Background: an optimization exercise with open tools, aiming at small area and a short achievable clock period. Do not read the settings as production practice. Only simulation tests tie the RTL to the original design; equivalence was not proved. The series may have gaps, and a smaller design here may also do less where the tests do not look.

==> design.v <==
module AND_gate(A, B, Out);  
  input [31:0] A;
  input [31:0] B;
  output [31:0] Out;
  assign Out = (A & B);
endmodule
module OR_gate(A, B, Out);  
  input [31:0] A;
  input [31:0] B;
  output [31:0] Out;
  assign Out = (A | B);
endmodule
module XOR_gate(A, B, Out);  
  input [31:0] A;
  input [31:0] B;
  output [31:0] Out;
  assign Out = (A ^ B);
endmodule
module NOT_gate(A, Out);  
  input [31:0] A;
  output [31:0] Out;
  assign Out = ~A;
endmodule
module NAND_gate(A, B, Out);  
  input [31:0] A;
  input [31:0] B;
  output [31:0] Out;
  assign Out = ~(A & B);
endmodule
module NOR_gate(A, B, Out);  
  input [31:0] A;
  input [31:0] B;
  output [31:0] Out;
  assign Out = ~(A | B);
endmodule
module XNOR_gate(A, B, Out);  
  input [31:0] A;
  input [31:0] B;
  output [31:0] Out;
  assign Out = ~(A ^ B);
endmodule
module ADD_er(A, B, SUM, Cout);  
  input [31:0] A;
  input [31:0] B;
  output Cout;
  output [31:0] SUM;
  reg [32:0] SUM_local;
  always @(*) begin
    SUM_local = {1'b0, A} + {1'b0, B};
  end
  assign SUM = SUM_local[31:0];  
  assign Cout = SUM_local[32];  
endmodule
module SUB_er(A, B, Out); 
  input [31:0] A;
  input [31:0] B;
  output [31:0] Out;
  reg [32:0] SUB_local;                 
  always @(*) begin
    SUB_local = B-A;
  end
  assign Out = SUB_local[32:0];
endmodule
module MUL_er(A, B, Out);  
  input [31:0] A;
  input [31:0] B;
  output [31:0] Out;
  reg [31:0] MUL_local;
  always @(*) begin
    MUL_local = A*B;
  end
  assign Out = MUL_local[31:0];
endmodule
module DIV_er(A, B, Out, Remainder); 
  input [31:0] A;
  input [31:0] B;
  output [31:0] Out;
  output [31:0] Remainder;
  reg [31:0] DIV_local;
  reg [31:0] REMAIN_local;
  always @(*) begin
    if (A == 32'd0) begin
      DIV_local = 32'hFFFFFFFF;
      REMAIN_local = B;
    end else begin
      DIV_local = B/A;
      REMAIN_local = B%A;
    end
  end
  assign Out = DIV_local[31:0];
  assign Remainder = REMAIN_local[31:0];
endmodule
module SHL_Logic(A, Out);  
  input [31:0] A;
  output [31:0] Out;
  reg [31:0] SHL_local;
  always @(*) begin
    SHL_local = (A << 1);
  end
  assign Out = SHL_local[31:0];
endmodule
module SHR_Logic(A, Out);  
  input [31:0] A;
  output [31:0] Out;
  reg [31:0] SHR_local;
  always @(*) begin
    SHR_local = (A >> 1);
  end
  assign Out = SHR_local[31:0];
endmodule
module DFF(clk, inputA, Out);  
  input clk;
  input inputA;
  output Out;
  reg Out;
  always @(posedge clk) begin
    Out = inputA;
  end
endmodule
module DFF_register(clk, reset, inputA, Out);  
  input clk;
  input reset;
  input [31:0] inputA;
  output [31:0] Out;
  wire [31:0] zeroes;
  assign zeroes = {32{1'b0}};
  reg [31:0] rst;
  always @(posedge clk)
  begin
    rst = inputA;
    if (reset==1) begin
      rst = 0;
    end
  end
  assign Out = rst;
endmodule
module ERROR_Check(clk, rst, add_of, LED); 
  input clk;
  input rst;
  input add_of;
  output LED;
  wire Overflow_ERR;
  assign Overflow_ERR = add_of;
  wire ERROR_wire;
  reg ERROR_value;
  DFF ERROR_CHECKER (clk, Overflow_ERR, ERROR_wire);
  always@(*)
  begin
    ERROR_value = ERROR_wire;
    if (rst == 0)
    begin
      ERROR_value = 0;
    end
  end
  assign LED = ERROR_wire;
endmodule
module MUX(channels, select, Out); 
  input [15:0][31:0] channels;
  input [3:0] select;
  output [31:0] Out;
  assign Out = channels[select];
endmodule
module breadboard(clk,reset,A,B,C,opcode, ERR_out); 
  input clk;
  input reset;
  input [3:0] opcode;
  input [31:0] A;
  input [31:0] B;
  output [31:0] C;
  output ERR_out;
  reg [31:0] curA;
  reg [31:0] curB;
  reg [31:0] curC;
  reg curERROR;
  reg [31:0] nextA;
  reg [31:0] nextB;
  reg [31:0] nextC;
  reg nextERROR;
  wire rst_wire;
  wire clk_wire;
  wire [31:0] inputA_wire;
  wire [31:0] inputB_wire;
  wire [31:0] reg_A_cur_wire;
  wire [31:0] reg_B_cur_wire;
  assign rst_wire = reset;
  assign clk_wire = clk;
  assign inputA_wire = A;
  assign inputB_wire = B;
  wire opcode_s0;
  wire opcode_s1;
  wire opcode_s2;
  wire opcode_s3;
  assign opcode_s0 = opcode[0];
  assign opcode_s1 = opcode[1];
  assign opcode_s2 = opcode[2];
  assign opcode_s3 = opcode[3];
  wire [3:0] opcode_MUX;
  wire [31:0] zeros_wire;
  wire [31:0] ADD_out_wire;
  wire carry_error_wire;
  wire [31:0] SUB_out_wire;
  wire [31:0] MUL_out_wire;
  wire [31:0] DIV_out_wire;
  wire [31:0] remainder_wire;
  wire [31:0] AND_out_wire;
  wire [31:0] OR_out_wire;
  wire [31:0] XOR_out_wire;
  wire [31:0] NOT_out_wire;
  wire [31:0] NAND_out_wire;
  wire [31:0] NOR_out_wire;
  wire [31:0] XNOR_out_wire;
  wire [31:0] SHL_out_wire;
  wire [31:0] SHR_out_wire;
  assign zeros_wire = {32{1'b0}};
  assign opcode_MUX = opcode;
  wire [15:0][31:0] MUX_channels;
  wire [31:0] MUX_out_wire;
  wire [31:0] reg_out_wire;
  assign MUX_channels[0]  = reg_out_wire;
  assign MUX_channels[1]  = ADD_out_wire;
  assign MUX_channels[2]  = SUB_out_wire;
  assign MUX_channels[3]  = MUL_out_wire;
  assign MUX_channels[4]  = DIV_out_wire;
  assign MUX_channels[5]  = remainder_wire;
  assign MUX_channels[6]  = AND_out_wire;
  assign MUX_channels[7]  = OR_out_wire;
  assign MUX_channels[8]  = XOR_out_wire;
  assign MUX_channels[9]  = NOT_out_wire;
  assign MUX_channels[10] = NAND_out_wire;
  assign MUX_channels[11] = NOR_out_wire;
  assign MUX_channels[12] = XNOR_out_wire;
  assign MUX_channels[13] = SHL_out_wire;
  assign MUX_channels[14] = SHR_out_wire;
  assign MUX_channels[15] = zeros_wire;
  wire [31:0] acc_result;
  wire ERROR_result;
  ADD_er        Ch1  (inputA_wire, inputB_wire, ADD_out_wire, carry_error_wire);
  SUB_er        Ch2  (inputA_wire, inputB_wire, SUB_out_wire);
  MUL_er        Ch3  (inputA_wire, inputB_wire, MUL_out_wire);
  DIV_er        Ch4  (inputA_wire, inputB_wire, DIV_out_wire, remainder_wire);
  AND_gate      Ch6  (inputA_wire, inputB_wire, AND_out_wire);
  OR_gate       Ch7  (inputA_wire, inputB_wire, OR_out_wire);
  XOR_gate      Ch8  (inputA_wire, inputB_wire, XOR_out_wire);
  NOT_gate      Ch9  (inputB_wire, NOT_out_wire);
  NAND_gate     Ch10 (inputA_wire, inputB_wire, NAND_out_wire);
  NOR_gate      Ch11 (inputA_wire, inputB_wire, NOR_out_wire);
  XNOR_gate     Ch12 (inputA_wire, inputB_wire, XNOR_out_wire);
  SHL_Logic     Ch13 (inputA_wire, SHL_out_wire);
  SHR_Logic     Ch14 (inputA_wire, SHR_out_wire);
  MUX           CMD (MUX_channels, opcode_MUX, MUX_out_wire);
  DFF_register  ACC (clk_wire, rst_wire, MUX_out_wire, reg_out_wire);
  ERROR_Check   ERR (clk_wire, rst_wire, carry_error_wire, ERROR_result);
  always @(*)
  begin
    curA = reg_A_cur_wire;
    curB = reg_B_cur_wire;
    curC = reg_out_wire;
    curERROR = ERROR_result;
    nextA = inputA_wire;
    nextB = inputB_wire;
    nextC = MUX_out_wire;
    nextERROR = carry_error_wire;
  end
  assign C = reg_out_wire; 
  assign ERR_out = ERROR_result;
endmodule
==> run.sh <==
#!/bin/bash
# synth_recipe.tcl (not shown) runs the flow's synth.tcl, then flattens the netlist and writes it again
# the make line also repeats each setting of config.mk as NAME=value (left out here)
make -C /OpenROAD-flow-scripts/flow DESIGN_CONFIG=/design/flow/config.mk WORK_HOME=/design/flow/orfs CLKGATE_MAP_FILE= SYNTH_SCRIPT=/design/flow/synth_recipe.tcl finish
==> config.mk <==
export PLATFORM = sky130hd
export DESIGN_NAME = breadboard
export DESIGN_NICKNAME = breadboard
export VERILOG_FILES = /design/flow/design.v
export SDC_FILE = /design/flow/constraint.sdc
export NUM_CORES = 4
export LEC_CHECK = 0
export CAP_MARGIN = 20
export CORE_MARGIN = 2
export CORE_UTILIZATION = 40
export SLEW_MARGIN = 20
==> constraint.sdc <==
create_clock -name core_clock -period 80.0 [get_ports {clk}]
set_input_delay 16.0000 -clock core_clock [delete_from_list [all_inputs] [get_ports {clk}]]
set_output_delay 16.0000 -clock core_clock [all_outputs]
set_load 0.01 [all_outputs]
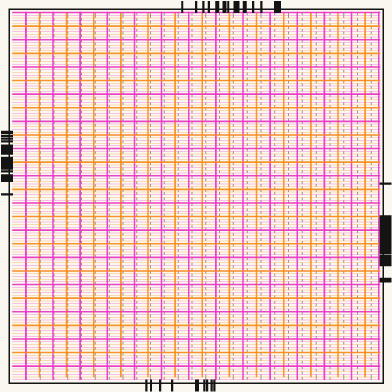
Figure 1: run 1, floorplan with the power grid.
(1 px per micron) Pins as bars on the die edge. Tap cells in grey.
| colour | net |
|---|---|
| magenta | VSS |
| orange | VDD |
met5 straps: 27
signal pins: 103
met1 rails: 136
met4 straps: 27
chip width: 372 microns
core area: 135000 sq um
die span in y: 372 microns

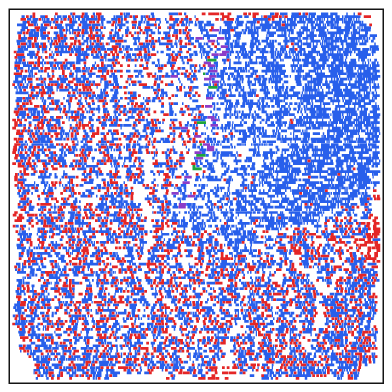
Figure 2: run 1, cells coloured by class.
(1 px per micron)
| colour | class | cells | share of their area |
|---|---|---|---|
| green | clock drivers and dummy loads | 8 | 0.19% |
| purple | flip-flops | 33 | 0.88% |
| blue | all other logic | 7335 | 73% |
| red | other buffers and delay cells | 2553 | 26% |
sequential share of cell area: 0.852%
row count: 135
fin util: 57.4%
post-route cell area: 77600 sq um

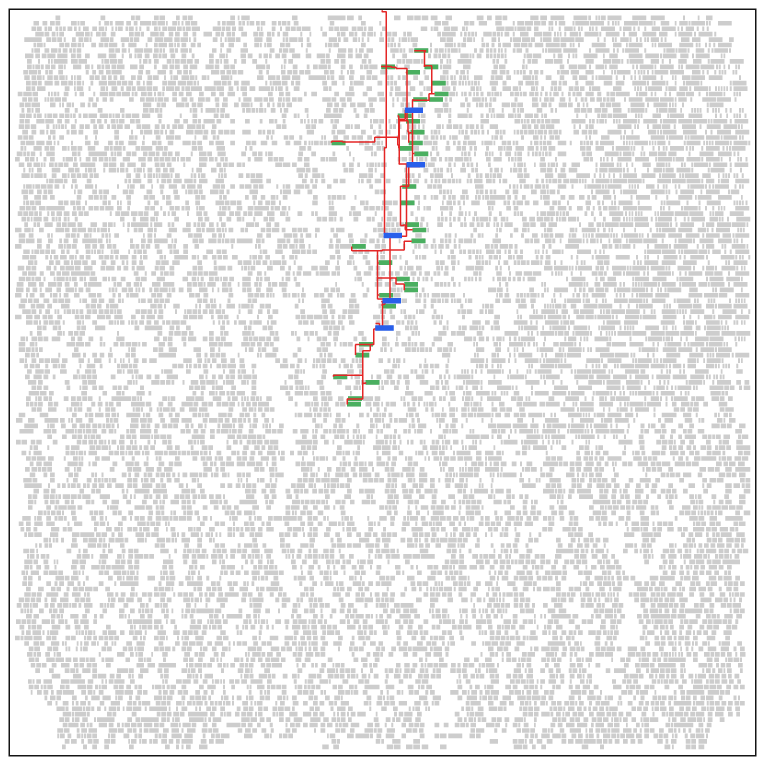
Figure 3: run 1, clock network drawn from the DEF.
(2 px per micron)
[blue] cells driving clock nets | count: 5
[green] flip-flops | count: 33
[red] clock wires | length: 690 microns
routed clock nets: 6
skew final: 0 ns

## run 1: per-layer routing
metal  GRT usage [%]  wire, microns
met5               0            316
met4            23.3          21500
met3            8.19          31800
met1            56.0         125000
met2            65.5         130000
## run 1: through the flow
stage               cell area [sq um]
finish                          77600
global route                    77600
CTS                             74900
detailed placement              74200
global placement                74200
floorplan                       54500
## run 1: worst reg2reg max path, cell delays in order, from the launching register on
cell       delay [ns]
dfxtp_1          0.45
nand2_1          0.11
o21ai_0          0.10
a2111oi_0        0.39
o211a_1          0.21
a311oi_1         0.09
a211o_1          0.23
## run 1: repair_timing
| action | 4_1_cts | 5_1_grt |
|---|---|---|
| gates cloned | 0 | 4 |
| endpoints found under the setup margin | 32 | 32 |
| pin swaps | 22 | 185 |
| buffers inserted | 21 | 88 |
| gates resized for setup | 113 | 433 |
## run 1: final cells by class
class / count / area share (%)
Sequential cell: 33 / 0.852
Inverter: 721 / 3.49
Multi-Input combinational cell: 6614 / 67.1
Tap cell: 1781 / 2.87
Timing Repair Buffer: 2553 / 25.5
Clock buffer: 5 / 0.161
Antenna cell: 6 / 0.0194
Clock inverter: 3 / 0.0226
## run 1: final timing paths
check | startpoint | to | cells past startpoint
setup / recovery | A[26] | flop | 309
hold reg to reg | flop | flop | 2
setup reg to reg | flop | flop | 6
hold / removal | flop | flop | 2
## run 1: cells in the final DEF, fill, tap and decap left out, types with 53 or more instances in the layout
master | Yosys | layout
xor2_1 | 164 | 162
nor2b_1 | 59 | 56
fa_1 | 411 | 410
o211ai_1 | 88 | 88
xnor2_1 | 277 | 276
o21a_1 | 135 | 131
o21ai_0 | 418 | 361
or2_2 | 59 | 57
a31oi_1 | 105 | 91
ha_1 | 749 | 720
clkdlybuf4s50_1 | 0 | 93
or3_1 | 71 | 64
and3_1 | 56 | 53
nand2_1 | 969 | 958
a21oi_2 | 1 | 79
nand3_1 | 156 | 150
inv_1 | 710 | 696
a211oi_1 | 112 | 92
a21oi_1 | 628 | 540
buf_4 | 1 | 2400
nor2_1 | 758 | 725
nor3_1 | 177 | 149
nand2b_1 | 76 | 75
a21o_1 | 217 | 214
## run 1: synthesized netlist by cell type, types with 62 or more instances
cell type,n
xor2_1,164
xnor2_1,277
o21a_1,135
nor3_1,177
nor2_1,758
a21o_1,217
a211oi_1,112
ha_1,749
fa_1,411
a31oi_1,105
a21oi_1,628
o211ai_1,88
nand3_1,156
nand2b_1,76
inv_1,710
or3_1,71
clkbuf_1,292
o31ai_1,62
buf_1,69
nand2_1,969
o21ai_0,418
## run 1: kinds of logic after synthesis
| family | after synthesis | share of synthesized area [%] |
|---|---|---|
| muxes | 88 | 1.79 |
| AOI/OAI and AO/OA | 2334 | 28.4 |
| adders and majority gates | 1160 | 32.4 |
| DFF | 33 | 1.22 |
| buffers and inverters | 1090 | 7.57 |
| and+or+nand+nor | 2590 | 21.6 |
| xor gates and xnor gates | 441 | 7.11 |
==> flow_summary.ini, run 1 <==
[sta]
slew_viol_final = 0
fmax_ghz = 0.0128
min_period_ns = 78.22
report.final.hold_viol_count = 0
fin_hold_ws_ns = 0.516
maxSlewHeadroom_pct = 29.8
fin_crit_sh_pct = 97.8
finalSetupViolCount = 0
worst_pin_slew_ns = 1.05

[detailed_routing]
avgViaCountPerCell = 6.03
wl_per_cell_microns = 26.3
via_count = 70600
drtAntennaViolNets = 0
wirelength_microns = 308000
drt_pass1_iterations = 9
dr.first_iter.drc_count = 7569
drcViolationCount = 0

[worst_setup_path]
cp_max_fo = 14
r2r_slack_ns = 78.29
crit_path_max_incr_delay_ns = 0.56
timing.critical_path.mode_cell = buf_4
start_kind = input port
required_ns = 80.17
worst_setup_path_end_kind = flop
cpMaxStageDelayCell = or4b_4
crit_family = compound AO/OA/AOI/OAI gates
cp_num_buf_inv = 58
path_class = in -> reg

[logic_synthesis]
synthFlopType = dfxtp_1
syn-cell-area_sq_um = 54300
synth_top_area_cell = ha_1
syn_avg_cell_area_sq_um = 7.02
synth_cells = 7736
synth_top_area_share_pct = 17.3
seq_area_frac_synth_pct = 1.22
yosysWarnings = 10
synth-async-reset-ratio_pct = 0

[cts]
clk_pin_slew_ns = 0.06
numCtsBuffers = 5
clock_path_buffers = 2
root_buffer = clkbuf_16
cts_sinks = 33

[flow_run]
drv_cap = 0

[floorplan]
pin_count = 103
dieArea_sq_um = 139000

[status]
status = complete, no violations

[final_layout]
multi_input_area_sq_um = 52000
fillCellCount = 13200
register_area_sq_um = 661
final_layout_size_suffix_gt1_share_pct = 30.9
nNetsFinal = 11200

[placement]
dp_slack_ns = -3.86
io_buffer_count = 102
dp_hpwl_microns = 246000

[global_route]
grt_first_pass_wirelength_microns = 441000
antenna_found_initial = 15
grt_max_degree = 93
grt_usage_pct = 42.6
Figure 4. Wiring by layer (run 1).
(1.5 px per micron) Two of the layers only.
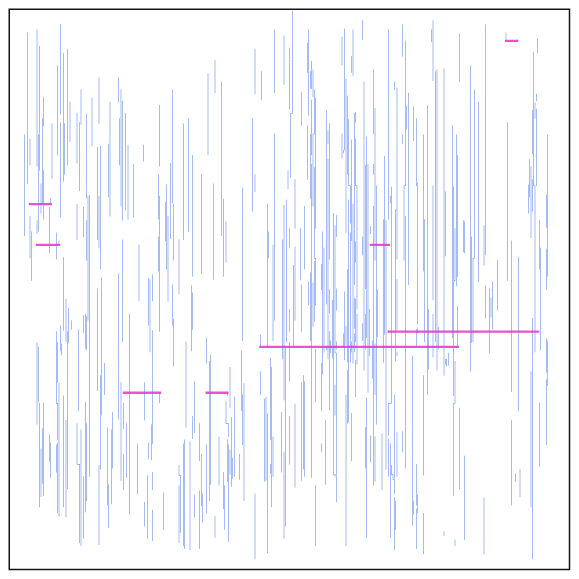

## Run 2: files that changed since run 1, shown whole
==> design.v <==
module breadboard(clk, reset, A, B, C, opcode, ERR_out);
  input clk;
  input reset;
  input [3:0] opcode;
  input [31:0] A;
  input [31:0] B;
  output [31:0] C;
  output ERR_out;
  reg [31:0] C;
  reg ERR_out;
  wire mul = (opcode == 4'd3);
  wire z16 = ~mul & ~|A[31:16];
  wire [31:0] a1 = z16 ? {A[15:0], 16'b0} : A;
  wire z8 = ~mul & ~|a1[31:24];
  wire [31:0] a2 = z8 ? {a1[23:0], 8'b0} : a1;
  wire z4 = ~mul & ~|a2[31:28];
  wire [31:0] a3 = z4 ? {a2[27:0], 4'b0} : a2;
  wire z2 = ~mul & ~|a3[31:30];
  wire [31:0] a4 = z2 ? {a3[29:0], 2'b0} : a3;
  wire z1 = ~mul & ~a4[31];
  wire [31:0] D = z1 ? {a4[30:0], 1'b0} : a4;
  wire [4:0] sh = {z16, z8, z4, z2, z1};
  wire [62:0] n0 = {31'b0, B & {32{~mul}}};
  wire [62:0] n1 = z16 ? {n0[46:0], 16'b0} : n0;
  wire [62:0] n2 = z8 ? {n1[54:0], 8'b0} : n1;
  wire [62:0] n3 = z4 ? {n2[58:0], 4'b0} : n2;
  wire [62:0] n4 = z2 ? {n3[60:0], 2'b0} : n3;
  wire [62:0] N = z1 ? {n4[61:0], 1'b0} : n4;
  wire [3:0] di = D[30:27];
  wire [6:0] m2 =
    (di == 4'd0) ? 7'h4c :
    (di == 4'd1) ? 7'h4d :
    (di == 4'd2) ? 7'h4d :
    (di == 4'd3) ? 7'h4e :
    (di == 4'd4) ? 7'h4f :
    (di == 4'd5) ? 7'h50 :
    (di == 4'd6) ? 7'h51 :
    (di == 4'd7) ? 7'h52 :
    (di == 4'd8) ? 7'h52 :
    (di == 4'd9) ? 7'h53 :
    (di == 4'd10) ? 7'h54 :
    (di == 4'd11) ? 7'h55 :
    (di == 4'd12) ? 7'h56 :
    (di == 4'd13) ? 7'h57 :
    (di == 4'd14) ? 7'h57 :
    7'h58;
  wire [6:0] m1 =
    (di == 4'd0) ? 7'h44 :
    (di == 4'd1) ? 7'h44 :
    (di == 4'd2) ? 7'h44 :
    (di == 4'd3) ? 7'h45 :
    (di == 4'd4) ? 7'h45 :
    (di == 4'd5) ? 7'h45 :
    (di == 4'd6) ? 7'h46 :
    (di == 4'd7) ? 7'h46 :
    (di == 4'd8) ? 7'h46 :
    (di == 4'd9) ? 7'h47 :
    (di == 4'd10) ? 7'h47 :
    (di == 4'd11) ? 7'h47 :
    (di == 4'd12) ? 7'h48 :
    (di == 4'd13) ? 7'h48 :
    (di == 4'd14) ? 7'h48 :
    7'h49;
  wire [6:0] m0 =
    (di == 4'd0) ? 7'h3c :
    (di == 4'd1) ? 7'h3b :
    (di == 4'd2) ? 7'h3b :
    (di == 4'd3) ? 7'h3b :
    (di == 4'd4) ? 7'h3b :
    (di == 4'd5) ? 7'h3b :
    (di == 4'd6) ? 7'h3b :
    (di == 4'd7) ? 7'h3a :
    (di == 4'd8) ? 7'h3a :
    (di == 4'd9) ? 7'h3a :
    (di == 4'd10) ? 7'h3a :
    (di == 4'd11) ? 7'h3a :
    (di == 4'd12) ? 7'h3a :
    (di == 4'd13) ? 7'h39 :
    (di == 4'd14) ? 7'h39 :
    7'h39;
  wire [6:0] mm1 =
    (di == 4'd0) ? 7'h33 :
    (di == 4'd1) ? 7'h32 :
    (di == 4'd2) ? 7'h32 :
    (di == 4'd3) ? 7'h31 :
    (di == 4'd4) ? 7'h30 :
    (di == 4'd5) ? 7'h30 :
    (di == 4'd6) ? 7'h2f :
    (di == 4'd7) ? 7'h2e :
    (di == 4'd8) ? 7'h2e :
    (di == 4'd9) ? 7'h2d :
    (di == 4'd10) ? 7'h2c :
    (di == 4'd11) ? 7'h2c :
    (di == 4'd12) ? 7'h2b :
    (di == 4'd13) ? 7'h2a :
    (di == 4'd14) ? 7'h2a :
    7'h29;
  wire [32:0] S [0:16];
  wire [32:0] Cy [0:16];
  wire [31:0] Qp;
  wire [31:0] Qn;
  assign S[16] = {2'b0, N[62:32]};
  assign Cy[16] = 33'b0;
  genvar j;
  generate
    for (j = 15; j >= 0; j = j - 1) begin : row
      wire [32:0] s_in = S[j+1];
      wire [32:0] c_in = Cy[j+1];
      wire [6:0] yh = s_in[32:26] + c_in[32:26];
      wire [6:0] yo = {~yh[6], yh[5:0]};
      wire ge2 = yo >= m2;
      wire ge1 = yo >= m1;
      wire ge0 = yo >= m0;
      wire gem1 = yo >= mm1;
      wire [2:0] qs = {ge1, ge2 | ~gem1, (ge1 & ~ge2) | (~ge0 & gem1)};
      wire bh = B[2*j+1];
      wire bl = B[2*j];
      wire bm;
      if (j == 0) begin : b0
        assign bm = 1'b0;
      end else begin : bn
        assign bm = B[2*j-1];
      end
      wire [2:0] bq = {bh & ~(bl & bm), (bh & ~bl & ~bm) | (~bh & bl & bm), bl ^ bm};
      wire [2:0] q = mul ? bq : qs;
      wire sub = q[2];
      wire two = q[1];
      wire one = q[0];
      wire [32:0] mag = ({33{one}} & {1'b0, D}) | ({33{two}} & {D, 1'b0});
      wire [32:0] t = mag ^ {33{sub}};
      wire [32:0] s4 = {s_in[30:0], N[2*j+1], N[2*j]};
      wire [32:0] c4 = {c_in[30:0], 1'b0, sub};
      wire [32:0] mj = (s4 & c4) | (s4 & t) | (c4 & t);
      assign S[j] = s4 ^ c4 ^ t;
      assign Cy[j] = {mj[31:0], 1'b0};
      assign Qp[2*j+1:2*j] = {sub & two, sub & one};
      assign Qn[2*j+1:2*j] = {~sub & two, ~sub & one};
    end
  endgenerate
  wire [32:0] W = S[0] + Cy[0];
  wire neg = W[32];
  wire [32:0] dz = {1'b0, D};
  wire [31:0] x3 = S[0][31:0] ^ Cy[0][31:0] ^ dz[31:0];
  wire [31:0] y3 = (S[0][31:0] & Cy[0][31:0]) | (S[0][31:0] & dz[31:0]) | (Cy[0][31:0] & dz[31:0]);
  wire [31:0] W2 = x3 + {y3[30:0], 1'b0};
  wire [31:0] Rn = neg ? W2 : W[31:0];
  wire [31:0] R = Rn >> sh;
  wire [32:0] qsum = {Qp, ~neg} + {~Qn, ~neg};
  wire [31:0] Qv = qsum[32:1];
  wire a_is0 = (A == 32'd0);
  wire a_is1 = (A == 32'd1);
  wire [31:0] quo = a_is0 ? 32'hFFFFFFFF : (a_is1 ? B : Qv);
  wire [31:0] rem = a_is0 ? B : (a_is1 ? 32'd0 : R);
  wire [31:0] prod = W[31:0];
  wire [32:0] ca;
  wire [32:0] cs;
  wire [31:0] sum;
  wire [31:0] dif;
  assign ca[0] = 1'b0;
  assign cs[0] = 1'b1;
  genvar i;
  generate
    for (i = 0; i < 32; i = i + 1) begin : rc
      wire na = ~A[i];
      assign sum[i] = A[i] ^ B[i] ^ ca[i];
      assign ca[i+1] = (A[i] & B[i]) | (A[i] & ca[i]) | (B[i] & ca[i]);
      assign dif[i] = B[i] ^ na ^ cs[i];
      assign cs[i+1] = (B[i] & na) | (B[i] & cs[i]) | (na & cs[i]);
    end
  endgenerate
  reg [31:0] nxt;
  always @(*) begin
    case (opcode)
      4'd0: nxt = C;
      4'd1: nxt = sum;
      4'd2: nxt = dif;
      4'd3: nxt = prod;
      4'd4: nxt = quo;
      4'd5: nxt = rem;
      4'd6: nxt = A & B;
      4'd7: nxt = A | B;
      4'd8: nxt = A ^ B;
      4'd9: nxt = ~B;
      4'd10: nxt = ~(A & B);
      4'd11: nxt = ~(A | B);
      4'd12: nxt = ~(A ^ B);
      4'd13: nxt = {A[30:0], 1'b0};
      4'd14: nxt = {1'b0, A[31:1]};
      default: nxt = 32'd0;
    endcase
  end
  always @(posedge clk) begin
    if (reset)
      C <= 32'd0;
    else
      C <= nxt;
    ERR_out <= ca[32];
  end
endmodule
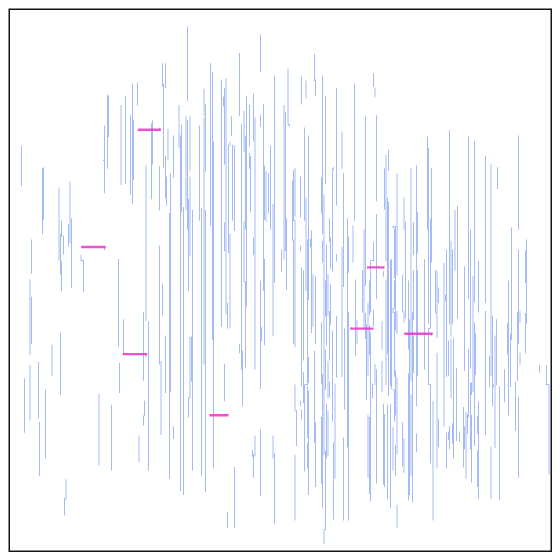
Figure 5: run 2, wiring by layer.
(1.5 px per micron) Two of the layers only.
| colour | layer | wire length |
|---|---|---|
| magenta | met5 | 95.7 microns |
| blue | met4 | 18000 microns |
total track usage: 38.5%
total number of vias: 55900
final wirelength: 260000 microns
WL per Instance: 28.8 microns

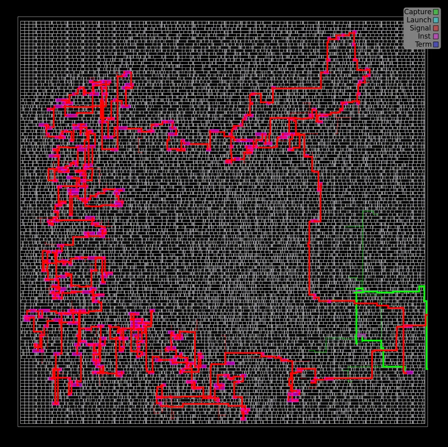
Figure 6: run 2, path with the least slack.
setup ws final: -0.650 ns
final non-filler cell total: 9035

==> run 2 against run 1 <==
Effect of this change: now fails the layout checks on setup timing; via count fell by 21%; routed wire length decreased by 16%; first-iteration DRC count fell by 12%; hold slack better by 0.41 ns; synthesized cell count is 17% lower; setup slack lost 2.4 ns; non-clock buffer count shrank 1126; sequential cell count unchanged; critical path type unchanged.
==> flow_summary.ini, run 2 <==
[status]
status = complete, but fails checks
violations = setup timing

[logic_synthesis]
synth_compound_area_share_pct = 25.6
ys_top_cells_by_count = inv_1, ha_1, xnor2_1, fa_1, a22oi_1
synthFlopType = dfxtp_1
yosys.area_share.simple_pct = 11.9
synth-async-reset-ratio_pct = 0
synth_adder_area_share_pct = 35.1
syn_avg_cell_area_sq_um = 7.90
ys_ff_latch = 33
synthMostInstantiatedCell = inv_1
synth_top_family_by_area = adder cells
yosysWarnings = 1
ys_types = 115
synth.area.mux_share_pct = 4.79
synth-xor-area-share_pct = 12.9
synth_cells = 6429
ys_top_cells_by_area = fa_1, ha_1, xnor2_1
synth_top_area_share_pct = 21.3
syn-cell-area_sq_um = 50800
synth_top_area_cell = fa_1
synth_edf_count = 0
seq_area_frac_synth_pct = 1.30

[placement]
dpl.cell_count = 8881
io_buffer_count = 102
dp_hpwl_microns = 204000
gp_congestion = 1.08
place_area_sq_um = 62600
dp_slack_ns = -1.68

[hold_path]
hold_end = C[11]
min-delay-start = C[11]
min_path_type = reg -> reg
hold_depth = 4

[detailed_routing]
drcViolationCount = 0
dr.first_iter.drc_count = 6673
avgViaCountPerCell = 6.19
drt_pass1_iterations = 6
drtAntennaViolNets = 0

[worst_setup_path]
r2r-end = C[27]
cp.arrival_ns = 80.87
r2r_slack_ns = 76.60
cpMaxStageDelayCell = fa_2
start_kind = input port
reg2reg_from = C[27]
worst_setup_path_end_kind = flop
crit_path_max_incr_delay_ns = 0.57
timing.critical_path.mode_cell = a21oi_2
cp_max_fo = 7
path_class = in -> reg
r2r_cells = 10
required_ns = 80.22
crit_start = A[17]

[global_route]
grt_max_degree = 77
overflow = 0
grt_first_pass_wirelength_microns = 375000
antenna_found_initial = 8
grt_pass1_vias = 54800

[cts]
insertion_delay_ns = 0.31
root_buffer = clkbuf_16
cts_tree = yes
cts_sinks = 33
clk_pin_slew_ns = 0.08
htreeDepth = 2
numCtsBuffers = 5
clock_path_buffers = 2

[floorplan]
die_h_microns = 360
die_w_microns = 360
start_util_pct = 40.4
dieArea_sq_um = 130000
pin_count = 103

[flow_run]
drv_cap = 0

[sta]
worst_pin_slew_ns = 1.35
maxSlewHeadroom_pct = 9.22
fin_hold_ws_ns = 0.924
slew_viol_final = 0
report.final.hold_viol_count = 0
finalSetupTns_ns = -13.63
finClkSkew_ns = 0
fin_crit_sh_pct = 101
finalSetupViolCount = 32
fmax_ghz = 0.0124
min_period_ns = 80.65
rsz0062_at_grt = true
setup_ws_ns = -0.650

[final_layout]
register_area_sq_um = 661
nNetsFinal = 8552
fillCellCount = 12000
multi_input_area_sq_um = 50000
regMostFlops = C
final_cell_mix = buf_4, inv_1, ha_1
final_layout_size_suffix_gt1_share_pct = 28.1
mostFrequentLayoutCell = buf_4
largest_register_ffs = 32
reg_top3 = C (32), ERR_out (1)
syn2layout_area_growth_pct = 31.5

[power_and_ir_drop]
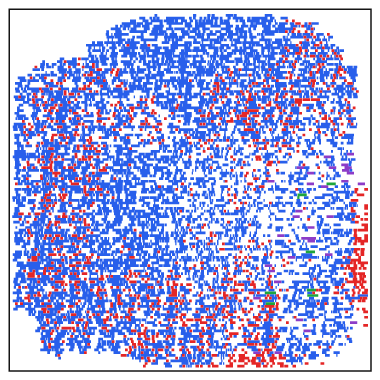
Figure 7: run 2, cells coloured by class.
(1 px per micron)
| colour | class | cells | share of their area |
|---|---|---|---|
| purple | flip-flops | 33 | 1.0% |
| green | clock drivers and dummy loads | 8 | 0.29% |
| red | other buffers and delay cells | 1427 | 18% |
| blue | all other logic | 5915 | 81% |
core area: 126000 sq um
row count: 130
post-route cell area: 66800 sq um
fin util: 53.1%

==> run 2: cell types whose count changed after synthesis, sizes merged, moves of 116 or more <==
| cell | previous run | this run |
|---|---|---|
| a22oi | 27 | 444 |
| o21a | 135 | 19 |
| mux2i | 34 | 185 |
| fa | 411 | 541 |
| a21oi | 629 | 420 |
| xnor2 | 277 | 553 |
| nand2 | 970 | 398 |
| nor2 | 760 | 399 |
| ha | 749 | 559 |
| o21ai | 433 | 269 |
==> run 2: worst max path at each step <==
stage | cells after the start | endpoint
3_3_place_gp | 344 | C[12]
5_1_grt | 360 | C[18]
4_1_cts | 351 | C[24]
2_1_floorplan | 372 | C[6]
6_report | 355 | C[24]
3_5_place_dp | 346 | C[12]
==> run 2: critical path, delay by kind of cell <==
kind | cells | cell delay, ns
buf+inv | 62 | 6.40
fa+ha+maj | 50 | 16.97
mux | 14 | 3.69
xor+xnor | 43 | 7.65
compound gates | 135 | 20.89
simple gates | 51 | 9.07
==> run 2: layer usage <==
| metal | vias up | track usage, % | wire length [microns] |
|---|---|---|---|
| li1 | 24500 | - | - |
| met1 | 27600 | 50.6 | 103000 |
| met2 | 3067 | 60.1 | 114000 |
| met3 | 759 | 6.72 | 25100 |
| met4 | 14 | 20.7 | 18000 |
| met5 | - | 0 | 95 |
==> run 2: layout make-up <==
cell class / count / area share, %
multi-input cells: 5272 / 74.9
repair buffers: 1427 / 17.1
inverters: 643 / 3.64
well taps: 1650 / 3.09
flip-flops and latches: 33 / 0.990
clock buffers: 5 / 0.187
clock inverters: 3 / 0.0975
diodes: 2 / 0.00750
==> run 2: what timing repair did <==
item,CTS,global route
resized for setup,80,501
hold buffers,0,0
pin swaps,52,363
cloned,0,1
buffers inserted,33,116
endpoints found under the setup margin,32,32
==> run 2: kinds of logic (layout without fill, tap and decap cells) <==
group | Yosys count | count (layout)
AOI/OAI and AO/OA | 1923 | 1923
and+or+nand+nor | 1291 | 1291
buffers and inverters | 1124 | 2078
adders and majority gates | 1100 | 1100
xor gates and xnor gates | 731 | 731
muxes | 227 | 227
DFF | 33 | 33
other | 0 | 2
Figure 8. Clock network drawn from the DEF (run 2).
(2 px per micron)
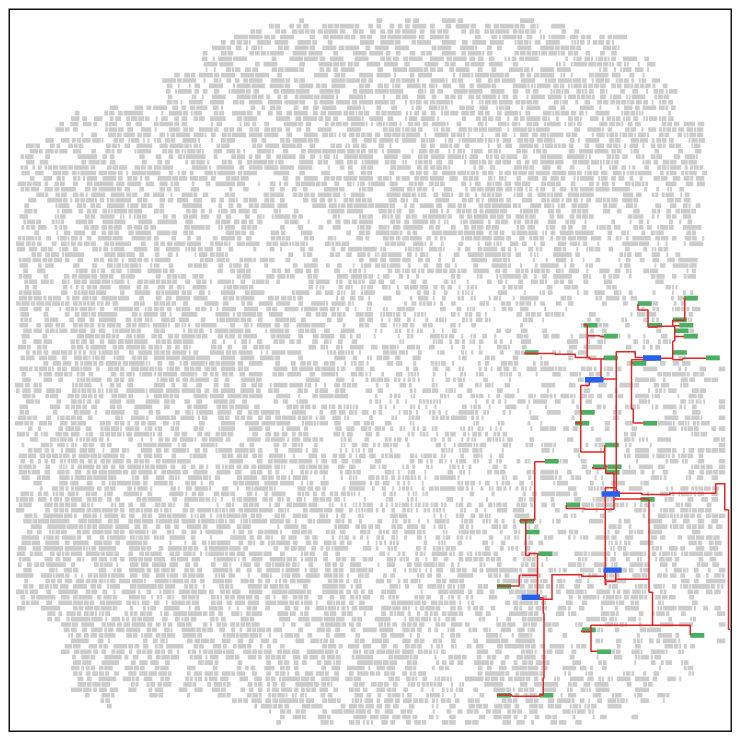

--- run 3 (changed files replaced; the others as in run 2) ---
==> design.v <==
module ks_add(a, b, cin, s, cout);
  parameter W = 32;
  parameter L = 5;           
  input [W-1:0] a;
  input [W-1:0] b;
  input cin;
  output [W-1:0] s;
  output cout;
  wire [W-1:0] p0 = a ^ b;
  wire [W-1:0] g [0:L];
  wire [W-1:0] p [0:L];
  assign g[0] = (a & b) | {{(W-1){1'b0}}, p0[0] & cin};
  assign p[0] = p0;
  genvar l, i;
  generate
    for (l = 0; l < L; l = l + 1) begin : lv
      for (i = 0; i < W; i = i + 1) begin : bt
        if (i >= (1 << l)) begin : m
          assign g[l+1][i] = g[l][i] | (p[l][i] & g[l][i-(1<<l)]);
          assign p[l+1][i] = p[l][i] & p[l][i-(1<<l)];
        end else begin : k
          assign g[l+1][i] = g[l][i];
          assign p[l+1][i] = p[l][i];
        end
      end
    end
  endgenerate
  assign s = p0 ^ {g[L][W-2:0], cin};
  assign cout = g[L][W-1];
endmodule
module breadboard(clk, reset, A, B, C, opcode, ERR_out);
  input clk;
  input reset;
  input [3:0] opcode;
  input [31:0] A;
  input [31:0] B;
  output [31:0] C;
  output ERR_out;
  reg [31:0] C;
  reg ERR_out;
  wire mul = (opcode == 4'd3);
  wire z16 = ~mul & ~|A[31:16];
  wire [31:0] a1 = z16 ? {A[15:0], 16'b0} : A;
  wire z8 = ~mul & ~|a1[31:24];
  wire [31:0] a2 = z8 ? {a1[23:0], 8'b0} : a1;
  wire z4 = ~mul & ~|a2[31:28];
  wire [31:0] a3 = z4 ? {a2[27:0], 4'b0} : a2;
  wire z2 = ~mul & ~|a3[31:30];
  wire [31:0] a4 = z2 ? {a3[29:0], 2'b0} : a3;
  wire z1 = ~mul & ~a4[31];
  wire [31:0] D = z1 ? {a4[30:0], 1'b0} : a4;
  wire [4:0] sh = {z16, z8, z4, z2, z1};
  wire [62:0] n0 = {31'b0, B & {32{~mul}}};
  wire [62:0] n1 = z16 ? {n0[46:0], 16'b0} : n0;
  wire [62:0] n2 = z8 ? {n1[54:0], 8'b0} : n1;
  wire [62:0] n3 = z4 ? {n2[58:0], 4'b0} : n2;
  wire [62:0] n4 = z2 ? {n3[60:0], 2'b0} : n3;
  wire [62:0] N = z1 ? {n4[61:0], 1'b0} : n4;
  wire [3:0] di = D[30:27];
  wire g2_0 = (di >= 4'd0) & (di <= 4'd1);
  wire g2_1 = (di == 4'd2);
  wire g2_2 = (di >= 4'd3) & (di <= 4'd4);
  wire g2_3 = (di >= 4'd5) & (di <= 4'd7);
  wire g2_4 = (di >= 4'd8) & (di <= 4'd10);
  wire g2_5 = (di >= 4'd11) & (di <= 4'd14);
  wire g2_6 = (di == 4'd15);
  wire g1_0 = (di >= 4'd0) & (di <= 4'd7);
  wire g1_1 = (di >= 4'd8) & (di <= 4'd15);
  wire g0_0 = (di >= 4'd0) & (di <= 4'd6);
  wire g0_1 = (di >= 4'd7) & (di <= 4'd15);
  wire gm1_0 = (di == 4'd0);
  wire gm1_1 = (di >= 4'd1) & (di <= 4'd2);
  wire gm1_2 = (di == 4'd3);
  wire gm1_3 = (di >= 4'd4) & (di <= 4'd5);
  wire gm1_4 = (di >= 4'd6) & (di <= 4'd8);
  wire gm1_5 = (di >= 4'd9) & (di <= 4'd11);
  wire gm1_6 = (di >= 4'd12) & (di <= 4'd15);
  wire [32:0] S [0:16];
  wire [32:0] Cy [0:16];
  wire [31:0] Qp;
  wire [31:0] Qn;
  assign S[16] = {2'b0, N[62:32]};
  assign Cy[16] = 33'b0;
  genvar j;
  generate
    for (j = 15; j >= 0; j = j - 1) begin : row
      wire [32:0] s_in = S[j+1];
      wire [32:0] c_in = Cy[j+1];
      wire [6:0] yh;
      wire yc;
      ks_add #(.W(7), .L(3)) est (.a(s_in[32:26]), .b(c_in[32:26]), .cin(1'b0), .s(yh), .cout(yc));
      wire [6:0] yo = {~yh[6], yh[5:0]};
      wire cg2_0 = yo >= 7'd76;   
      wire cg2_1 = yo >= 7'd77;   
      wire cg2_2 = yo >= 7'd78;   
      wire cg2_3 = yo >= 7'd80;   
      wire cg2_4 = yo >= 7'd82;   
      wire cg2_5 = yo >= 7'd85;   
      wire cg2_6 = yo >= 7'd86;   
      wire ge2 = (g2_0 & cg2_0) | (g2_1 & cg2_1) | (g2_2 & cg2_2) | (g2_3 & cg2_3) | (g2_4 & cg2_4) | (g2_5 & cg2_5) | (g2_6 & cg2_6);
      wire cg1_0 = yo >= 7'd68;   
      wire cg1_1 = yo >= 7'd70;   
      wire ge1 = (g1_0 & cg1_0) | (g1_1 & cg1_1);
      wire cg0_0 = yo >= 7'd59;   
      wire cg0_1 = yo >= 7'd57;   
      wire ge0 = (g0_0 & cg0_0) | (g0_1 & cg0_1);
      wire cgm1_0 = yo >= 7'd51;   
      wire cgm1_1 = yo >= 7'd50;   
      wire cgm1_2 = yo >= 7'd49;   
      wire cgm1_3 = yo >= 7'd48;   
      wire cgm1_4 = yo >= 7'd46;   
      wire cgm1_5 = yo >= 7'd44;   
      wire cgm1_6 = yo >= 7'd41;   
      wire gem1 = (gm1_0 & cgm1_0) | (gm1_1 & cgm1_1) | (gm1_2 & cgm1_2) | (gm1_3 & cgm1_3) | (gm1_4 & cgm1_4) | (gm1_5 & cgm1_5) | (gm1_6 & cgm1_6);
      wire [2:0] qs = {ge1, ge2 | ~gem1, (ge1 & ~ge2) | (~ge0 & gem1)};
      wire bh = B[2*j+1];
      wire bl = B[2*j];
      wire bm;
      if (j == 0) begin : b0
        assign bm = 1'b0;
      end else begin : bn
        assign bm = B[2*j-1];
      end
      wire [2:0] bq = {bh & ~(bl & bm), (bh & ~bl & ~bm) | (~bh & bl & bm), bl ^ bm};
      wire [2:0] q = mul ? bq : qs;
      wire sub = q[2];
      wire two = q[1];
      wire one = q[0];
      wire [32:0] mag = ({33{one}} & {1'b0, D}) | ({33{two}} & {D, 1'b0});
      wire [32:0] t = mag ^ {33{sub}};
      wire [32:0] s4 = {s_in[30:0], N[2*j+1], N[2*j]};
      wire [32:0] c4 = {c_in[30:0], 1'b0, sub};
      wire [32:0] mj = (s4 & c4) | (s4 & t) | (c4 & t);
      assign S[j] = s4 ^ c4 ^ t;
      assign Cy[j] = {mj[31:0], 1'b0};
      assign Qp[2*j+1:2*j] = {sub & two, sub & one};
      assign Qn[2*j+1:2*j] = {~sub & two, ~sub & one};
    end
  endgenerate
  wire [32:0] W;
  wire wc;
  ks_add #(.W(33), .L(6)) fin (.a(S[0]), .b(Cy[0]), .cin(1'b0), .s(W), .cout(wc));
  wire neg = W[32];
  wire [31:0] dz = D;
  wire [31:0] x3 = S[0][31:0] ^ Cy[0][31:0] ^ dz;
  wire [31:0] y3 = (S[0][31:0] & Cy[0][31:0]) | (S[0][31:0] & dz) | (Cy[0][31:0] & dz);
  wire [31:0] W2;
  wire w2c;
  ks_add #(.W(32), .L(5)) cor (.a(x3), .b({y3[30:0], 1'b0}), .cin(1'b0), .s(W2), .cout(w2c));
  wire [31:0] Rn = neg ? W2 : W[31:0];
  wire [31:0] R = Rn >> sh;
  wire [31:0] Qv;
  wire qc;
  ks_add #(.W(32), .L(5)) quo_add (.a(Qp), .b(~Qn), .cin(~neg), .s(Qv), .cout(qc));
  wire a_is0 = (A == 32'd0);
  wire a_is1 = (A == 32'd1);
  wire [31:0] quo = a_is0 ? 32'hFFFFFFFF : (a_is1 ? B : Qv);
  wire [31:0] rem = a_is0 ? B : (a_is1 ? 32'd0 : R);
  wire [31:0] prod = W[31:0];
  wire [32:0] ca;
  wire [32:0] cs;
  wire [31:0] sum;
  wire [31:0] dif;
  assign ca[0] = 1'b0;
  assign cs[0] = 1'b1;
  genvar i;
  generate
    for (i = 0; i < 32; i = i + 1) begin : rc
      wire na = ~A[i];
      assign sum[i] = A[i] ^ B[i] ^ ca[i];
      assign ca[i+1] = (A[i] & B[i]) | (A[i] & ca[i]) | (B[i] & ca[i]);
      assign dif[i] = B[i] ^ na ^ cs[i];
      assign cs[i+1] = (B[i] & na) | (B[i] & cs[i]) | (na & cs[i]);
    end
  endgenerate
  reg [31:0] nxt;
  always @(*) begin
    case (opcode)
      4'd0: nxt = C;
      4'd1: nxt = sum;
      4'd2: nxt = dif;
      4'd3: nxt = prod;
      4'd4: nxt = quo;
      4'd5: nxt = rem;
      4'd6: nxt = A & B;
      4'd7: nxt = A | B;
      4'd8: nxt = A ^ B;
      4'd9: nxt = ~B;
      4'd10: nxt = ~(A & B);
      4'd11: nxt = ~(A | B);
      4'd12: nxt = ~(A ^ B);
      4'd13: nxt = {A[30:0], 1'b0};
      4'd14: nxt = {1'b0, A[31:1]};
      default: nxt = 32'd0;
    endcase
  end
  always @(posedge clk) begin
    if (reset)
      C <= 32'd0;
    else
      C <= nxt;
    ERR_out <= ca[32];
  end
endmodule
==> config.mk <==
export PLATFORM = sky130hd
export DESIGN_NAME = breadboard
export DESIGN_NICKNAME = breadboard
export VERILOG_FILES = /design/flow/design.v
export SDC_FILE = /design/flow/constraint.sdc
export NUM_CORES = 4
export LEC_CHECK = 0
export CAP_MARGIN = 20
export CORE_MARGIN = 2
export CORE_UTILIZATION = 40
export SLEW_MARGIN = 20
export SYNTH_HIERARCHICAL = 1
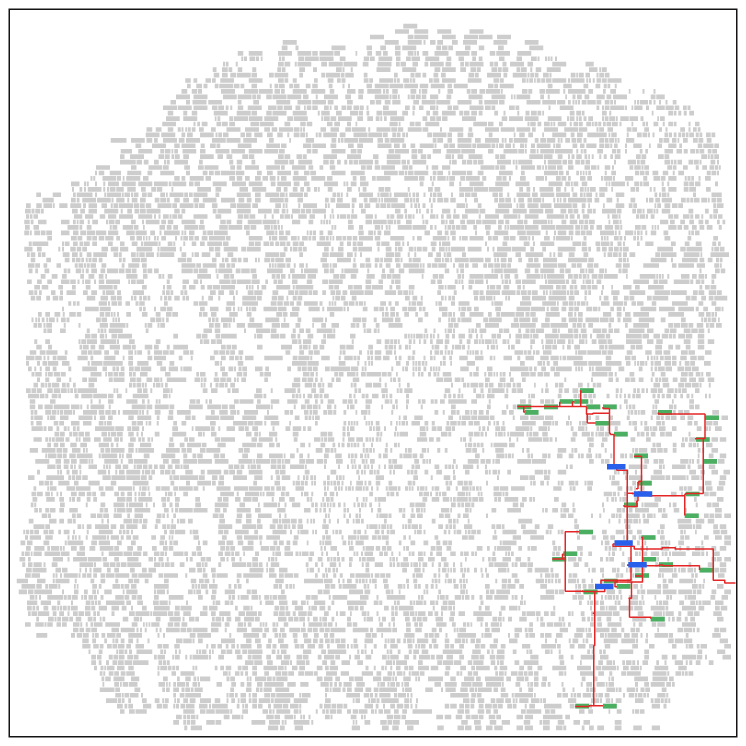
Figure 9: run 3, clock network drawn from the DEF.
(2 px per micron)
[blue] cells driving clock nets | count: 5
[red] clock wires | length: 702 microns
[green] flip-flops | count: 33
routed clock nets: 6

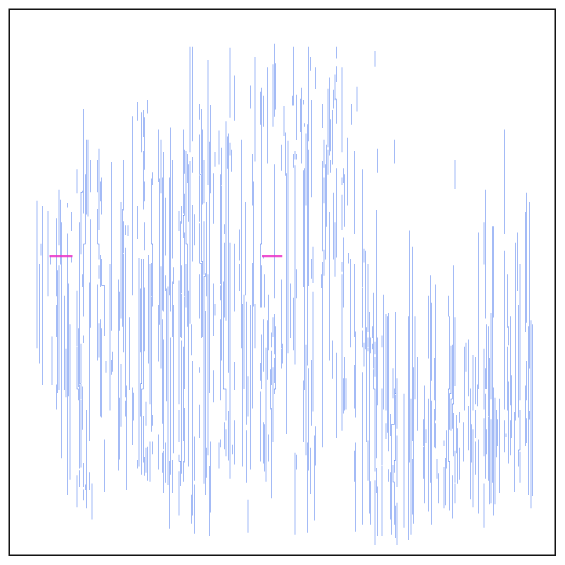
Figure 10: run 3, wiring by layer.
(1.5 px per micron) Two of the layers only.
| colour | layer | wire length |
|---|---|---|
| blue | met4 | 24.5 mm |
| magenta | met5 | 25.8 microns |
WL per Instance: 31.2 microns
final wirelength: 277000 microns

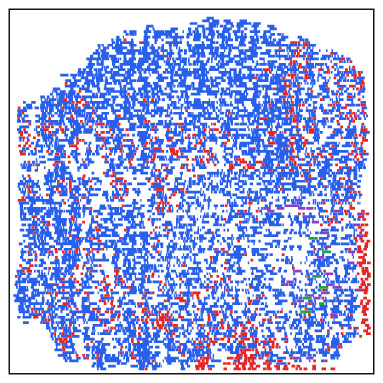
Figure 11: run 3, cells coloured by class.
(1 px per micron)
| colour | class | cells | share of their area |
|---|---|---|---|
| purple | flip-flops | 33 | 1.1% |
| green | clock drivers and dummy loads | 8 | 0.29% |
| red | other buffers and delay cells | 1015 | 14% |
| blue | all other logic | 6158 | 85% |
row count: 131
core area: 128000 sq um
fin util: 48.6%
sequential share of cell area: 1.06%
post-route cell area: 62100 sq um

==> run 3 against run 2 <==
Effect of this change: now clean on timing, DRC and antenna; sequential cell count is the same; die area is 1.5% higher; register-to-register slack gained 1.3 ns.
==> flow_summary.ini, run 3 <==
[global_route]
overflow = 0
grt_first_pass_wirelength_microns = 393000
antenna_found_initial = 9
grt_max_degree = 87
grt_pass1_vias = 55800
grt_usage_pct = 40.2

[cts]
htreeDepth = 2
cts_sinks = 33
clock_path_buffers = 2
clk_pin_slew_ns = 0.07
root_buffer = clkbuf_16
insertion_delay_ns = 0.28
numCtsBuffers = 5
cts_tree = yes
ctsHoldBuffers = 0

[logic_synthesis]
syn_avg_cell_area_sq_um = 7.64
syn-cell-area_sq_um = 51600
yosysWarnings = 10
synth_cells = 6752

[worst_setup_path]
r2r_cells = 4
path_class = in -> reg
cpMaxStageDelayCell = fa_1
r2r_slack_ns = 77.88
crit_path_max_incr_delay_ns = 0.61
r2r-end = C[12]
start_kind = input port
reg2reg_from = C[12]
crit_family = compound AO/OA/AOI/OAI gates
cp_num_buf_inv = 65
worst_setup_path_end_kind = flop
required_ns = 80.16
timing.critical_path.mode_cell = fa_2
cp.arrival_ns = 78.62
cp_max_fo = 26

[sta]
fmax_ghz = 0.0127
min_period_ns = 78.46
report.final.hold_viol_count = 0
finClkSkew_ns = 0
fin_crit_sh_pct = 98.1
setup_ws_ns = 1.54
worst_pin_slew_ns = 1.15
finalSetupViolCount = 0
maxSlewHeadroom_pct = 22.8
slew_viol_final = 0

[detailed_routing]
avgViaCountPerCell = 6.60
drt_pass1_iterations = 8
drtAntennaViolNets = 0
dr.first_iter.drc_count = 7958
via_count = 58600
drcViolationCount = 0

[status]
status = complete, no violations

[final_layout]
nNetsFinal = 8179
reg_top3 = C (32), ERR_out (1)
final_layout_size_suffix_gt1_share_pct = 21.3
regMostFlops = C
mostFrequentLayoutCell = buf_4
final_cell_mix = buf_4, inv_1, fa_1
syn2layout_area_growth_pct = 20.4
fillCellCount = 12600
largest_register_ffs = 32

[hold_path]
min-delay-start = C[15]
hold_end = C[15]
min_path_type = reg -> reg
hold_depth = 4

[placement]
io_buffer_count = 102
gp_congestion = 1.08
dp_hpwl_microns = 213000
dp_slack_ns = -1.55

[floorplan]
pin_count = 103
die_w_microns = 363
start_util_pct = 40.4
dieArea_sq_um = 132000
die_h_microns = 363

[flow_run]
drv_cap = 0
## run 3: cell count changes in the layout (fill, tap and decap cells not counted), sizes merged, moves of 46 or more
cell    delta
ha       -227
a211oi    +76
a22oi    -275
o21ai     +74
nand2b    -61
a31oi     +60
nand2    +116
o211ai    +47
nor2      +56
nand3     +46
o22ai    +226
mux2i     -70
buf      -418
## run 3: layout make-up
class	instances	area, sq um	share of cell area [%]
diodes	8	20.0	0.0323
clock buffers	7	143	0.230
clock inverters	1	30.0	0.0484
inverters	645	2420	3.90
multi-input cells	5513	48500	78.2
flip-flops and latches	33	661	1.06
well taps	1662	2080	3.35
repair buffers	1015	8180	13.2
## run 3: how the worst max path moves through the flow
stage | startpoint | end | slack, ns | cells past startpoint
2_1_floorplan | opcode[2] | C[30] | 0.001 | 348
3_3_place_gp | A[24] | C[30] | -0.64 | 308
3_5_place_dp | A[26] | C[30] | -1.55 | 315
4_1_cts | A[23] | C[30] | 0.002 | 316
5_1_grt | A[29] | C[30] | -0.72 | 328
6_report | A[23] | C[30] | 1.54 | 317
## run 3: worst reg2reg max path, stage by stage, from the launching register on
cell and delay [ns]:
dfxtp_1 0.35, a221oi_2 0.72, o2111ai_1 0.22, a21oi_1 0.54, a31oi_1 0.16
## run 3: metal layers
metal  up-vias  part of all wire [%]  GRT usage (%)  wire length [microns]
met5         -                0.0090              0                     25
met4         4                   8.8           27.3                  24500
met3      1152                    12           9.05                  32500
met2      4274                    42           60.2                 116000
met1     28400                    38           51.6                 104000
li1      24800                     -              -                      -
## run 3: metrics by stage
| stage | cell area [sq um] | instances | setup TNS (ns) | hold slack, ns |
|---|---|---|---|---|
| after floorplan | 51700 | 6781 | 0 | 0.640 |
| after global placement | 58600 | 8736 | -7.45 | 0.625 |
| after detailed placement | 58600 | 8736 | -36.78 | 0.651 |
| after CTS | 59000 | 8749 | 0 | 0.667 |
| after global routing | 62000 | 8877 | -18.47 | 0.728 |
| final | 62100 | 8884 | 0 | 0.656 |
## run 3: what timing repair did
item,in CTS,in global routing
pin swaps,3,270
endpoints found under the setup margin,32,32
cloned,0,3
gates resized for setup,26,426
buffers inserted,5,126
Figure 12. Signal routing as the flow saved it (run 3).
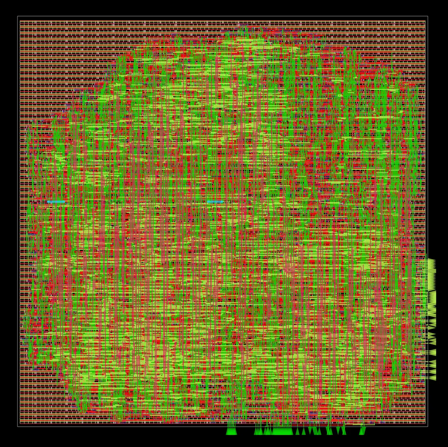

## Run 4: what changed since run 3
--- a/design.v
+++ b/design.v
@@ -9,7 +9,7 @@
   wire [W-1:0] p0 = a ^ b;
   wire [W-1:0] g [0:L];
   wire [W-1:0] p [0:L];
-  assign g[0] = (a & b) | {{(W-1){1'b0}}, p0[0] & cin};
+  assign g[0] = a & b;
   assign p[0] = p0;
   genvar l, i;
   generate
@@ -25,8 +25,9 @@
       end
     end
   endgenerate
-  assign s = p0 ^ {g[L][W-2:0], cin};
-  assign cout = g[L][W-1];
+  wire [W-1:0] cy = g[L] | (p[L] & {W{cin}});
+  assign s = p0 ^ {cy[W-2:0], cin};
+  assign cout = cy[W-1];
 endmodule
 module breadboard(clk, reset, A, B, C, opcode, ERR_out);
   input clk;
@@ -87,8 +88,12 @@
       wire [32:0] s_in = S[j+1];
       wire [32:0] c_in = Cy[j+1];
       wire [6:0] yh;
-      wire yc;
-      ks_add #(.W(7), .L(3)) est (.a(s_in[32:26]), .b(c_in[32:26]), .cin(1'b0), .s(yh), .cout(yc));
+      if (j == 15) begin : e0
+        assign yh = s_in[32:26];
+      end else begin : en
+        wire yc;
+        ks_add #(.W(7), .L(3)) est (.a(s_in[32:26]), .b(c_in[32:26]), .cin(1'b0), .s(yh), .cout(yc));
+      end
       wire [6:0] yo = {~yh[6], yh[5:0]};
       wire cg2_0 = yo >= 7'd76;   
       wire cg2_1 = yo >= 7'd77;   
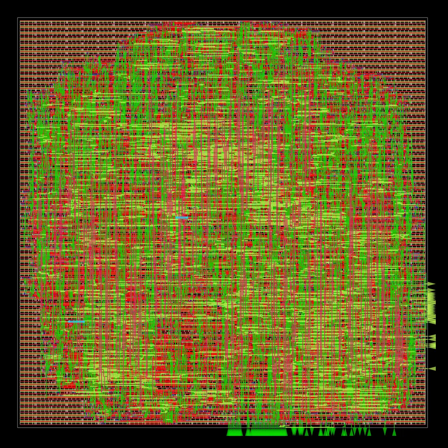
Figure 13: run 4, signal routing as the flow saved it.
wire length on met1: 103000 microns
highest routed layer: met5
total number of vias: 54900
WL met2: 112000 microns

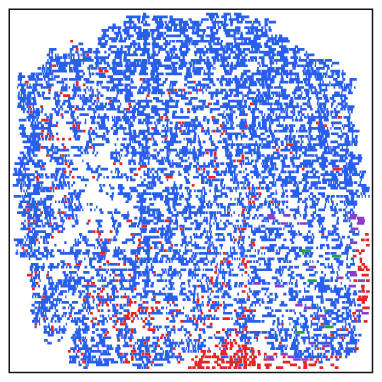
Figure 14: run 4, cells coloured by class.
(1 px per micron)
| colour | class | cells | share of their area |
|---|---|---|---|
| red | other buffers and delay cells | 539 | 8.1% |
| purple | flip-flops | 33 | 1.2% |
| green | clock drivers and dummy loads | 8 | 0.26% |
| blue | all other logic | 6134 | 90% |
post-route cell area: 56800 sq um
core area: 127000 sq um
fin util: 44.6%

==> run 4 against run 3 <==
Effect of this change: global-route usage decreased by 1.5 points; cell count decreased by 5.7%; sequential share of layout area increased by 0.098 points.
==> flow_summary.ini, run 4 <==
[global_route]
overflow = 0
antenna_found_initial = 11
grt_pass1_vias = 52400
grt_first_pass_wirelength_microns = 377000
grt_max_degree = 88

[detailed_routing]
drt_pass1_iterations = 6
drcViolationCount = 0
dr.first_iter.drc_count = 7119
avgViaCountPerCell = 6.56
drtAntennaViolNets = 0

[placement]
io_buffer_count = 102
gp_congestion = 1.08
dp_hpwl_microns = 205000
place_area_sq_um = 55200

[floorplan]
num_rows = 131
die_h_microns = 362
start_util_pct = 40.2
die_w_microns = 362
pin_count = 103
dieArea_sq_um = 131000

[worst_setup_path]
timing.critical_path.mode_cell = a21oi_1
path_class = in -> reg
cp_max_fo = 32
start_kind = input port
worst_setup_path_end_kind = flop
crit_family = compound AO/OA/AOI/OAI gates
cp.arrival_ns = 77.51
required_ns = 80.21
crit_path_max_incr_delay_ns = 0.66
cp_num_buf_inv = 33
cpMaxStageDelayCell = fa_2

[sta]
slew_viol_final = 0
finClkSkew_ns = 0
report.final.hold_viol_count = 0
fmax_ghz = 0.0129
fin_crit_sh_pct = 96.6
finalSetupTns_ns = 0
finalSetupViolCount = 0
min_period_ns = 77.29
fin_hold_ws_ns = 0.568
worst_pin_slew_ns = 1.26
maxSlewHeadroom_pct = 15.5

[final_layout]
register_area_sq_um = 661
syn2layout_area_growth_pct = 11.0
regMostFlops = C
nNetsFinal = 7671
fillCellCount = 13000
mostFrequentLayoutCell = inv_1
reg_top3 = C (32), ERR_out (1)
multi_input_area_sq_um = 47100
final_cell_mix = inv_1, nand2_1, fa_1
final_layout_size_suffix_gt1_share_pct = 13.4
largest_register_ffs = 32

[hold_path]
min_path_type = reg -> reg

[logic_synthesis]
yosysWarnings = 10
syn_avg_cell_area_sq_um = 7.62
synth_cells = 6718
syn-cell-area_sq_um = 51200

[cts]
ctsHoldBuffers = 0
numCtsBuffers = 5
clk_pin_slew_ns = 0.07
root_buffer = clkbuf_16
cts_sinks = 33
htreeDepth = 2
cts_tree = yes
insertion_delay_ns = 0.29
clock_path_buffers = 2

[flow_run]
drv_cap = 0

[status]
status = complete, no violations
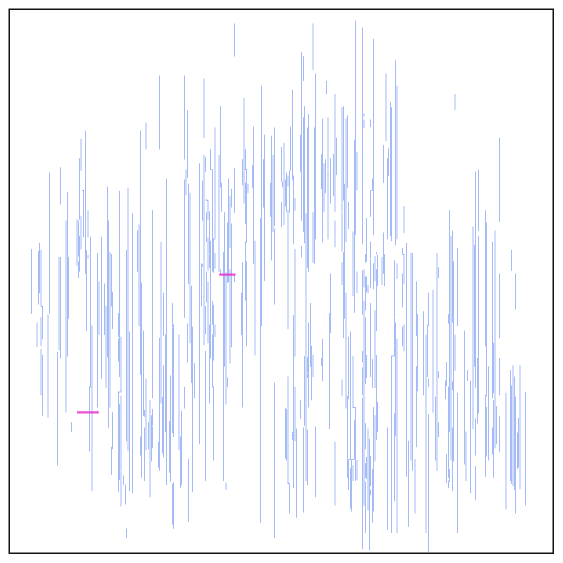
Figure 15: run 4, wiring by layer.
(1.5 px per micron) Two of the layers only.
| colour | layer | wire length |
|---|---|---|
| blue | met4 | 20.7 mm |
| magenta | met5 | 22.1 microns |
WL per Instance: 31.5 microns
final wirelength: 264000 microns
total track usage: 38.8%

-- run 4: layout make-up --
class / instances / area share (%)
diodes: 4 / 0.0176
clock buffers: 5 / 0.220
clock inverters: 3 / 0.0308
inverters: 652 / 4.31
multi-input cells: 5482 / 82.8
flip-flops and latches: 33 / 1.16
well taps: 1662 / 3.66
repair buffers: 539 / 7.78
-- run 4: what timing repair did --
| item | CTS | global route |
|---|---|---|
| gates resized for setup | 14 | 184 |
| gates cloned | 0 | 2 |
| pin swaps | 0 | 33 |
| endpoints found under the setup margin | 32 | 32 |
| setup buffers | 0 | 48 |
-- run 4: path summary, 6_finish.rpt --
path                            slack, ns  endpoint  depth (start not counted)  startpoint
worst max-delay path                 2.71     C[24]                        272       A[26]
worst min-delay path                 0.57     C[18]                          2       C[18]
worst max register to register      78.18      C[7]                          7        C[7]
worst min register to register       0.57     C[18]                          2       C[18]
-- run 4: per-layer routing --
metal  vias to the layer above  track usage [%]  routed length (microns)
li1                      23600                -                        -
met1                     26900             51.1                   103000
met2                      3605             58.8                   112000
met3                       893             7.06                    27800
met4                         4             23.9                    20700
met5                         -                0                       22
-- run 4: metrics by stage --
step           std cells  worst slack (ns)
6_report            8380              2.71
5_1_grt             8380            -0.327
4_1_cts             8326            0.0397
3_5_place_dp        8318             -1.57
3_3_place_gp        8318             -1.34
2_1_floorplan       6755              5.48
-- run 4: worst register-to-register path: cells and delay by family (launching register included) --
kind,cells,cell delay (ns)
flip-flops,1,0.32
AND/OR/NAND/NOR,2,0.25
AO/OA/AOI/OAI,5,1.09
Figure 16. Clock network drawn from the DEF (run 4).
(2 px per micron)
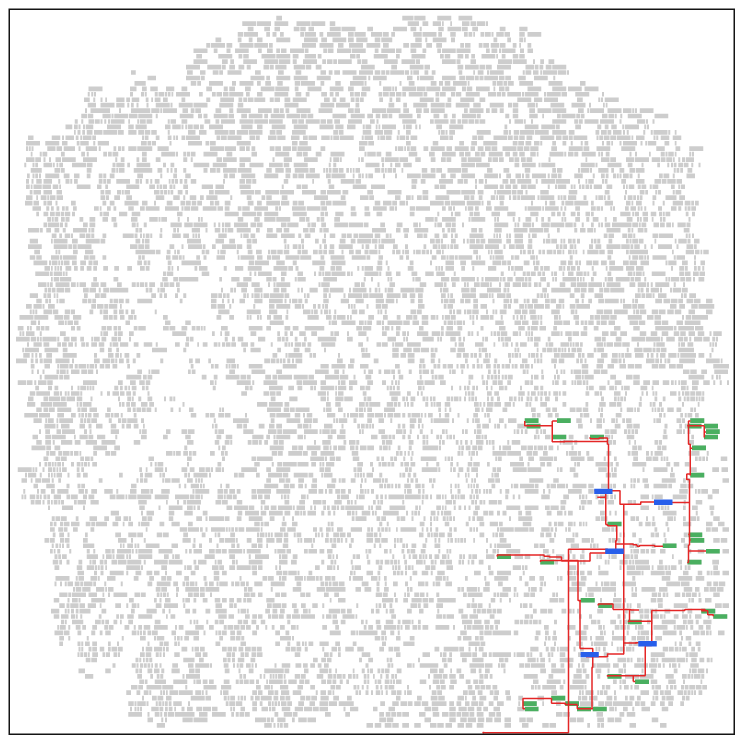

--- run 5 (changed files replaced; the others as in run 4) ---
==> design.v <==
module ks_add(a, b, cin, s, cout);
  parameter W = 32;
  parameter L = 5;           
  input [W-1:0] a;
  input [W-1:0] b;
  input cin;
  output [W-1:0] s;
  output cout;
  wire [W-1:0] p0 = a ^ b;
  wire [W-1:0] g [0:L];
  wire [W-1:0] p [0:L];
  assign g[0] = a & b;
  assign p[0] = p0;
  genvar l, i;
  generate
    for (l = 0; l < L; l = l + 1) begin : lv
      for (i = 0; i < W; i = i + 1) begin : bt
        if (i >= (1 << l)) begin : m
          assign g[l+1][i] = g[l][i] | (p[l][i] & g[l][i-(1<<l)]);
          assign p[l+1][i] = p[l][i] & p[l][i-(1<<l)];
        end else begin : k
          assign g[l+1][i] = g[l][i];
          assign p[l+1][i] = p[l][i];
        end
      end
    end
  endgenerate
  wire [W-1:0] cy = g[L] | (p[L] & {W{cin}});
  assign s = p0 ^ {cy[W-2:0], cin};
  assign cout = cy[W-1];
endmodule
module norm(A, mul, D, sh);
  input [31:0] A;
  input mul;
  output [31:0] D;
  output [4:0] sh;
  wire z16 = ~mul & ~|A[31:16];
  wire [31:0] a1 = z16 ? {A[15:0], 16'b0} : A;
  wire z8 = ~mul & ~|a1[31:24];
  wire [31:0] a2 = z8 ? {a1[23:0], 8'b0} : a1;
  wire z4 = ~mul & ~|a2[31:28];
  wire [31:0] a3 = z4 ? {a2[27:0], 4'b0} : a2;
  wire z2 = ~mul & ~|a3[31:30];
  wire [31:0] a4 = z2 ? {a3[29:0], 2'b0} : a3;
  wire z1 = ~mul & ~a4[31];
  assign D = z1 ? {a4[30:0], 1'b0} : a4;
  assign sh = {z16, z8, z4, z2, z1};
endmodule
module qsel(yh, gl, mul, bq, q);
  input [6:0] yh;
  input [17:0] gl;
  input mul;
  input [2:0] bq;
  output [2:0] q;
  wire [6:0] yo = {~yh[6], yh[5:0]};    
  wire cg2_0 = yo >= 7'd76;   
  wire cg2_1 = yo >= 7'd77;   
  wire cg2_2 = yo >= 7'd78;   
  wire cg2_3 = yo >= 7'd80;   
  wire cg2_4 = yo >= 7'd82;   
  wire cg2_5 = yo >= 7'd85;   
  wire cg2_6 = yo >= 7'd86;   
  wire ge2 = (gl[0] & cg2_0) | (gl[1] & cg2_1) | (gl[2] & cg2_2) | (gl[3] & cg2_3) | (gl[4] & cg2_4) | (gl[5] & cg2_5) | (gl[6] & cg2_6);
  wire cg1_0 = yo >= 7'd68;   
  wire cg1_1 = yo >= 7'd70;   
  wire ge1 = (gl[7] & cg1_0) | (gl[8] & cg1_1);
  wire cg0_0 = yo >= 7'd59;   
  wire cg0_1 = yo >= 7'd57;   
  wire ge0 = (gl[9] & cg0_0) | (gl[10] & cg0_1);
  wire cgm1_0 = yo >= 7'd51;   
  wire cgm1_1 = yo >= 7'd50;   
  wire cgm1_2 = yo >= 7'd49;   
  wire cgm1_3 = yo >= 7'd48;   
  wire cgm1_4 = yo >= 7'd46;   
  wire cgm1_5 = yo >= 7'd44;   
  wire cgm1_6 = yo >= 7'd41;   
  wire gem1 = (gl[11] & cgm1_0) | (gl[12] & cgm1_1) | (gl[13] & cgm1_2) | (gl[14] & cgm1_3) | (gl[15] & cgm1_4) | (gl[16] & cgm1_5) | (gl[17] & cgm1_6);
  wire [2:0] qs = {ge1, ge2 | ~gem1, (ge1 & ~ge2) | (~ge0 & gem1)};
  assign q = mul ? bq : qs;
endmodule
module breadboard(clk, reset, A, B, C, opcode, ERR_out);
  input clk;
  input reset;
  input [3:0] opcode;
  input [31:0] A;
  input [31:0] B;
  output [31:0] C;
  output ERR_out;
  reg [31:0] C;
  reg ERR_out;
  wire mul = (opcode == 4'd3);
  wire [31:0] D;
  wire [4:0] sh;
  norm nrm (.A(A), .mul(mul), .D(D), .sh(sh));
  wire z16 = sh[4];
  wire z8 = sh[3];
  wire z4 = sh[2];
  wire z2 = sh[1];
  wire z1 = sh[0];
  wire [62:0] n0 = {31'b0, B & {32{~mul}}};
  wire [62:0] n1 = z16 ? {n0[46:0], 16'b0} : n0;
  wire [62:0] n2 = z8 ? {n1[54:0], 8'b0} : n1;
  wire [62:0] n3 = z4 ? {n2[58:0], 4'b0} : n2;
  wire [62:0] n4 = z2 ? {n3[60:0], 2'b0} : n3;
  wire [62:0] N = z1 ? {n4[61:0], 1'b0} : n4;
  wire [3:0] di = D[30:27];
  wire g2_0 = (di >= 4'd0) & (di <= 4'd1);
  wire g2_1 = (di == 4'd2);
  wire g2_2 = (di >= 4'd3) & (di <= 4'd4);
  wire g2_3 = (di >= 4'd5) & (di <= 4'd7);
  wire g2_4 = (di >= 4'd8) & (di <= 4'd10);
  wire g2_5 = (di >= 4'd11) & (di <= 4'd14);
  wire g2_6 = (di == 4'd15);
  wire g1_0 = (di >= 4'd0) & (di <= 4'd7);
  wire g1_1 = (di >= 4'd8) & (di <= 4'd15);
  wire g0_0 = (di >= 4'd0) & (di <= 4'd6);
  wire g0_1 = (di >= 4'd7) & (di <= 4'd15);
  wire gm1_0 = (di == 4'd0);
  wire gm1_1 = (di >= 4'd1) & (di <= 4'd2);
  wire gm1_2 = (di == 4'd3);
  wire gm1_3 = (di >= 4'd4) & (di <= 4'd5);
  wire gm1_4 = (di >= 4'd6) & (di <= 4'd8);
  wire gm1_5 = (di >= 4'd9) & (di <= 4'd11);
  wire gm1_6 = (di >= 4'd12) & (di <= 4'd15);
  wire [17:0] gl = {gm1_6, gm1_5, gm1_4, gm1_3, gm1_2, gm1_1, gm1_0, g0_1, g0_0, g1_1, g1_0, g2_6, g2_5, g2_4, g2_3, g2_2, g2_1, g2_0};
  wire [32:0] S [0:16];
  wire [32:0] Cy [0:16];
  wire [31:0] Qp;
  wire [31:0] Qn;
  assign S[16] = {2'b0, N[62:32]};
  assign Cy[16] = 33'b0;
  genvar j;
  generate
    for (j = 15; j >= 0; j = j - 1) begin : row
      wire [32:0] s_in = S[j+1];
      wire [32:0] c_in = Cy[j+1];
      wire [6:0] yh;
      if (j == 15) begin : e0
        assign yh = s_in[32:26];
      end else begin : en
        wire yc;
        ks_add #(.W(7), .L(3)) est (.a(s_in[32:26]), .b(c_in[32:26]), .cin(1'b0), .s(yh), .cout(yc));
      end
      wire bh = B[2*j+1];
      wire bl = B[2*j];
      wire bm;
      if (j == 0) begin : b0
        assign bm = 1'b0;
      end else begin : bn
        assign bm = B[2*j-1];
      end
      wire [2:0] bq = {bh & ~(bl & bm), (bh & ~bl & ~bm) | (~bh & bl & bm), bl ^ bm};
      wire [2:0] q;
      qsel qs (.yh(yh), .gl(gl), .mul(mul), .bq(bq), .q(q));
      wire sub = q[2];
      wire two = q[1];
      wire one = q[0];
      wire [32:0] mag = ({33{one}} & {1'b0, D}) | ({33{two}} & {D, 1'b0});
      wire [32:0] t = mag ^ {33{sub}};
      wire [32:0] s4 = {s_in[30:0], N[2*j+1], N[2*j]};
      wire [32:0] c4 = {c_in[30:0], 1'b0, sub};
      wire [32:0] mj = (s4 & c4) | (s4 & t) | (c4 & t);
      assign S[j] = s4 ^ c4 ^ t;
      assign Cy[j] = {mj[31:0], 1'b0};
      assign Qp[2*j+1:2*j] = {sub & two, sub & one};
      assign Qn[2*j+1:2*j] = {~sub & two, ~sub & one};
    end
  endgenerate
  wire [32:0] W;
  wire wc;
  ks_add #(.W(33), .L(6)) fin (.a(S[0]), .b(Cy[0]), .cin(1'b0), .s(W), .cout(wc));
  wire neg = W[32];
  wire [31:0] dz = D;
  wire [31:0] x3 = S[0][31:0] ^ Cy[0][31:0] ^ dz;
  wire [31:0] y3 = (S[0][31:0] & Cy[0][31:0]) | (S[0][31:0] & dz) | (Cy[0][31:0] & dz);
  wire [31:0] W2;
  wire w2c;
  ks_add #(.W(32), .L(5)) cor (.a(x3), .b({y3[30:0], 1'b0}), .cin(1'b0), .s(W2), .cout(w2c));
  wire [31:0] Rn = neg ? W2 : W[31:0];
  wire [31:0] R = Rn >> sh;
  wire [31:0] Qv;
  wire qc;
  ks_add #(.W(32), .L(5)) quo_add (.a(Qp), .b(~Qn), .cin(~neg), .s(Qv), .cout(qc));
  wire a_is0 = (A == 32'd0);
  wire a_is1 = (A == 32'd1);
  wire [31:0] quo = a_is0 ? 32'hFFFFFFFF : (a_is1 ? B : Qv);
  wire [31:0] rem = a_is0 ? B : (a_is1 ? 32'd0 : R);
  wire [31:0] prod = W[31:0];
  wire [32:0] ca;
  wire [32:0] cs;
  wire [31:0] sum;
  wire [31:0] dif;
  assign ca[0] = 1'b0;
  assign cs[0] = 1'b1;
  genvar i;
  generate
    for (i = 0; i < 32; i = i + 1) begin : rc
      wire na = ~A[i];
      assign sum[i] = A[i] ^ B[i] ^ ca[i];
      assign ca[i+1] = (A[i] & B[i]) | (A[i] & ca[i]) | (B[i] & ca[i]);
      assign dif[i] = B[i] ^ na ^ cs[i];
      assign cs[i+1] = (B[i] & na) | (B[i] & cs[i]) | (na & cs[i]);
    end
  endgenerate
  reg [31:0] nxt;
  always @(*) begin
    case (opcode)
      4'd0: nxt = C;
      4'd1: nxt = sum;
      4'd2: nxt = dif;
      4'd3: nxt = prod;
      4'd4: nxt = quo;
      4'd5: nxt = rem;
      4'd6: nxt = A & B;
      4'd7: nxt = A | B;
      4'd8: nxt = A ^ B;
      4'd9: nxt = ~B;
      4'd10: nxt = ~(A & B);
      4'd11: nxt = ~(A | B);
      4'd12: nxt = ~(A ^ B);
      4'd13: nxt = {A[30:0], 1'b0};
      4'd14: nxt = {1'b0, A[31:1]};
      default: nxt = 32'd0;
    endcase
  end
  always @(posedge clk) begin
    if (reset)
      C <= 32'd0;
    else
      C <= nxt;
    ERR_out <= ca[32];
  end
endmodule
==> config.mk <==
export PLATFORM = sky130hd
export DESIGN_NAME = breadboard
export DESIGN_NICKNAME = breadboard
export VERILOG_FILES = /design/flow/design.v
export SDC_FILE = /design/flow/constraint.sdc
export NUM_CORES = 4
export LEC_CHECK = 0
export CAP_MARGIN = 20
export CORE_MARGIN = 2
export CORE_UTILIZATION = 40
export SETUP_SLACK_MARGIN = 5
export SLEW_MARGIN = 20
export SYNTH_HIERARCHICAL = 1
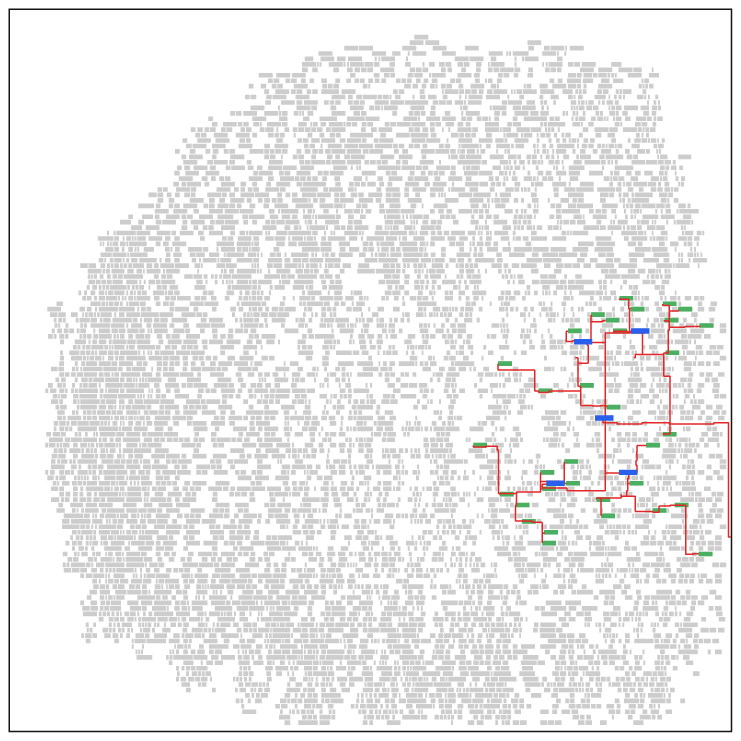
Figure 17: run 5, clock network drawn from the DEF.
(2 px per micron)
[red] clock wires | length: 871 microns
[green] flip-flops | count: 33
[blue] cells driving clock nets | count: 5
routed clock nets: 6
Clock Latency Late Sink: 0.30 ns

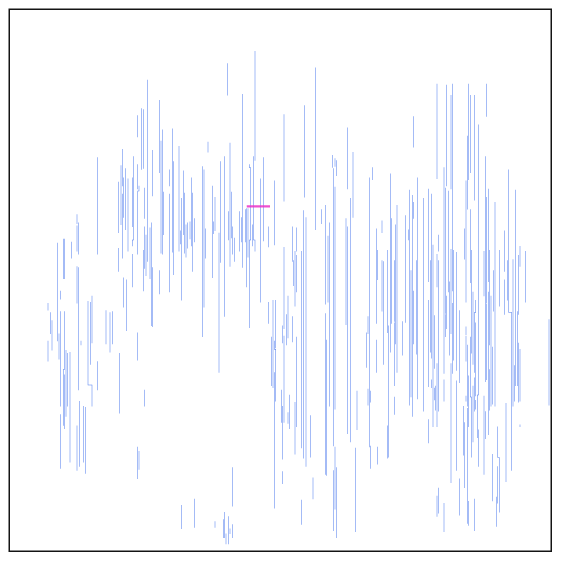
Figure 18: run 5, wiring by layer.
(1.5 px per micron) Two of the layers only.
| colour | layer | wire length |
|---|---|---|
| magenta | met5 | 13.8 microns |
| blue | met4 | 14900 microns |
total number of vias: 53500
final wirelength: 233000 microns
total track usage: 33.2%

==> run 5 against run 4 <==
Effect of this change: synthesized cell count decreased by 6.3%; synthesized area shrank 0.75%; count of clock-buffer cells in the layout grew 1; sequential cell count unchanged; critical path depth is 19 lower; critical path type unchanged; critical endpoint is now C[13].
==> flow_summary.ini, run 5 <==
[sta]
finalSetupViolCount = 0
finClkSkew_ns = 0
fin_hold_ws_ns = 0.758
maxSlewHeadroom_pct = 17.1
min_period_ns = 74.42
fmax_ghz = 0.0134
worst_pin_slew_ns = 1.24
rsz0062_at_grt = false
slew_viol_final = 0
report.final.hold_viol_count = 0
finalSetupTns_ns = 0
fin_crit_sh_pct = 93.0

[floorplan]
die_h_microns = 360
dieArea_sq_um = 130000
pin_count = 103
start_util_pct = 40.4
die_w_microns = 360
num_rows = 130
coreArea_sq_um = 126000

[final_layout]
mostFrequentLayoutCell = buf_4
nNetsFinal = 7405
largest_register_ffs = 32
final_layout_size_suffix_gt1_share_pct = 23.9
fillCellCount = 11800
reg_top3 = C (32), ERR_out (1)
syn2layout_area_growth_pct = 22.1
final_cell_mix = buf_4, fa_1, inv_1
final_area_sq_um = 62100
regMostFlops = C

[detailed_routing]
drcViolationCount = 0
avgViaCountPerCell = 6.61
dr.first_iter.drc_count = 6801
drt_pass1_iterations = 6
drtAntennaViolNets = 0

[cts]
clk_pin_slew_ns = 0.07
root_buffer = clkbuf_16
htreeDepth = 2
cts_tree = yes
cts_sinks = 33
numCtsBuffers = 5
clock_path_buffers = 2
ctsHoldBuffers = 0

[placement]
dp_hpwl_microns = 163000
gp_congestion = 1.03
io_buffer_count = 102
place_area_sq_um = 54200

[worst_setup_path]
required_ns = 80.23
start_kind = input port
cp_num_buf_inv = 40
crit_family = compound AO/OA/AOI/OAI gates
r2r_slack_ns = 78.11
cpMaxStageDelayCell = xor2_1
path_class = in -> reg
cp_max_fo = 17
crit_path_max_incr_delay_ns = 0.73
timing.critical_path.mode_cell = inv_1
worst_setup_path_end_kind = flop
cp.arrival_ns = 74.65

[hold_path]
min_path_type = reg -> reg

[global_route]
grt_max_degree = 93
antenna_found_initial = 3
overflow = 0
grt_pass1_vias = 50800
grt_first_pass_wirelength_microns = 333000

[logic_synthesis]
yosysWarnings = 10
syn-cell-area_sq_um = 50800
syn_avg_cell_area_sq_um = 8.07
synth_cells = 6294

[status]
status = complete, no violations

[flow_run]
drv_cap = 0
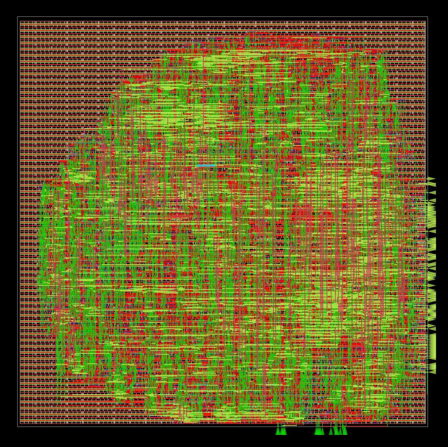
Figure 19: run 5, signal routing as the flow saved it.
met3 wire len: 26100 microns
WL per Instance: 28.8 microns

-- run 5: timing repair --
item | CTS | global route
setup buffers | 50 | 245
gates cloned | 7 | 23
endpoints found under the hold margin | 0 | 0
resized for setup | 236 | 625
endpoints found under the setup margin | 32 | 32
pin swaps | 59 | 344
-- run 5: path summary, 6_finish.rpt --
| path | endpoint | cells past startpoint | start |
|---|---|---|---|
| setup / recovery | C[13] | 253 | A[22] |
| hold / removal | C[16] | 5 | C[16] |
| setup reg to reg | C[30] | 5 | C[30] |
| hold reg to reg | C[16] | 5 | C[16] |
-- run 5: layout make-up --
| type | instances | area [sq um] | share of cell area [%] |
|---|---|---|---|
| clock inverters | 2 | 10.0 | 0.0161 |
| inverters | 539 | 2040 | 3.29 |
| repair buffers | 692 | 6420 | 10.3 |
| well taps | 1650 | 2060 | 3.33 |
| diodes | 4 | 10.0 | 0.0161 |
| multi-input cells | 5176 | 50700 | 81.7 |
| flip-flops and latches | 33 | 661 | 1.06 |
| clock buffers | 6 | 129 | 0.208 |
-- run 5: through the flow --
stage | std cells | utilization (%) | setup WS (ns)
3_5_place_dp | 7764 | 43.1 | -1.63
6_report | 8102 | 49.3 | 5.58
5_1_grt | 8098 | 49.3 | 3.70
3_3_place_gp | 7763 | 43.1 | -0.961
2_1_floorplan | 6340 | - | 5.00
4_1_cts | 7829 | 44.7 | 5.00
-- run 5: tightest hold or removal path, stage by stage (launching register included) --
cell	delay [ns]
dfxtp_1	0.36
nand2_1	0.05
o21ai_0	0.08
a221oi_1	0.05
nand4_1	0.07
o31a_1	0.11
-- run 5: layer usage --
layer  vias to the layer above  track usage (%)  wire, microns
li1                      22800                -              -
met3                       702             7.00          26100
met5                         -                0             13
met4                         2             15.7          14900
met2                      3423             49.7          99400
met1                     26600             45.4          92700
Figure 20. Cells coloured by class (run 5).
(1 px per micron)
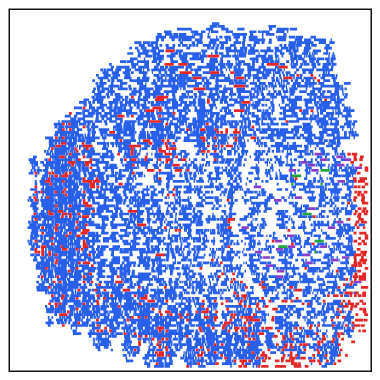

## Run 6: what changed since run 5
--- a/config.mk
+++ b/config.mk
@@ -8,6 +8,5 @@
 export CAP_MARGIN = 20
 export CORE_MARGIN = 2
 export CORE_UTILIZATION = 40
-export SETUP_SLACK_MARGIN = 5
 export SLEW_MARGIN = 20
 export SYNTH_HIERARCHICAL = 1
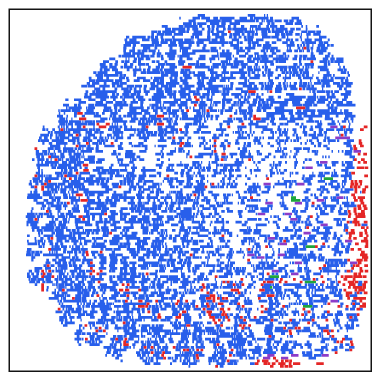
Figure 21: run 6, cells coloured by class.
(1 px per micron)
| colour | class | cells | share of their area |
|---|---|---|---|
| purple | flip-flops | 33 | 1.2% |
| green | clock drivers and dummy loads | 8 | 0.32% |
| blue | all other logic | 5708 | 91% |
| red | other buffers and delay cells | 448 | 7.1% |
core area: 126000 sq um
fin util: 44.4%
post-route cell area: 56000 sq um
row count: 130

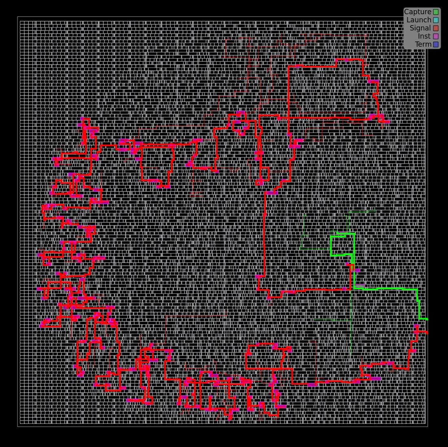
Figure 22: run 6, path with the least slack.
crit path time final: 77.33 ns
final non-filler cell total: 7851
setup ws final: 2.67 ns
TNS Setup: 0 ns

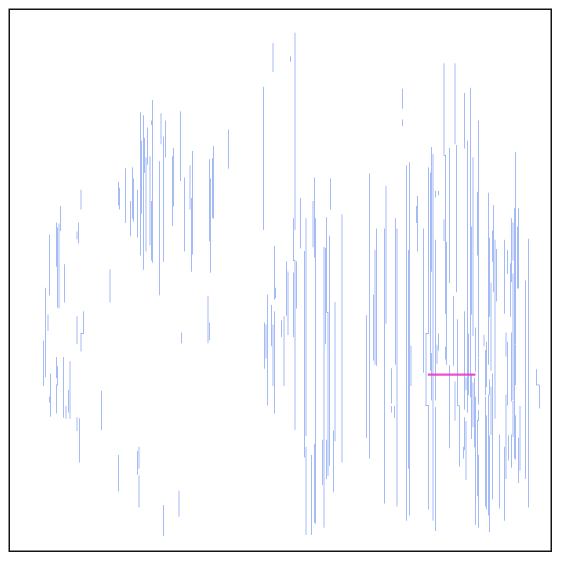
Figure 23: run 6, wiring by layer.
(1.5 px per micron) Two of the layers only.
| colour | layer | wire length |
|---|---|---|
| blue | met4 | 12200 microns |
| magenta | met5 | 30.4 microns |
total number of vias: 51500
WL per Instance: 28.8 microns
total track usage: 33.4%
final wirelength: 226000 microns

==> run 6 against run 5 <==
Effect of this change: critical path depth is 3 lower; design area is 9.8% lower; setup slack worse by 2.9 ns; first-iteration DRC count is 13% lower; synthesized area stayed put; sequential share of layout area is 0.12 points higher; count of clock-buffer cells in the layout is 1 higher; fmax is 3.8% lower; utilization is 4.8 points lower; hold slack worse by 0.0029 ns.
==> flow_summary.ini, run 6 <==
[worst_setup_path]
r2r_slack_ns = 78.35
cp.arrival_ns = 77.57
start_kind = input port
cpMaxStageDelayCell = fa_1
path_class = in -> reg
crit_path_max_incr_delay_ns = 0.64
cp_max_fo = 34
worst_setup_path_end_kind = flop
required_ns = 80.23

[logic_synthesis]
synth_cells = 6294
syn-cell-area_sq_um = 50800
syn_avg_cell_area_sq_um = 8.07
yosysWarnings = 10

[cts]
cts_sinks = 33
cts_tree = yes
clock_path_buffers = 2
insertion_delay_ns = 0.32
clk_pin_slew_ns = 0.08
numCtsBuffers = 5
ctsHoldBuffers = 0
htreeDepth = 2
root_buffer = clkbuf_16

[sta]
fmax_ghz = 0.0129
report.final.hold_viol_count = 0
worst_pin_slew_ns = 1.20
slew_viol_final = 0
maxSlewHeadroom_pct = 19.7
fin_crit_sh_pct = 96.7
finClkSkew_ns = 0
fin_hold_ws_ns = 0.755
finalSetupViolCount = 0

[final_layout]
final_cell_mix = a22oi_1, fa_1, inv_1
mostFrequentLayoutCell = a22oi_1
regMostFlops = C
register_area_sq_um = 661
largest_register_ffs = 32
multi_input_area_sq_um = 47200
nNetsFinal = 7154
final_layout_size_suffix_gt1_share_pct = 13.7
reg_top3 = C (32), ERR_out (1)
syn2layout_area_growth_pct = 10.1
fillCellCount = 12600

[hold_path]
min_path_type = reg -> reg

[placement]
io_buffer_count = 102
dp_hpwl_microns = 167000
dp_slack_ns = -2.19
place_area_sq_um = 54200
gp_congestion = 1.02

[floorplan]
start_util_pct = 40.4
pin_count = 103
die_w_microns = 360
dieArea_sq_um = 130000
die_h_microns = 360

[detailed_routing]
wl_met3_microns = 22800
avgViaCountPerCell = 6.56
drcViolationCount = 0
drtAntennaViolNets = 0
met1_length_microns = 94000
drt_pass1_iterations = 6
dr.first_iter.drc_count = 5947
routed.top_layer = met5
met2_length_microns = 97100

[global_route]
grt_first_pass_wirelength_microns = 332000
overflow = 0
grt_max_degree = 81
grt_pass1_vias = 49700
antenna_found_initial = 4

[status]
status = complete, no violations

[flow_run]
drv_cap = 0
[run 6: timing repair]
item,in CTS,in global routing
endpoints found under the hold margin,0,0
buffers inserted,0,41
setup endpoints to repair,32,32
pin swaps,0,41
gates cloned,0,3
resized for setup,39,184
[run 6: final timing paths]
| check | cells after the start | endpoint | from |
|---|---|---|---|
| worst max register to register | 5 | C[4] | C[4] |
| worst max-delay path | 250 | C[27] | A[22] |
| worst min-delay path | 4 | C[3] | C[3] |
| worst min register to register | 4 | C[3] | C[3] |
[run 6: per-stage QoR]
stage                     util, %  instances
after floorplan                 -       6340
after global placement       43.0       7795
after detailed placement     43.0       7795
after CTS                    43.3       7803
after global routing         44.4       7848
final                        44.4       7851
[run 6: layout make-up]
class / instances / area share [%]
clock inverter: 1 / 0.0537
multi-input combinational: 5169 / 84.4
clock buffer: 7 / 0.255
sequential: 33 / 1.18
tap: 1650 / 3.69
antenna: 4 / 0.0179
timing repair buffer: 448 / 6.81
inverter: 539 / 3.64
[run 6: per-layer routing]
layer / track usage [%] / vias to the layer above
li1: - / 22300
met1: 46.0 / 25700
met2: 50.3 / 3039
met3: 6.39 / 477
met4: 15.2 / 2
met5: 0.148 / -
[run 6: worst max-delay path, delay by kind of cell]
family                     cells  cell delay [ns]
and+or+nand+nor               39            10.90
xor gates and xnor gates      33             6.25
AOI/OAI and AO/OA            104            23.70
muxes                          1             0.38
buffers and inverters         34             4.50
adders and majority gates     39            15.73
Figure 24. Signal routing as the flow saved it (run 6).
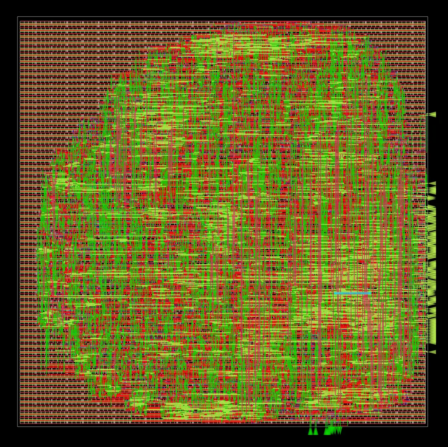

## Run 7: what changed since run 6
--- a/design.v
+++ b/design.v
@@ -15,9 +15,9 @@
   generate
     for (l = 0; l < L; l = l + 1) begin : lv
       for (i = 0; i < W; i = i + 1) begin : bt
-        if (i >= (1 << l)) begin : m
-          assign g[l+1][i] = g[l][i] | (p[l][i] & g[l][i-(1<<l)]);
-          assign p[l+1][i] = p[l][i] & p[l][i-(1<<l)];
+        if ((i >> l) & 1) begin : m
+          assign g[l+1][i] = g[l][i] | (p[l][i] & g[l][((i >> l) << l) - 1]);
+          assign p[l+1][i] = p[l][i] & p[l][((i >> l) << l) - 1];
         end else begin : k
           assign g[l+1][i] = g[l][i];
           assign p[l+1][i] = p[l][i];
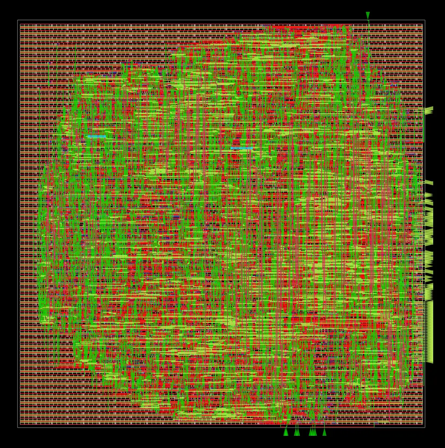
Figure 25: run 7, signal routing as the flow saved it.
total track usage: 33.0%
final wirelength: 218000 microns
wire length on met1: 90100 microns
met3 wire len: 21000 microns
WL per Instance: 28.1 microns

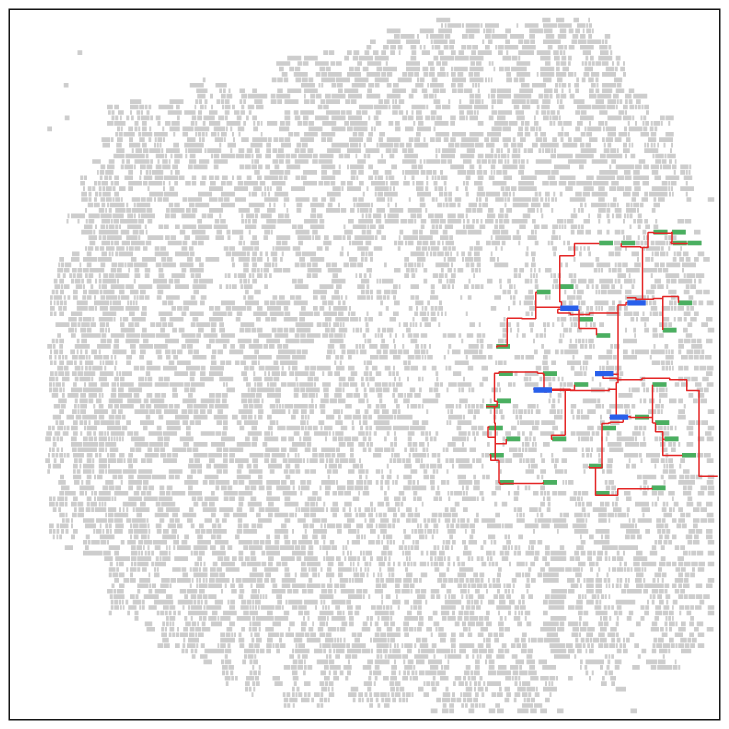
Figure 26: run 7, clock network drawn from the DEF.
(2 px per micron)
[blue] cells driving clock nets | count: 5
[red] clock wires | length: 873 microns
[green] flip-flops | count: 33
routed clock nets: 6
flops lie: east

==> run 7 against run 6 <==
Effect of this change: still clean on timing, DRC and antenna; clock skew unchanged; sequential cell count unchanged; cell count decreased by 1.2%; die area decreased by 3.2%; hold slack got worse by 0.056 ns; non-clock buffer count increased by 74; register-to-register slack got worse by 0.23 ns; synthesized cell count decreased by 2.8%; design area decreased by 0.30%; first-iteration DRC count decreased by 4.2%; highest routed layer unchanged.
==> flow_summary.ini, run 7 <==
[sta]
finClkSkew_ns = 0
maxSlewHeadroom_pct = 22.0
slew_viol_final = 0
fmax_ghz = 0.0129
worst_pin_slew_ns = 1.17
finalSetupViolCount = 0
min_period_ns = 77.45
report.final.hold_viol_count = 0
fin_crit_sh_pct = 96.8
fin_hold_ws_ns = 0.699
setup_ws_ns = 2.55
rsz0062_at_grt = true

[placement]
gp_congestion = 1.02
dp_hpwl_microns = 161000
dpl.cell_count = 7609
dp_slack_ns = -1.16
io_buffer_count = 102

[worst_setup_path]
cpMaxStageDelayCell = xnor2_1
required_ns = 80.17
start_kind = input port
worst_setup_path_end_kind = flop
timing.critical_path.mode_cell = buf_4
cp.arrival_ns = 77.61
r2r_cells = 6
r2r-end = C[1]
cp_max_fo = 34
path_class = in -> reg
reg2reg_from = C[1]
crit_path_max_incr_delay_ns = 0.67
r2r_slack_ns = 78.12

[global_route]
grt_max_degree = 74
grt_util_met2_pct = 50.7
use_met3_pct = 5.28
grt_pass1_vias = 48200
overflow = 0
grt_first_pass_wirelength_microns = 319000
antenna_found_initial = 4
grt_use_met1_pct = 45.6
busiest_layer = met2

[floorplan]
die_h_microns = 355
die_w_microns = 355
dieArea_sq_um = 126000
pin_count = 103
start_util_pct = 40.3

[cts]
numCtsBuffers = 5
htreeDepth = 2
root_buffer = clkbuf_16
ctsHoldBuffers = 0
cts_sinks = 33
clock_path_buffers = 2
insertion_delay_ns = 0.30
cts_tree = yes
clk_pin_slew_ns = 0.06

[detailed_routing]
drcViolationCount = 0
dr.first_iter.drc_count = 5700
via_count = 50200
avgViaCountPerCell = 6.46
drt_pass1_iterations = 7
drtAntennaViolNets = 0

[final_layout]
finalNonFillerCells = 7759
largest_register_ffs = 32
final_cell_mix = fa_1, a22oi_1, inv_1
reg_top3 = C (32), ERR_out (1)
final_layout_size_suffix_gt1_share_pct = 15.3
mostFrequentLayoutCell = fa_1
regMostFlops = C
syn2layout_area_growth_pct = 13.5
nNetsFinal = 7089

[hold_path]
min_path_type = reg -> reg
hold_depth = 4
hold_end = C[8]
min-delay-start = C[8]

[logic_synthesis]
synth_cells = 6119
syn_avg_cell_area_sq_um = 8.03
syn-cell-area_sq_um = 49100
yosysWarnings = 10

[status]
status = complete, no violations

[flow_run]
drv_cap = 0
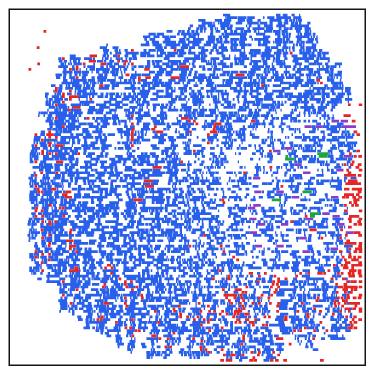
Figure 27: run 7, cells coloured by class.
(1 px per micron)
| colour | class | cells | share of their area |
|---|---|---|---|
| green | clock drivers and dummy loads | 8 | 0.33% |
| red | other buffers and delay cells | 522 | 8.5% |
| blue | all other logic | 5569 | 90% |
| purple | flip-flops | 33 | 1.2% |
sequential share of cell area: 1.18%
fin util: 45.8%
core area: 122000 sq um
post-route cell area: 55800 sq um
row count: 128

-- run 7: critical path: cells and delay by family --
kind            cells  cell delay, ns
fa+ha+maj          33           14.21
xor+xnor           31            6.76
mux                 2            0.87
buf+inv            50            7.78
simple gates       56           10.73
compound gates    100           21.11
-- run 7: area by class of cell --
| type | instances | area [sq um] |
|---|---|---|
| fillers | 12100 | 66100 |
| multi-input cells | 5099 | 46600 |
| repair buffers | 522 | 4580 |
| well taps | 1625 | 2030 |
| inverters | 470 | 1780 |
| flip-flops and latches | 33 | 661 |
| clock buffers | 6 | 139 |
| clock inverters | 2 | 37.5 |
| diodes | 2 | 5.00 |
-- run 7: how the worst max path moves through the flow --
stage	start	end	slack, ns	cells after the start
finish	A[23]	C[0]	2.55	272
global route	A[23]	C[14]	-0.68	279
global placement	A[23]	C[1]	-0.14	254
detailed placement	A[23]	C[1]	-1.16	245
floorplan	opcode[2]	C[14]	0.11	293
CTS	A[23]	C[1]	0.01	259
-- run 7: layer usage --
metal	part of all wire, %	vias up
met3	9.6	498
met5	0.014	-
met1	41	25000
met2	44	2805
met4	5.3	4
li1	-	21800
-- run 7: metrics by stage --
step / instance area [sq um] / TNS [ns]
after floorplan: 49300 / 0
after global placement: 52900 / -0.534
after detailed placement: 52900 / -29.00
after CTS: 53200 / 0
after global routing: 55800 / -13.94
final: 55800 / 0
-- run 7: repair_timing --
action | 4_1_cts | 5_1_grt
pin swaps | 1 | 97
gates cloned | 0 | 13
setup buffers | 0 | 127
gates resized for setup | 22 | 261
setup endpoints to repair | 32 | 32
Figure 28. Wiring by layer (run 7).
(1.5 px per micron) Two of the layers only.
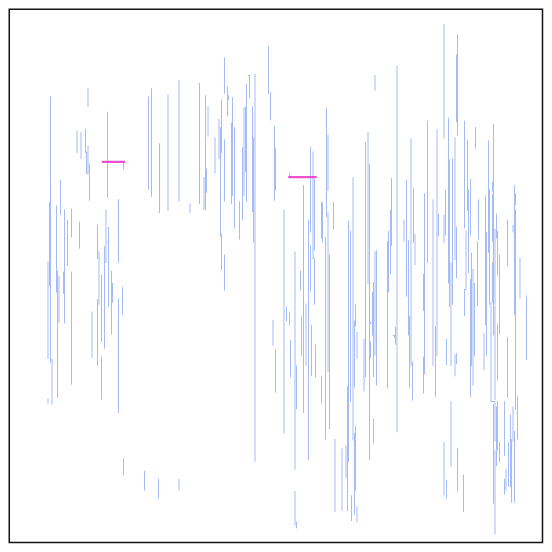

## Run 8: what changed since run 7
--- a/design.v
+++ b/design.v
@@ -77,6 +77,15 @@
   wire gem1 = (gl[11] & cgm1_0) | (gl[12] & cgm1_1) | (gl[13] & cgm1_2) | (gl[14] & cgm1_3) | (gl[15] & cgm1_4) | (gl[16] & cgm1_5) | (gl[17] & cgm1_6);
   wire [2:0] qs = {ge1, ge2 | ~gem1, (ge1 & ~ge2) | (~ge0 & gem1)};
   assign q = mul ? bq : qs;
+endmodule
+module fa3(a, b, c, s, co);
+  input a;
+  input b;
+  input c;
+  output s;
+  output co;
+  assign s = a ^ b ^ c;
+  assign co = (a & b) | (a & c) | (b & c);
 endmodule
 module breadboard(clk, reset, A, B, C, opcode, ERR_out);
   input clk;
@@ -155,12 +164,22 @@
       wire sub = q[2];
       wire two = q[1];
       wire one = q[0];
-      wire [32:0] mag = ({33{one}} & {1'b0, D}) | ({33{two}} & {D, 1'b0});
-      wire [32:0] t = mag ^ {33{sub}};
+      wire [32:0] d1 = {1'b0, D};
+      wire [32:0] d2 = {D, 1'b0};
       wire [32:0] s4 = {s_in[30:0], N[2*j+1], N[2*j]};
       wire [32:0] c4 = {c_in[30:0], 1'b0, sub};
-      wire [32:0] mj = (s4 & c4) | (s4 & t) | (c4 & t);
-      assign S[j] = s4 ^ c4 ^ t;
+      wire [32:0] mj;
+      genvar b;
+      for (b = 0; b < 33; b = b + 1) begin : bt
+        if (b == 1 || b == 2 || (j == 15 && b > 2)) begin : h
+          wire t = ((one & d1[b]) | (two & d2[b])) ^ sub;
+          assign S[j][b] = s4[b] ^ t;
+          assign mj[b] = s4[b] & t;
+        end else begin : f
+          wire t = ((one & d1[b]) | (two & d2[b])) ^ sub;
+          fa3 fa (.a(s4[b]), .b(c4[b]), .c(t), .s(S[j][b]), .co(mj[b]));
+        end
+      end
       assign Cy[j] = {mj[31:0], 1'b0};
       assign Qp[2*j+1:2*j] = {sub & two, sub & one};
       assign Qn[2*j+1:2*j] = {~sub & two, ~sub & one};
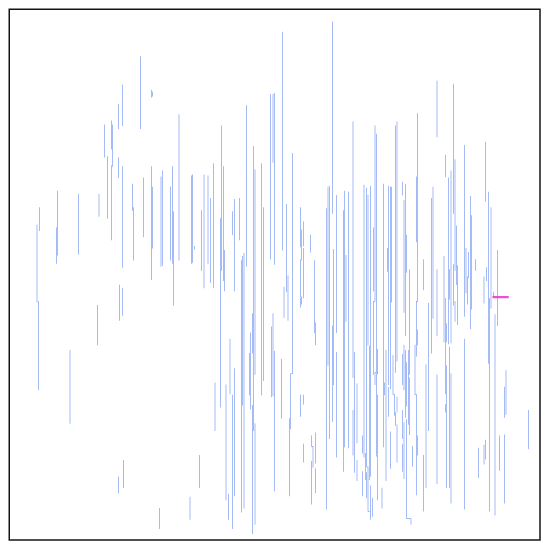
Figure 29: run 8, wiring by layer.
(1.5 px per micron) Two of the layers only.
| colour | layer | wire length |
|---|---|---|
| magenta | met5 | 9.20 microns |
| blue | met4 | 13300 microns |
final wirelength: 215000 microns
WL per Instance: 29.7 microns
total track usage: 33.7%
total number of vias: 47300

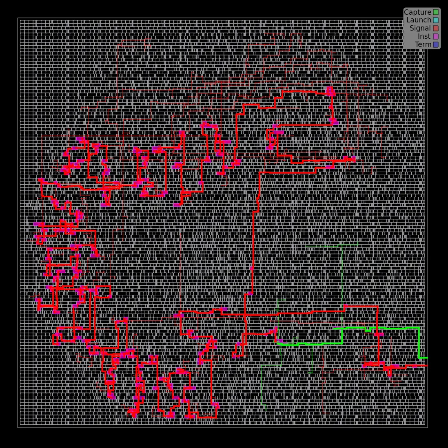
Figure 30: run 8, path with the least slack.
setup ws final: 3.53 ns
crit path time final: 76.47 ns
fin util: 44.2%
final non-filler cell total: 7264

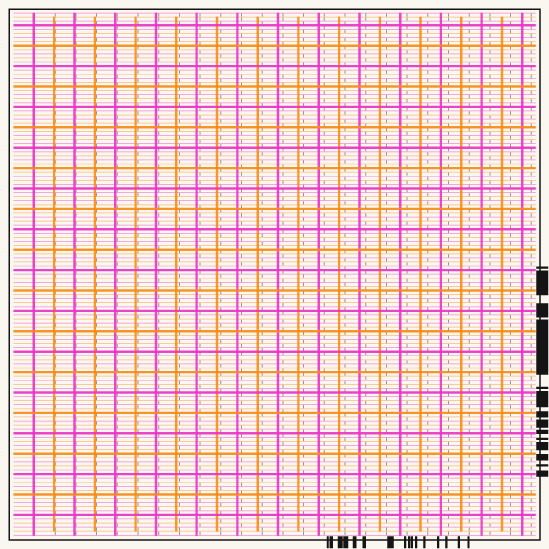
Figure 31: run 8, floorplan with the power grid.
(1.5 px per micron) Pins as bars on the die edge. Tap cells in grey.
| colour | net |
|---|---|
| magenta | VSS |
| orange | VDD |
tap cells: 1625
signal pins: 103
met1 rails: 129
met5 straps: 25
met4 straps: 25
core area: 121000 sq um
chip width: 353 microns
die span in y: 353 microns

==> run 8 against run 7 <==
Effect of this change: design area down 3.9%; global-route usage is 0.72 points higher; count of clock-buffer cells in the layout increased by 1; sequential share of layout area about the same; clock skew unchanged; cell count is 6.4% lower; synthesized cell count down 6.9%; die area decreased by 0.91%; via count down 5.8%; setup slack improved by 0.97 ns; still clean; fmax up 1.3%; hold slack better by 0.070 ns.
==> flow_summary.ini, run 8 <==
[worst_setup_path]
cpMaxStageDelayCell = clkdlybuf4s50_1
start_kind = input port
worst_setup_path_end_kind = flop
reg2reg_from = C[15]
crit_start = A[21]
r2r_cells = 4
cp_max_fo = 34
path_class = in -> reg
required_ns = 80.18
timing.critical_path.mode_cell = xnor2_1
r2r-end = C[15]
cp.arrival_ns = 76.66
crit_path_max_incr_delay_ns = 0.69
r2r_slack_ns = 77.81

[detailed_routing]
avgViaCountPerCell = 6.51
dr.first_iter.drc_count = 5173
drtAntennaViolNets = 0
drcViolationCount = 0
drt_pass1_iterations = 6

[floorplan]
num_rows = 128
pin_count = 103
start_util_pct = 40.2
dieArea_sq_um = 125000

[cts]
insertion_delay_ns = 0.32
clk_pin_slew_ns = 0.07
numCtsBuffers = 5
htreeDepth = 2
cts_sinks = 33
cts_tree = yes
clock_path_buffers = 2
ctsHoldBuffers = 0
root_buffer = clkbuf_16

[sta]
slew_viol_final = 0
fin_crit_sh_pct = 95.6
report.final.hold_viol_count = 0
fmax_ghz = 0.0131
finalSetupTns_ns = 0
finClkSkew_ns = 0
fin_hold_ws_ns = 0.770
worst_pin_slew_ns = 1.21
finalSetupViolCount = 0
maxSlewHeadroom_pct = 18.5

[logic_synthesis]
yosysWarnings = 10
syn_avg_cell_area_sq_um = 8.55
syn-cell-area_sq_um = 48700
synth_cells = 5694

[placement]
dp_hpwl_microns = 164000
dp_slack_ns = -0.731
gp_congestion = 1.04
io_buffer_count = 102

[global_route]
grt_pass1_vias = 47400
grt_max_degree = 79
overflow = 0
antenna_found_initial = 3
grt_first_pass_wirelength_microns = 320000

[final_layout]
final_layout_size_suffix_gt1_share_pct = 15.0
fillCellCount = 11900
mostFrequentLayoutCell = xnor2_1
final_cell_mix = xnor2_1, fa_1, a22oi_1
register_area_sq_um = 661
reg_top3 = C (32), ERR_out (1)
regMostFlops = C
nNetsFinal = 6626
largest_register_ffs = 32
multi_input_area_sq_um = 46100
syn2layout_area_growth_pct = 10.1

[status]
status = complete, no violations

[hold_path]
hold_depth = 4
hold_end = C[22]
min-delay-start = C[22]
min_path_type = reg -> reg

[flow_run]
drv_cap = 0
run 8: cell count changes in the layout (fill, tap and decap cells not counted), sizes merged, moves of 30 or more:
cell     before  now
fa          544  575
xnor2       285  657
xor2        424   31
nand2       361  316
nor4         66   31
buf         415  340
a211o        35    5
o211ai       57   89
a21oi       302  215
o21ai       293  258
a32oi         3   39
a2111oi      18   54
inv         466  233
run 8: worst max-delay path by stage:
| stage | slack (ns) | to |
|---|---|---|
| 6_report | 3.53 | C[28] |
| 4_1_cts | 0.09 | C[28] |
| 3_3_place_gp | 0.26 | C[28] |
| 5_1_grt | -0.11 | C[28] |
| 2_1_floorplan | 0.22 | C[28] |
| 3_5_place_dp | -0.73 | C[28] |
run 8: timing repair:
action	4_1_cts	5_1_grt
endpoints found under the setup margin	22	32
pin swaps	1	20
hold endpoints to repair	0	0
buffers inserted	5	36
gates cloned	1	2
resized for setup	18	127
run 8: layer usage:
layer  track usage (%)  up-vias  routed length (microns)
met5                 0        -                        9
met3              5.74      466                    19200
li1                  -    20600                        -
met4              17.2        2                    13300
met2              52.6     2464                    95300
met1              44.8    23700                    87600
run 8: final cells by class:
type / instances / share of cell area [%]
well taps: 1625 / 3.79
multi-input cells: 4918 / 85.9
repair buffers: 442 / 7.01
clock buffers: 7 / 0.285
diodes: 1 / 0.00467
flip-flops and latches: 33 / 1.23
inverters: 237 / 1.72
clock inverters: 1 / 0.00934
run 8: per-stage QoR:
| step | std cells | cell area [sq um] |
|---|---|---|
| after floorplan | 5739 | 48900 |
| after global routing | 7263 | 53600 |
| final | 7264 | 53600 |
| after global placement | 7211 | 52300 |
| after detailed placement | 7211 | 52300 |
| after CTS | 7225 | 52700 |
run 8: critical path: cells and delay by family:
kind / cells / cell delay [ns]
AND/OR/NAND/NOR: 38 / 6.71
XOR/XNOR: 32 / 7.07
adder cells (fa/ha/maj): 32 / 13.51
buffers and inverters: 27 / 6.04
AO/OA/AOI/OAI: 126 / 27.09
Figure 32. Clock network drawn from the DEF (run 8).
(2 px per micron)
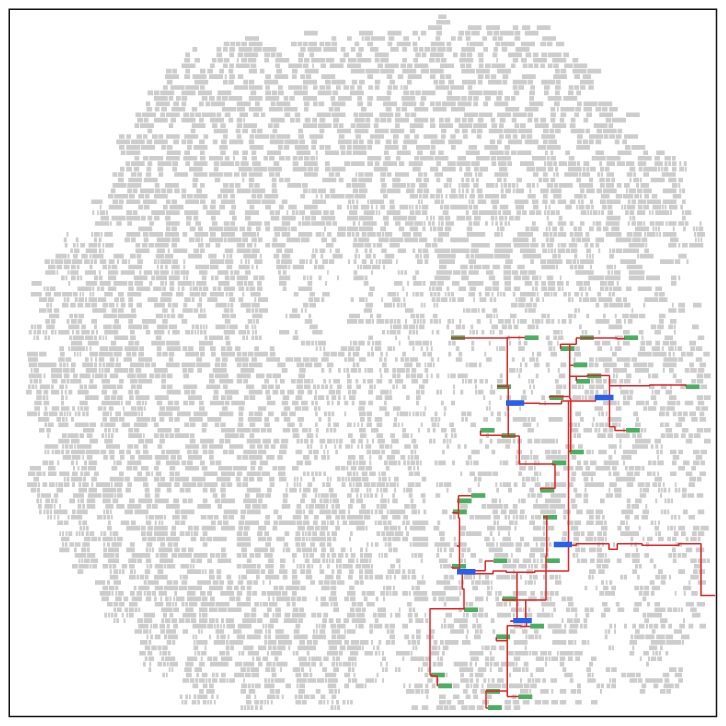

## Run 9: what changed since run 8
--- a/config.mk
+++ b/config.mk
@@ -7,6 +7,6 @@
 export LEC_CHECK = 0
 export CAP_MARGIN = 20
 export CORE_MARGIN = 2
-export CORE_UTILIZATION = 40
+export CORE_UTILIZATION = 60
 export SLEW_MARGIN = 20
 export SYNTH_HIERARCHICAL = 1
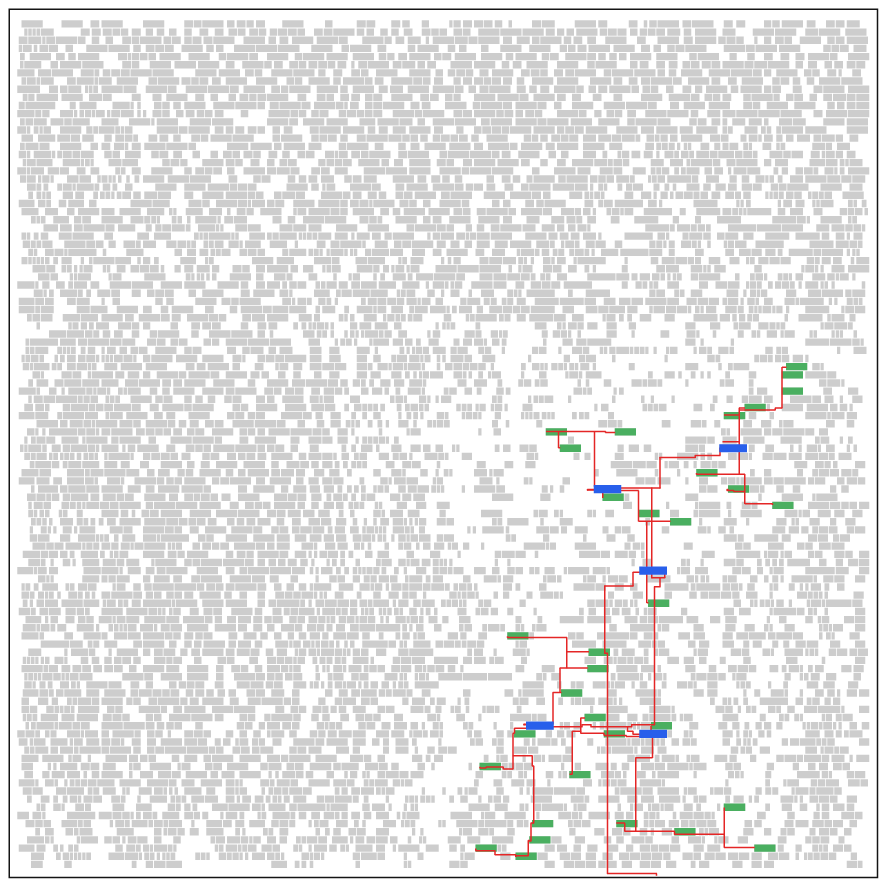
Figure 33: run 9, clock network drawn from the DEF.
(3 px per micron)
[red] clock wires | length: 875 microns
[green] flip-flops | count: 33
[blue] cells driving clock nets | count: 5
routed clock nets: 6
Clock Latency Late Sink: 0.31 ns

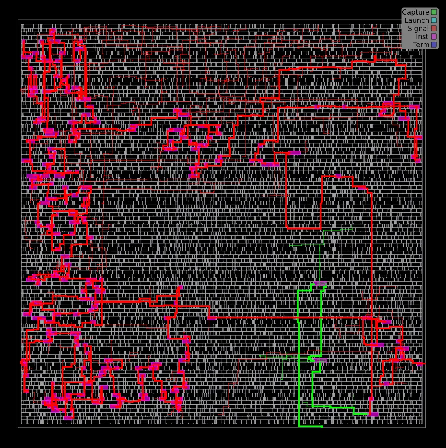
Figure 34: run 9, path with the least slack.
crit path time final: 77.45 ns
fin util: 65.9%
final non-filler cell total: 6700

==> run 9 against run 8 <==
Effect of this change: design area shrank 1.2%; first-iteration DRC count grew 22%; non-clock buffer count is the same; sequential share of layout area is essentially flat; setup slack lost 0.98 ns; still clean on timing, DRC and antenna; synthesized cell count is the same; global-route usage grew 15 points; critical path type unchanged; register-to-register slack lost 0.10 ns; fmax shrank 1.3%; utilization grew 22 points; die area shrank 33%.
==> flow_summary.ini, run 9 <==
[final_layout]
reg_top3 = C (32), ERR_out (1)
mostFrequentLayoutCell = xnor2_1
final_cell_mix = xnor2_1, fa_1, a22oi_1
largest_register_ffs = 32
multi_input_area_sq_um = 46200
fillCellCount = 6790
regMostFlops = C
register_area_sq_um = 661
final_area_sq_um = 53000
syn2layout_area_growth_pct = 8.81
final_layout_size_suffix_gt1_share_pct = 15.3
nNetsFinal = 6626

[logic_synthesis]
synth_cells = 5694
syn_avg_cell_area_sq_um = 8.55
syn-cell-area_sq_um = 48700
yosysWarnings = 10

[sta]
fin_crit_sh_pct = 96.8
slew_viol_final = 0
maxSlewHeadroom_pct = 13.5
finClkSkew_ns = 0
finalSetupTns_ns = 0
report.final.hold_viol_count = 0
finalSetupViolCount = 0
fin_hold_ws_ns = 0.706
worst_pin_slew_ns = 1.29
fmax_ghz = 0.0129
setup_ws_ns = 2.55

[detailed_routing]
dr.first_iter.drc_count = 6323
avgViaCountPerCell = 7.34
drtAntennaViolNets = 0
wirelength_microns = 207000
drt_pass1_iterations = 7
drcViolationCount = 0
via_count = 49200

[floorplan]
start_util_pct = 60.6
pin_count = 103
die_h_microns = 289
coreArea_sq_um = 80400
num_rows = 104
dieArea_sq_um = 83500
die_w_microns = 289

[global_route]
grt_first_pass_wirelength_microns = 304000
grt_max_degree = 68
grt_pass1_vias = 47900
overflow = 0
antenna_found_initial = 10

[cts]
clk_pin_slew_ns = 0.07
clock_path_buffers = 2
root_buffer = clkbuf_16
numCtsBuffers = 5
cts_sinks = 33
cts_tree = yes
htreeDepth = 2

[hold_path]
min_path_type = reg -> reg

[worst_setup_path]
crit_path_max_incr_delay_ns = 0.77
cp_num_buf_inv = 30
cp.arrival_ns = 77.62
worst_setup_path_end_kind = flop
path_class = in -> reg
crit_family = compound AO/OA/AOI/OAI gates
cp_max_fo = 34
timing.critical_path.mode_cell = xnor2_1
cpMaxStageDelayCell = clkdlybuf4s50_1
required_ns = 80.17
start_kind = input port

[placement]
dpl.cell_count = 6636
dp_slack_ns = -1.14
dp_hpwl_microns = 154000
place_area_sq_um = 51500
io_buffer_count = 102
gp_congestion = 1.07

[flow_run]
drv_cap = 0

[status]
status = complete, no violations
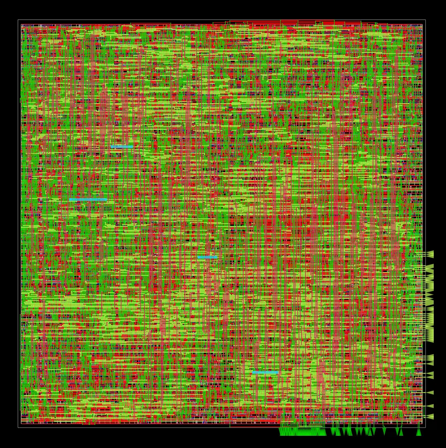
Figure 35: run 9, signal routing as the flow saved it.
met3 wire len: 27300 microns
WL per Instance: 31.0 microns
total track usage: 48.5%

==> run 9: tightest hold or removal path, stage by stage (launching register included) <==
cell and delay [ns]:
dfxtp_1 0.34, a221oi_1 0.08, nand3_1 0.07, a21oi_1 0.04, a41oi_1 0.13
==> run 9: layout make-up <==
class / count / area share (%)
antenna: 2 / 0.00945
clock buffer: 7 / 0.288
clock inverter: 1 / 0.00945
inverter: 237 / 1.72
multi-input combinational: 4918 / 87.2
sequential: 33 / 1.25
tap: 1060 / 2.50
timing repair buffer: 442 / 7.04
==> run 9: routing by layer <==
| layer | track usage, % | routed length, microns |
|---|---|---|
| met1 | 61.2 | 74600 |
| met5 | 0 | 67 |
| met2 | 72.2 | 87700 |
| met3 | 13.1 | 27300 |
| met4 | 33.6 | 17800 |
==> run 9: final timing paths <==
path	startpoint	to	slack (ns)	cells past startpoint
max	A[29]	C[0]	2.55	248
min	C[23]	C[23]	0.71	4
max reg2reg	C[4]	C[4]	77.71	4
min reg2reg	C[23]	C[23]	0.71	4
==> run 9: timing repair <==
| action | in CTS | in global routing |
|---|---|---|
| hold buffers | 0 | 0 |
| setup buffers | 0 | 52 |
| hold endpoints to repair | 0 | 0 |
| resized for setup | 23 | 131 |
| pin swaps | 1 | 24 |
| setup endpoints to repair | 32 | 32 |
| gates cloned | 1 | 1 |
Figure 36. Cells coloured by class (run 9).
(1 px per micron)
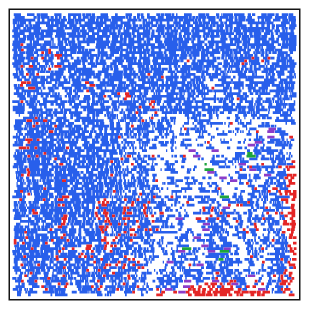

## Run 10: what changed since run 9
--- a/design.v
+++ b/design.v
@@ -86,6 +86,14 @@
   output co;
   assign s = a ^ b ^ c;
   assign co = (a & b) | (a & c) | (b & c);
+endmodule
+module ha2(a, b, s, co);
+  input a;
+  input b;
+  output s;
+  output co;
+  assign s = a ^ b;
+  assign co = a & b;
 endmodule
 module breadboard(clk, reset, A, B, C, opcode, ERR_out);
   input clk;
@@ -173,8 +181,7 @@
       for (b = 0; b < 33; b = b + 1) begin : bt
         if (b == 1 || b == 2 || (j == 15 && b > 2)) begin : h
           wire t = ((one & d1[b]) | (two & d2[b])) ^ sub;
-          assign S[j][b] = s4[b] ^ t;
-          assign mj[b] = s4[b] & t;
+          ha2 ha (.a(s4[b]), .b(t), .s(S[j][b]), .co(mj[b]));
         end else begin : f
           wire t = ((one & d1[b]) | (two & d2[b])) ^ sub;
           fa3 fa (.a(s4[b]), .b(c4[b]), .c(t), .s(S[j][b]), .co(mj[b]));
@@ -190,8 +197,14 @@
   ks_add #(.W(33), .L(6)) fin (.a(S[0]), .b(Cy[0]), .cin(1'b0), .s(W), .cout(wc));
   wire neg = W[32];
   wire [31:0] dz = D;
-  wire [31:0] x3 = S[0][31:0] ^ Cy[0][31:0] ^ dz;
-  wire [31:0] y3 = (S[0][31:0] & Cy[0][31:0]) | (S[0][31:0] & dz) | (Cy[0][31:0] & dz);
+  wire [31:0] x3;
+  wire [31:0] y3;
+  genvar f;
+  generate
+    for (f = 0; f < 32; f = f + 1) begin : csa
+      fa3 fc (.a(S[0][f]), .b(Cy[0][f]), .c(dz[f]), .s(x3[f]), .co(y3[f]));
+    end
+  endgenerate
   wire [31:0] W2;
   wire w2c;
   ks_add #(.W(32), .L(5)) cor (.a(x3), .b({y3[30:0], 1'b0}), .cin(1'b0), .s(W2), .cout(w2c));
@@ -214,11 +227,8 @@
   genvar i;
   generate
     for (i = 0; i < 32; i = i + 1) begin : rc
-      wire na = ~A[i];
-      assign sum[i] = A[i] ^ B[i] ^ ca[i];
-      assign ca[i+1] = (A[i] & B[i]) | (A[i] & ca[i]) | (B[i] & ca[i]);
-      assign dif[i] = B[i] ^ na ^ cs[i];
-      assign cs[i+1] = (B[i] & na) | (B[i] & cs[i]) | (na & cs[i]);
+      fa3 fa (.a(A[i]), .b(B[i]), .c(ca[i]), .s(sum[i]), .co(ca[i+1]));
+      fa3 fs (.a(~A[i]), .b(B[i]), .c(cs[i]), .s(dif[i]), .co(cs[i+1]));
     end
   endgenerate
   reg [31:0] nxt;
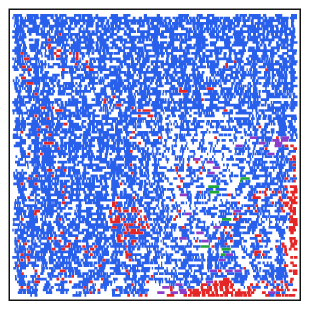
Figure 37: run 10, cells coloured by class.
(1 px per micron)
| colour | class | cells | share of their area |
|---|---|---|---|
| blue | all other logic | 5165 | 91% |
| purple | flip-flops | 33 | 1.3% |
| green | clock drivers and dummy loads | 8 | 0.33% |
| red | other buffers and delay cells | 421 | 7.0% |
sequential share of cell area: 1.24%
row count: 104
fin util: 65.8%
core area: 80700 sq um
post-route cell area: 53100 sq um

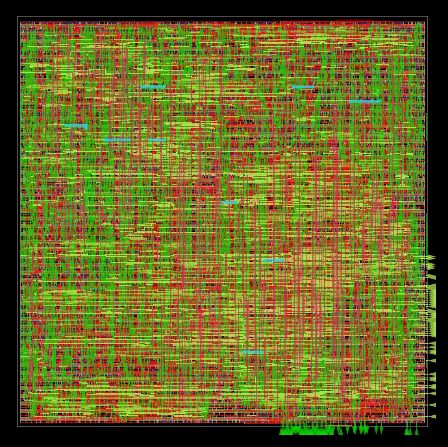
Figure 38: run 10, signal routing as the flow saved it.
WL met2: 86100 microns
WL per Instance: 30.0 microns
total number of vias: 48500

==> run 10 against run 9 <==
Effect of this change: setup slack worse by 0.10 ns; via count shrank 1.4%; highest routed layer unchanged; still clean on timing, DRC and antenna; count of clock-buffer cells in the layout unchanged; die area is 0.45% higher; hold slack improved by 0.075 ns; synthesized area is 0.45% higher; critical endpoint is now C[17]; clock skew unchanged; cell count barely moved.
==> flow_summary.ini, run 10 <==
[status]
status = complete, no violations

[placement]
io_buffer_count = 102
dp_hpwl_microns = 149000
dpl.cell_count = 6611
place_area_sq_um = 51500
gp_congestion = 1.06

[hold_path]
min_path_type = reg -> reg

[sta]
finClkSkew_ns = 0
report.final.hold_viol_count = 0
fin_hold_ws_ns = 0.781
slew_viol_final = 0
finalSetupViolCount = 0
fmax_ghz = 0.0129
fin_crit_sh_pct = 96.9
maxSlewHeadroom_pct = 26.1
finalSetupTns_ns = 0
worst_pin_slew_ns = 1.10

[detailed_routing]
avgViaCountPerCell = 7.25
drtAntennaViolNets = 0
drcViolationCount = 0
dr.first_iter.drc_count = 5778
wirelength_microns = 201000
drt_pass1_iterations = 9

[cts]
root_buffer = clkbuf_16
insertion_delay_ns = 0.30
cts_sinks = 33
clk_pin_slew_ns = 0.07
htreeDepth = 2
numCtsBuffers = 5
clock_path_buffers = 2
cts_tree = yes
ctsHoldBuffers = 0

[final_layout]
largest_register_ffs = 32
nNetsFinal = 6619
final_layout_size_suffix_gt1_share_pct = 15.1
final_cell_mix = xnor2_1, fa_1, a22oi_1
fillCellCount = 6860
register_area_sq_um = 661
reg_top3 = C (32), ERR_out (1)
mostFrequentLayoutCell = xnor2_1
syn2layout_area_growth_pct = 8.55
multi_input_area_sq_um = 46400
regMostFlops = C

[worst_setup_path]
crit_path_max_incr_delay_ns = 0.71
r2r_slack_ns = 77.50
worst_setup_path_end_kind = flop
required_ns = 80.15
path_class = in -> reg
timing.critical_path.mode_cell = xnor2_1
start_kind = input port
cp.arrival_ns = 77.70
cpMaxStageDelayCell = clkdlybuf4s50_1
cp_max_fo = 34

[global_route]
grt_max_degree = 87
overflow = 0
grt_first_pass_wirelength_microns = 297000
grt_pass1_vias = 46600
grt_usage_pct = 46.8
antenna_found_initial = 16

[floorplan]
die_w_microns = 290
pin_count = 103
die_h_microns = 290
dieArea_sq_um = 83800
start_util_pct = 60.6

[logic_synthesis]
syn-cell-area_sq_um = 48900
syn_avg_cell_area_sq_um = 8.58
synth_cells = 5704
yosysWarnings = 10

[flow_run]
drv_cap = 0

[power_and_ir_drop]
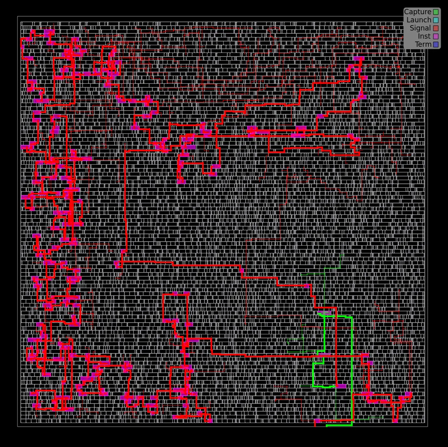
Figure 39: run 10, path with the least slack.
crit path time final: 77.55 ns
setup ws final: 2.45 ns
final non-filler cell total: 6694

run 10: cell type report:
type                       instances  area share [%]
multi-input combinational       4943            87.4
timing repair buffer             421            6.86
tap                             1060            2.50
inverter                         222            1.64
sequential                        33            1.24
clock buffer                       7           0.269
clock inverter                     1          0.0566
antenna                            7          0.0330
run 10: final timing paths:
path                              end   from  cells after the start
worst min-delay path            C[25]  C[25]                      4
worst max-delay path            C[17]  A[27]                    255
worst max register to register   C[0]   C[0]                      5
worst min register to register  C[25]  C[25]                      4
run 10: repair_timing:
| action | 4_1_cts | 5_1_grt |
|---|---|---|
| buffers inserted | 0 | 66 |
| resized for setup | 27 | 136 |
| pin swaps | 0 | 25 |
| endpoints found under the setup margin | 32 | 32 |
| cloned | 0 | 1 |
run 10: critical path: cells and delay by family:
kind                     cells  cell delay, ns
buffers and inverters       32            6.99
adder cells (fa/ha/maj)     32           14.03
AO/OA/AOI/OAI              119           27.72
multiplexers                 2            0.40
AND/OR/NAND/NOR             37            5.47
XOR/XNOR                    33            6.86
run 10: metal layers:
metal  GRT usage (%)  vias up  wire, microns
li1                -    20700              -
met1            58.1    23700          73200
met2            69.8     3361          86100
met3            14.4      824          24900
met4            31.7       18          16500
met5           0.455        -            127
run 10: metrics by stage:
step	setup WS (ns)	utilization [%]
finish	2.45	65.8
global route	-0.548	65.8
CTS	0.0288	64.2
detailed placement	-1.37	63.8
global placement	-0.00134	63.8
floorplan	0.363	-

## port drivers added, routing unchanged
Ports are ideal in the flow. The routed layouts listed here were re-timed in OpenROAD. Step 1 sets driving cells, clkbuf_16 on the clock port and buf_2 on the other inputs (assumed; they add their load-dependent delay and slew). Step 2 also shifts input and output timing later by t, the mid clock arrival at the registers, as if the neighbouring blocks saw the same clock. Three values: ideal ports, drivers, drivers and shift; two values: the first two.
run	t (ns)	slack for setup (ns)	worst register clock-pin slew, ns
run 1	0.340	1.781 / 1.783 / 1.443	0.06 / 0.06
run 2	0.368	-0.650 / -0.660 / -1.028	0.08 / 0.08
run 3	0.326	1.540 / 1.552 / 1.226	0.07 / 0.07
run 4	0.351	2.706 / 2.724 / 2.373	0.08 / 0.08
run 5	0.347	5.577 / 5.601 / 5.254	0.07 / 0.07
run 6	0.356	2.666 / 2.678 / 2.322	0.08 / 0.08
run 7	0.347	2.555 / 2.576 / 2.229	0.07 / 0.07
run 8	0.362	3.526 / 3.530 / 3.168	0.07 / 0.07
run 9	0.354	2.551 / 2.576 / 2.221	0.07 / 0.07
run 10	0.344	2.446 / 2.471 / 2.127	0.07 / 0.07
For run 2, which loses most, drivers alone change the setup slack by -0.010 ns; drivers and shift together by -0.378 ns.
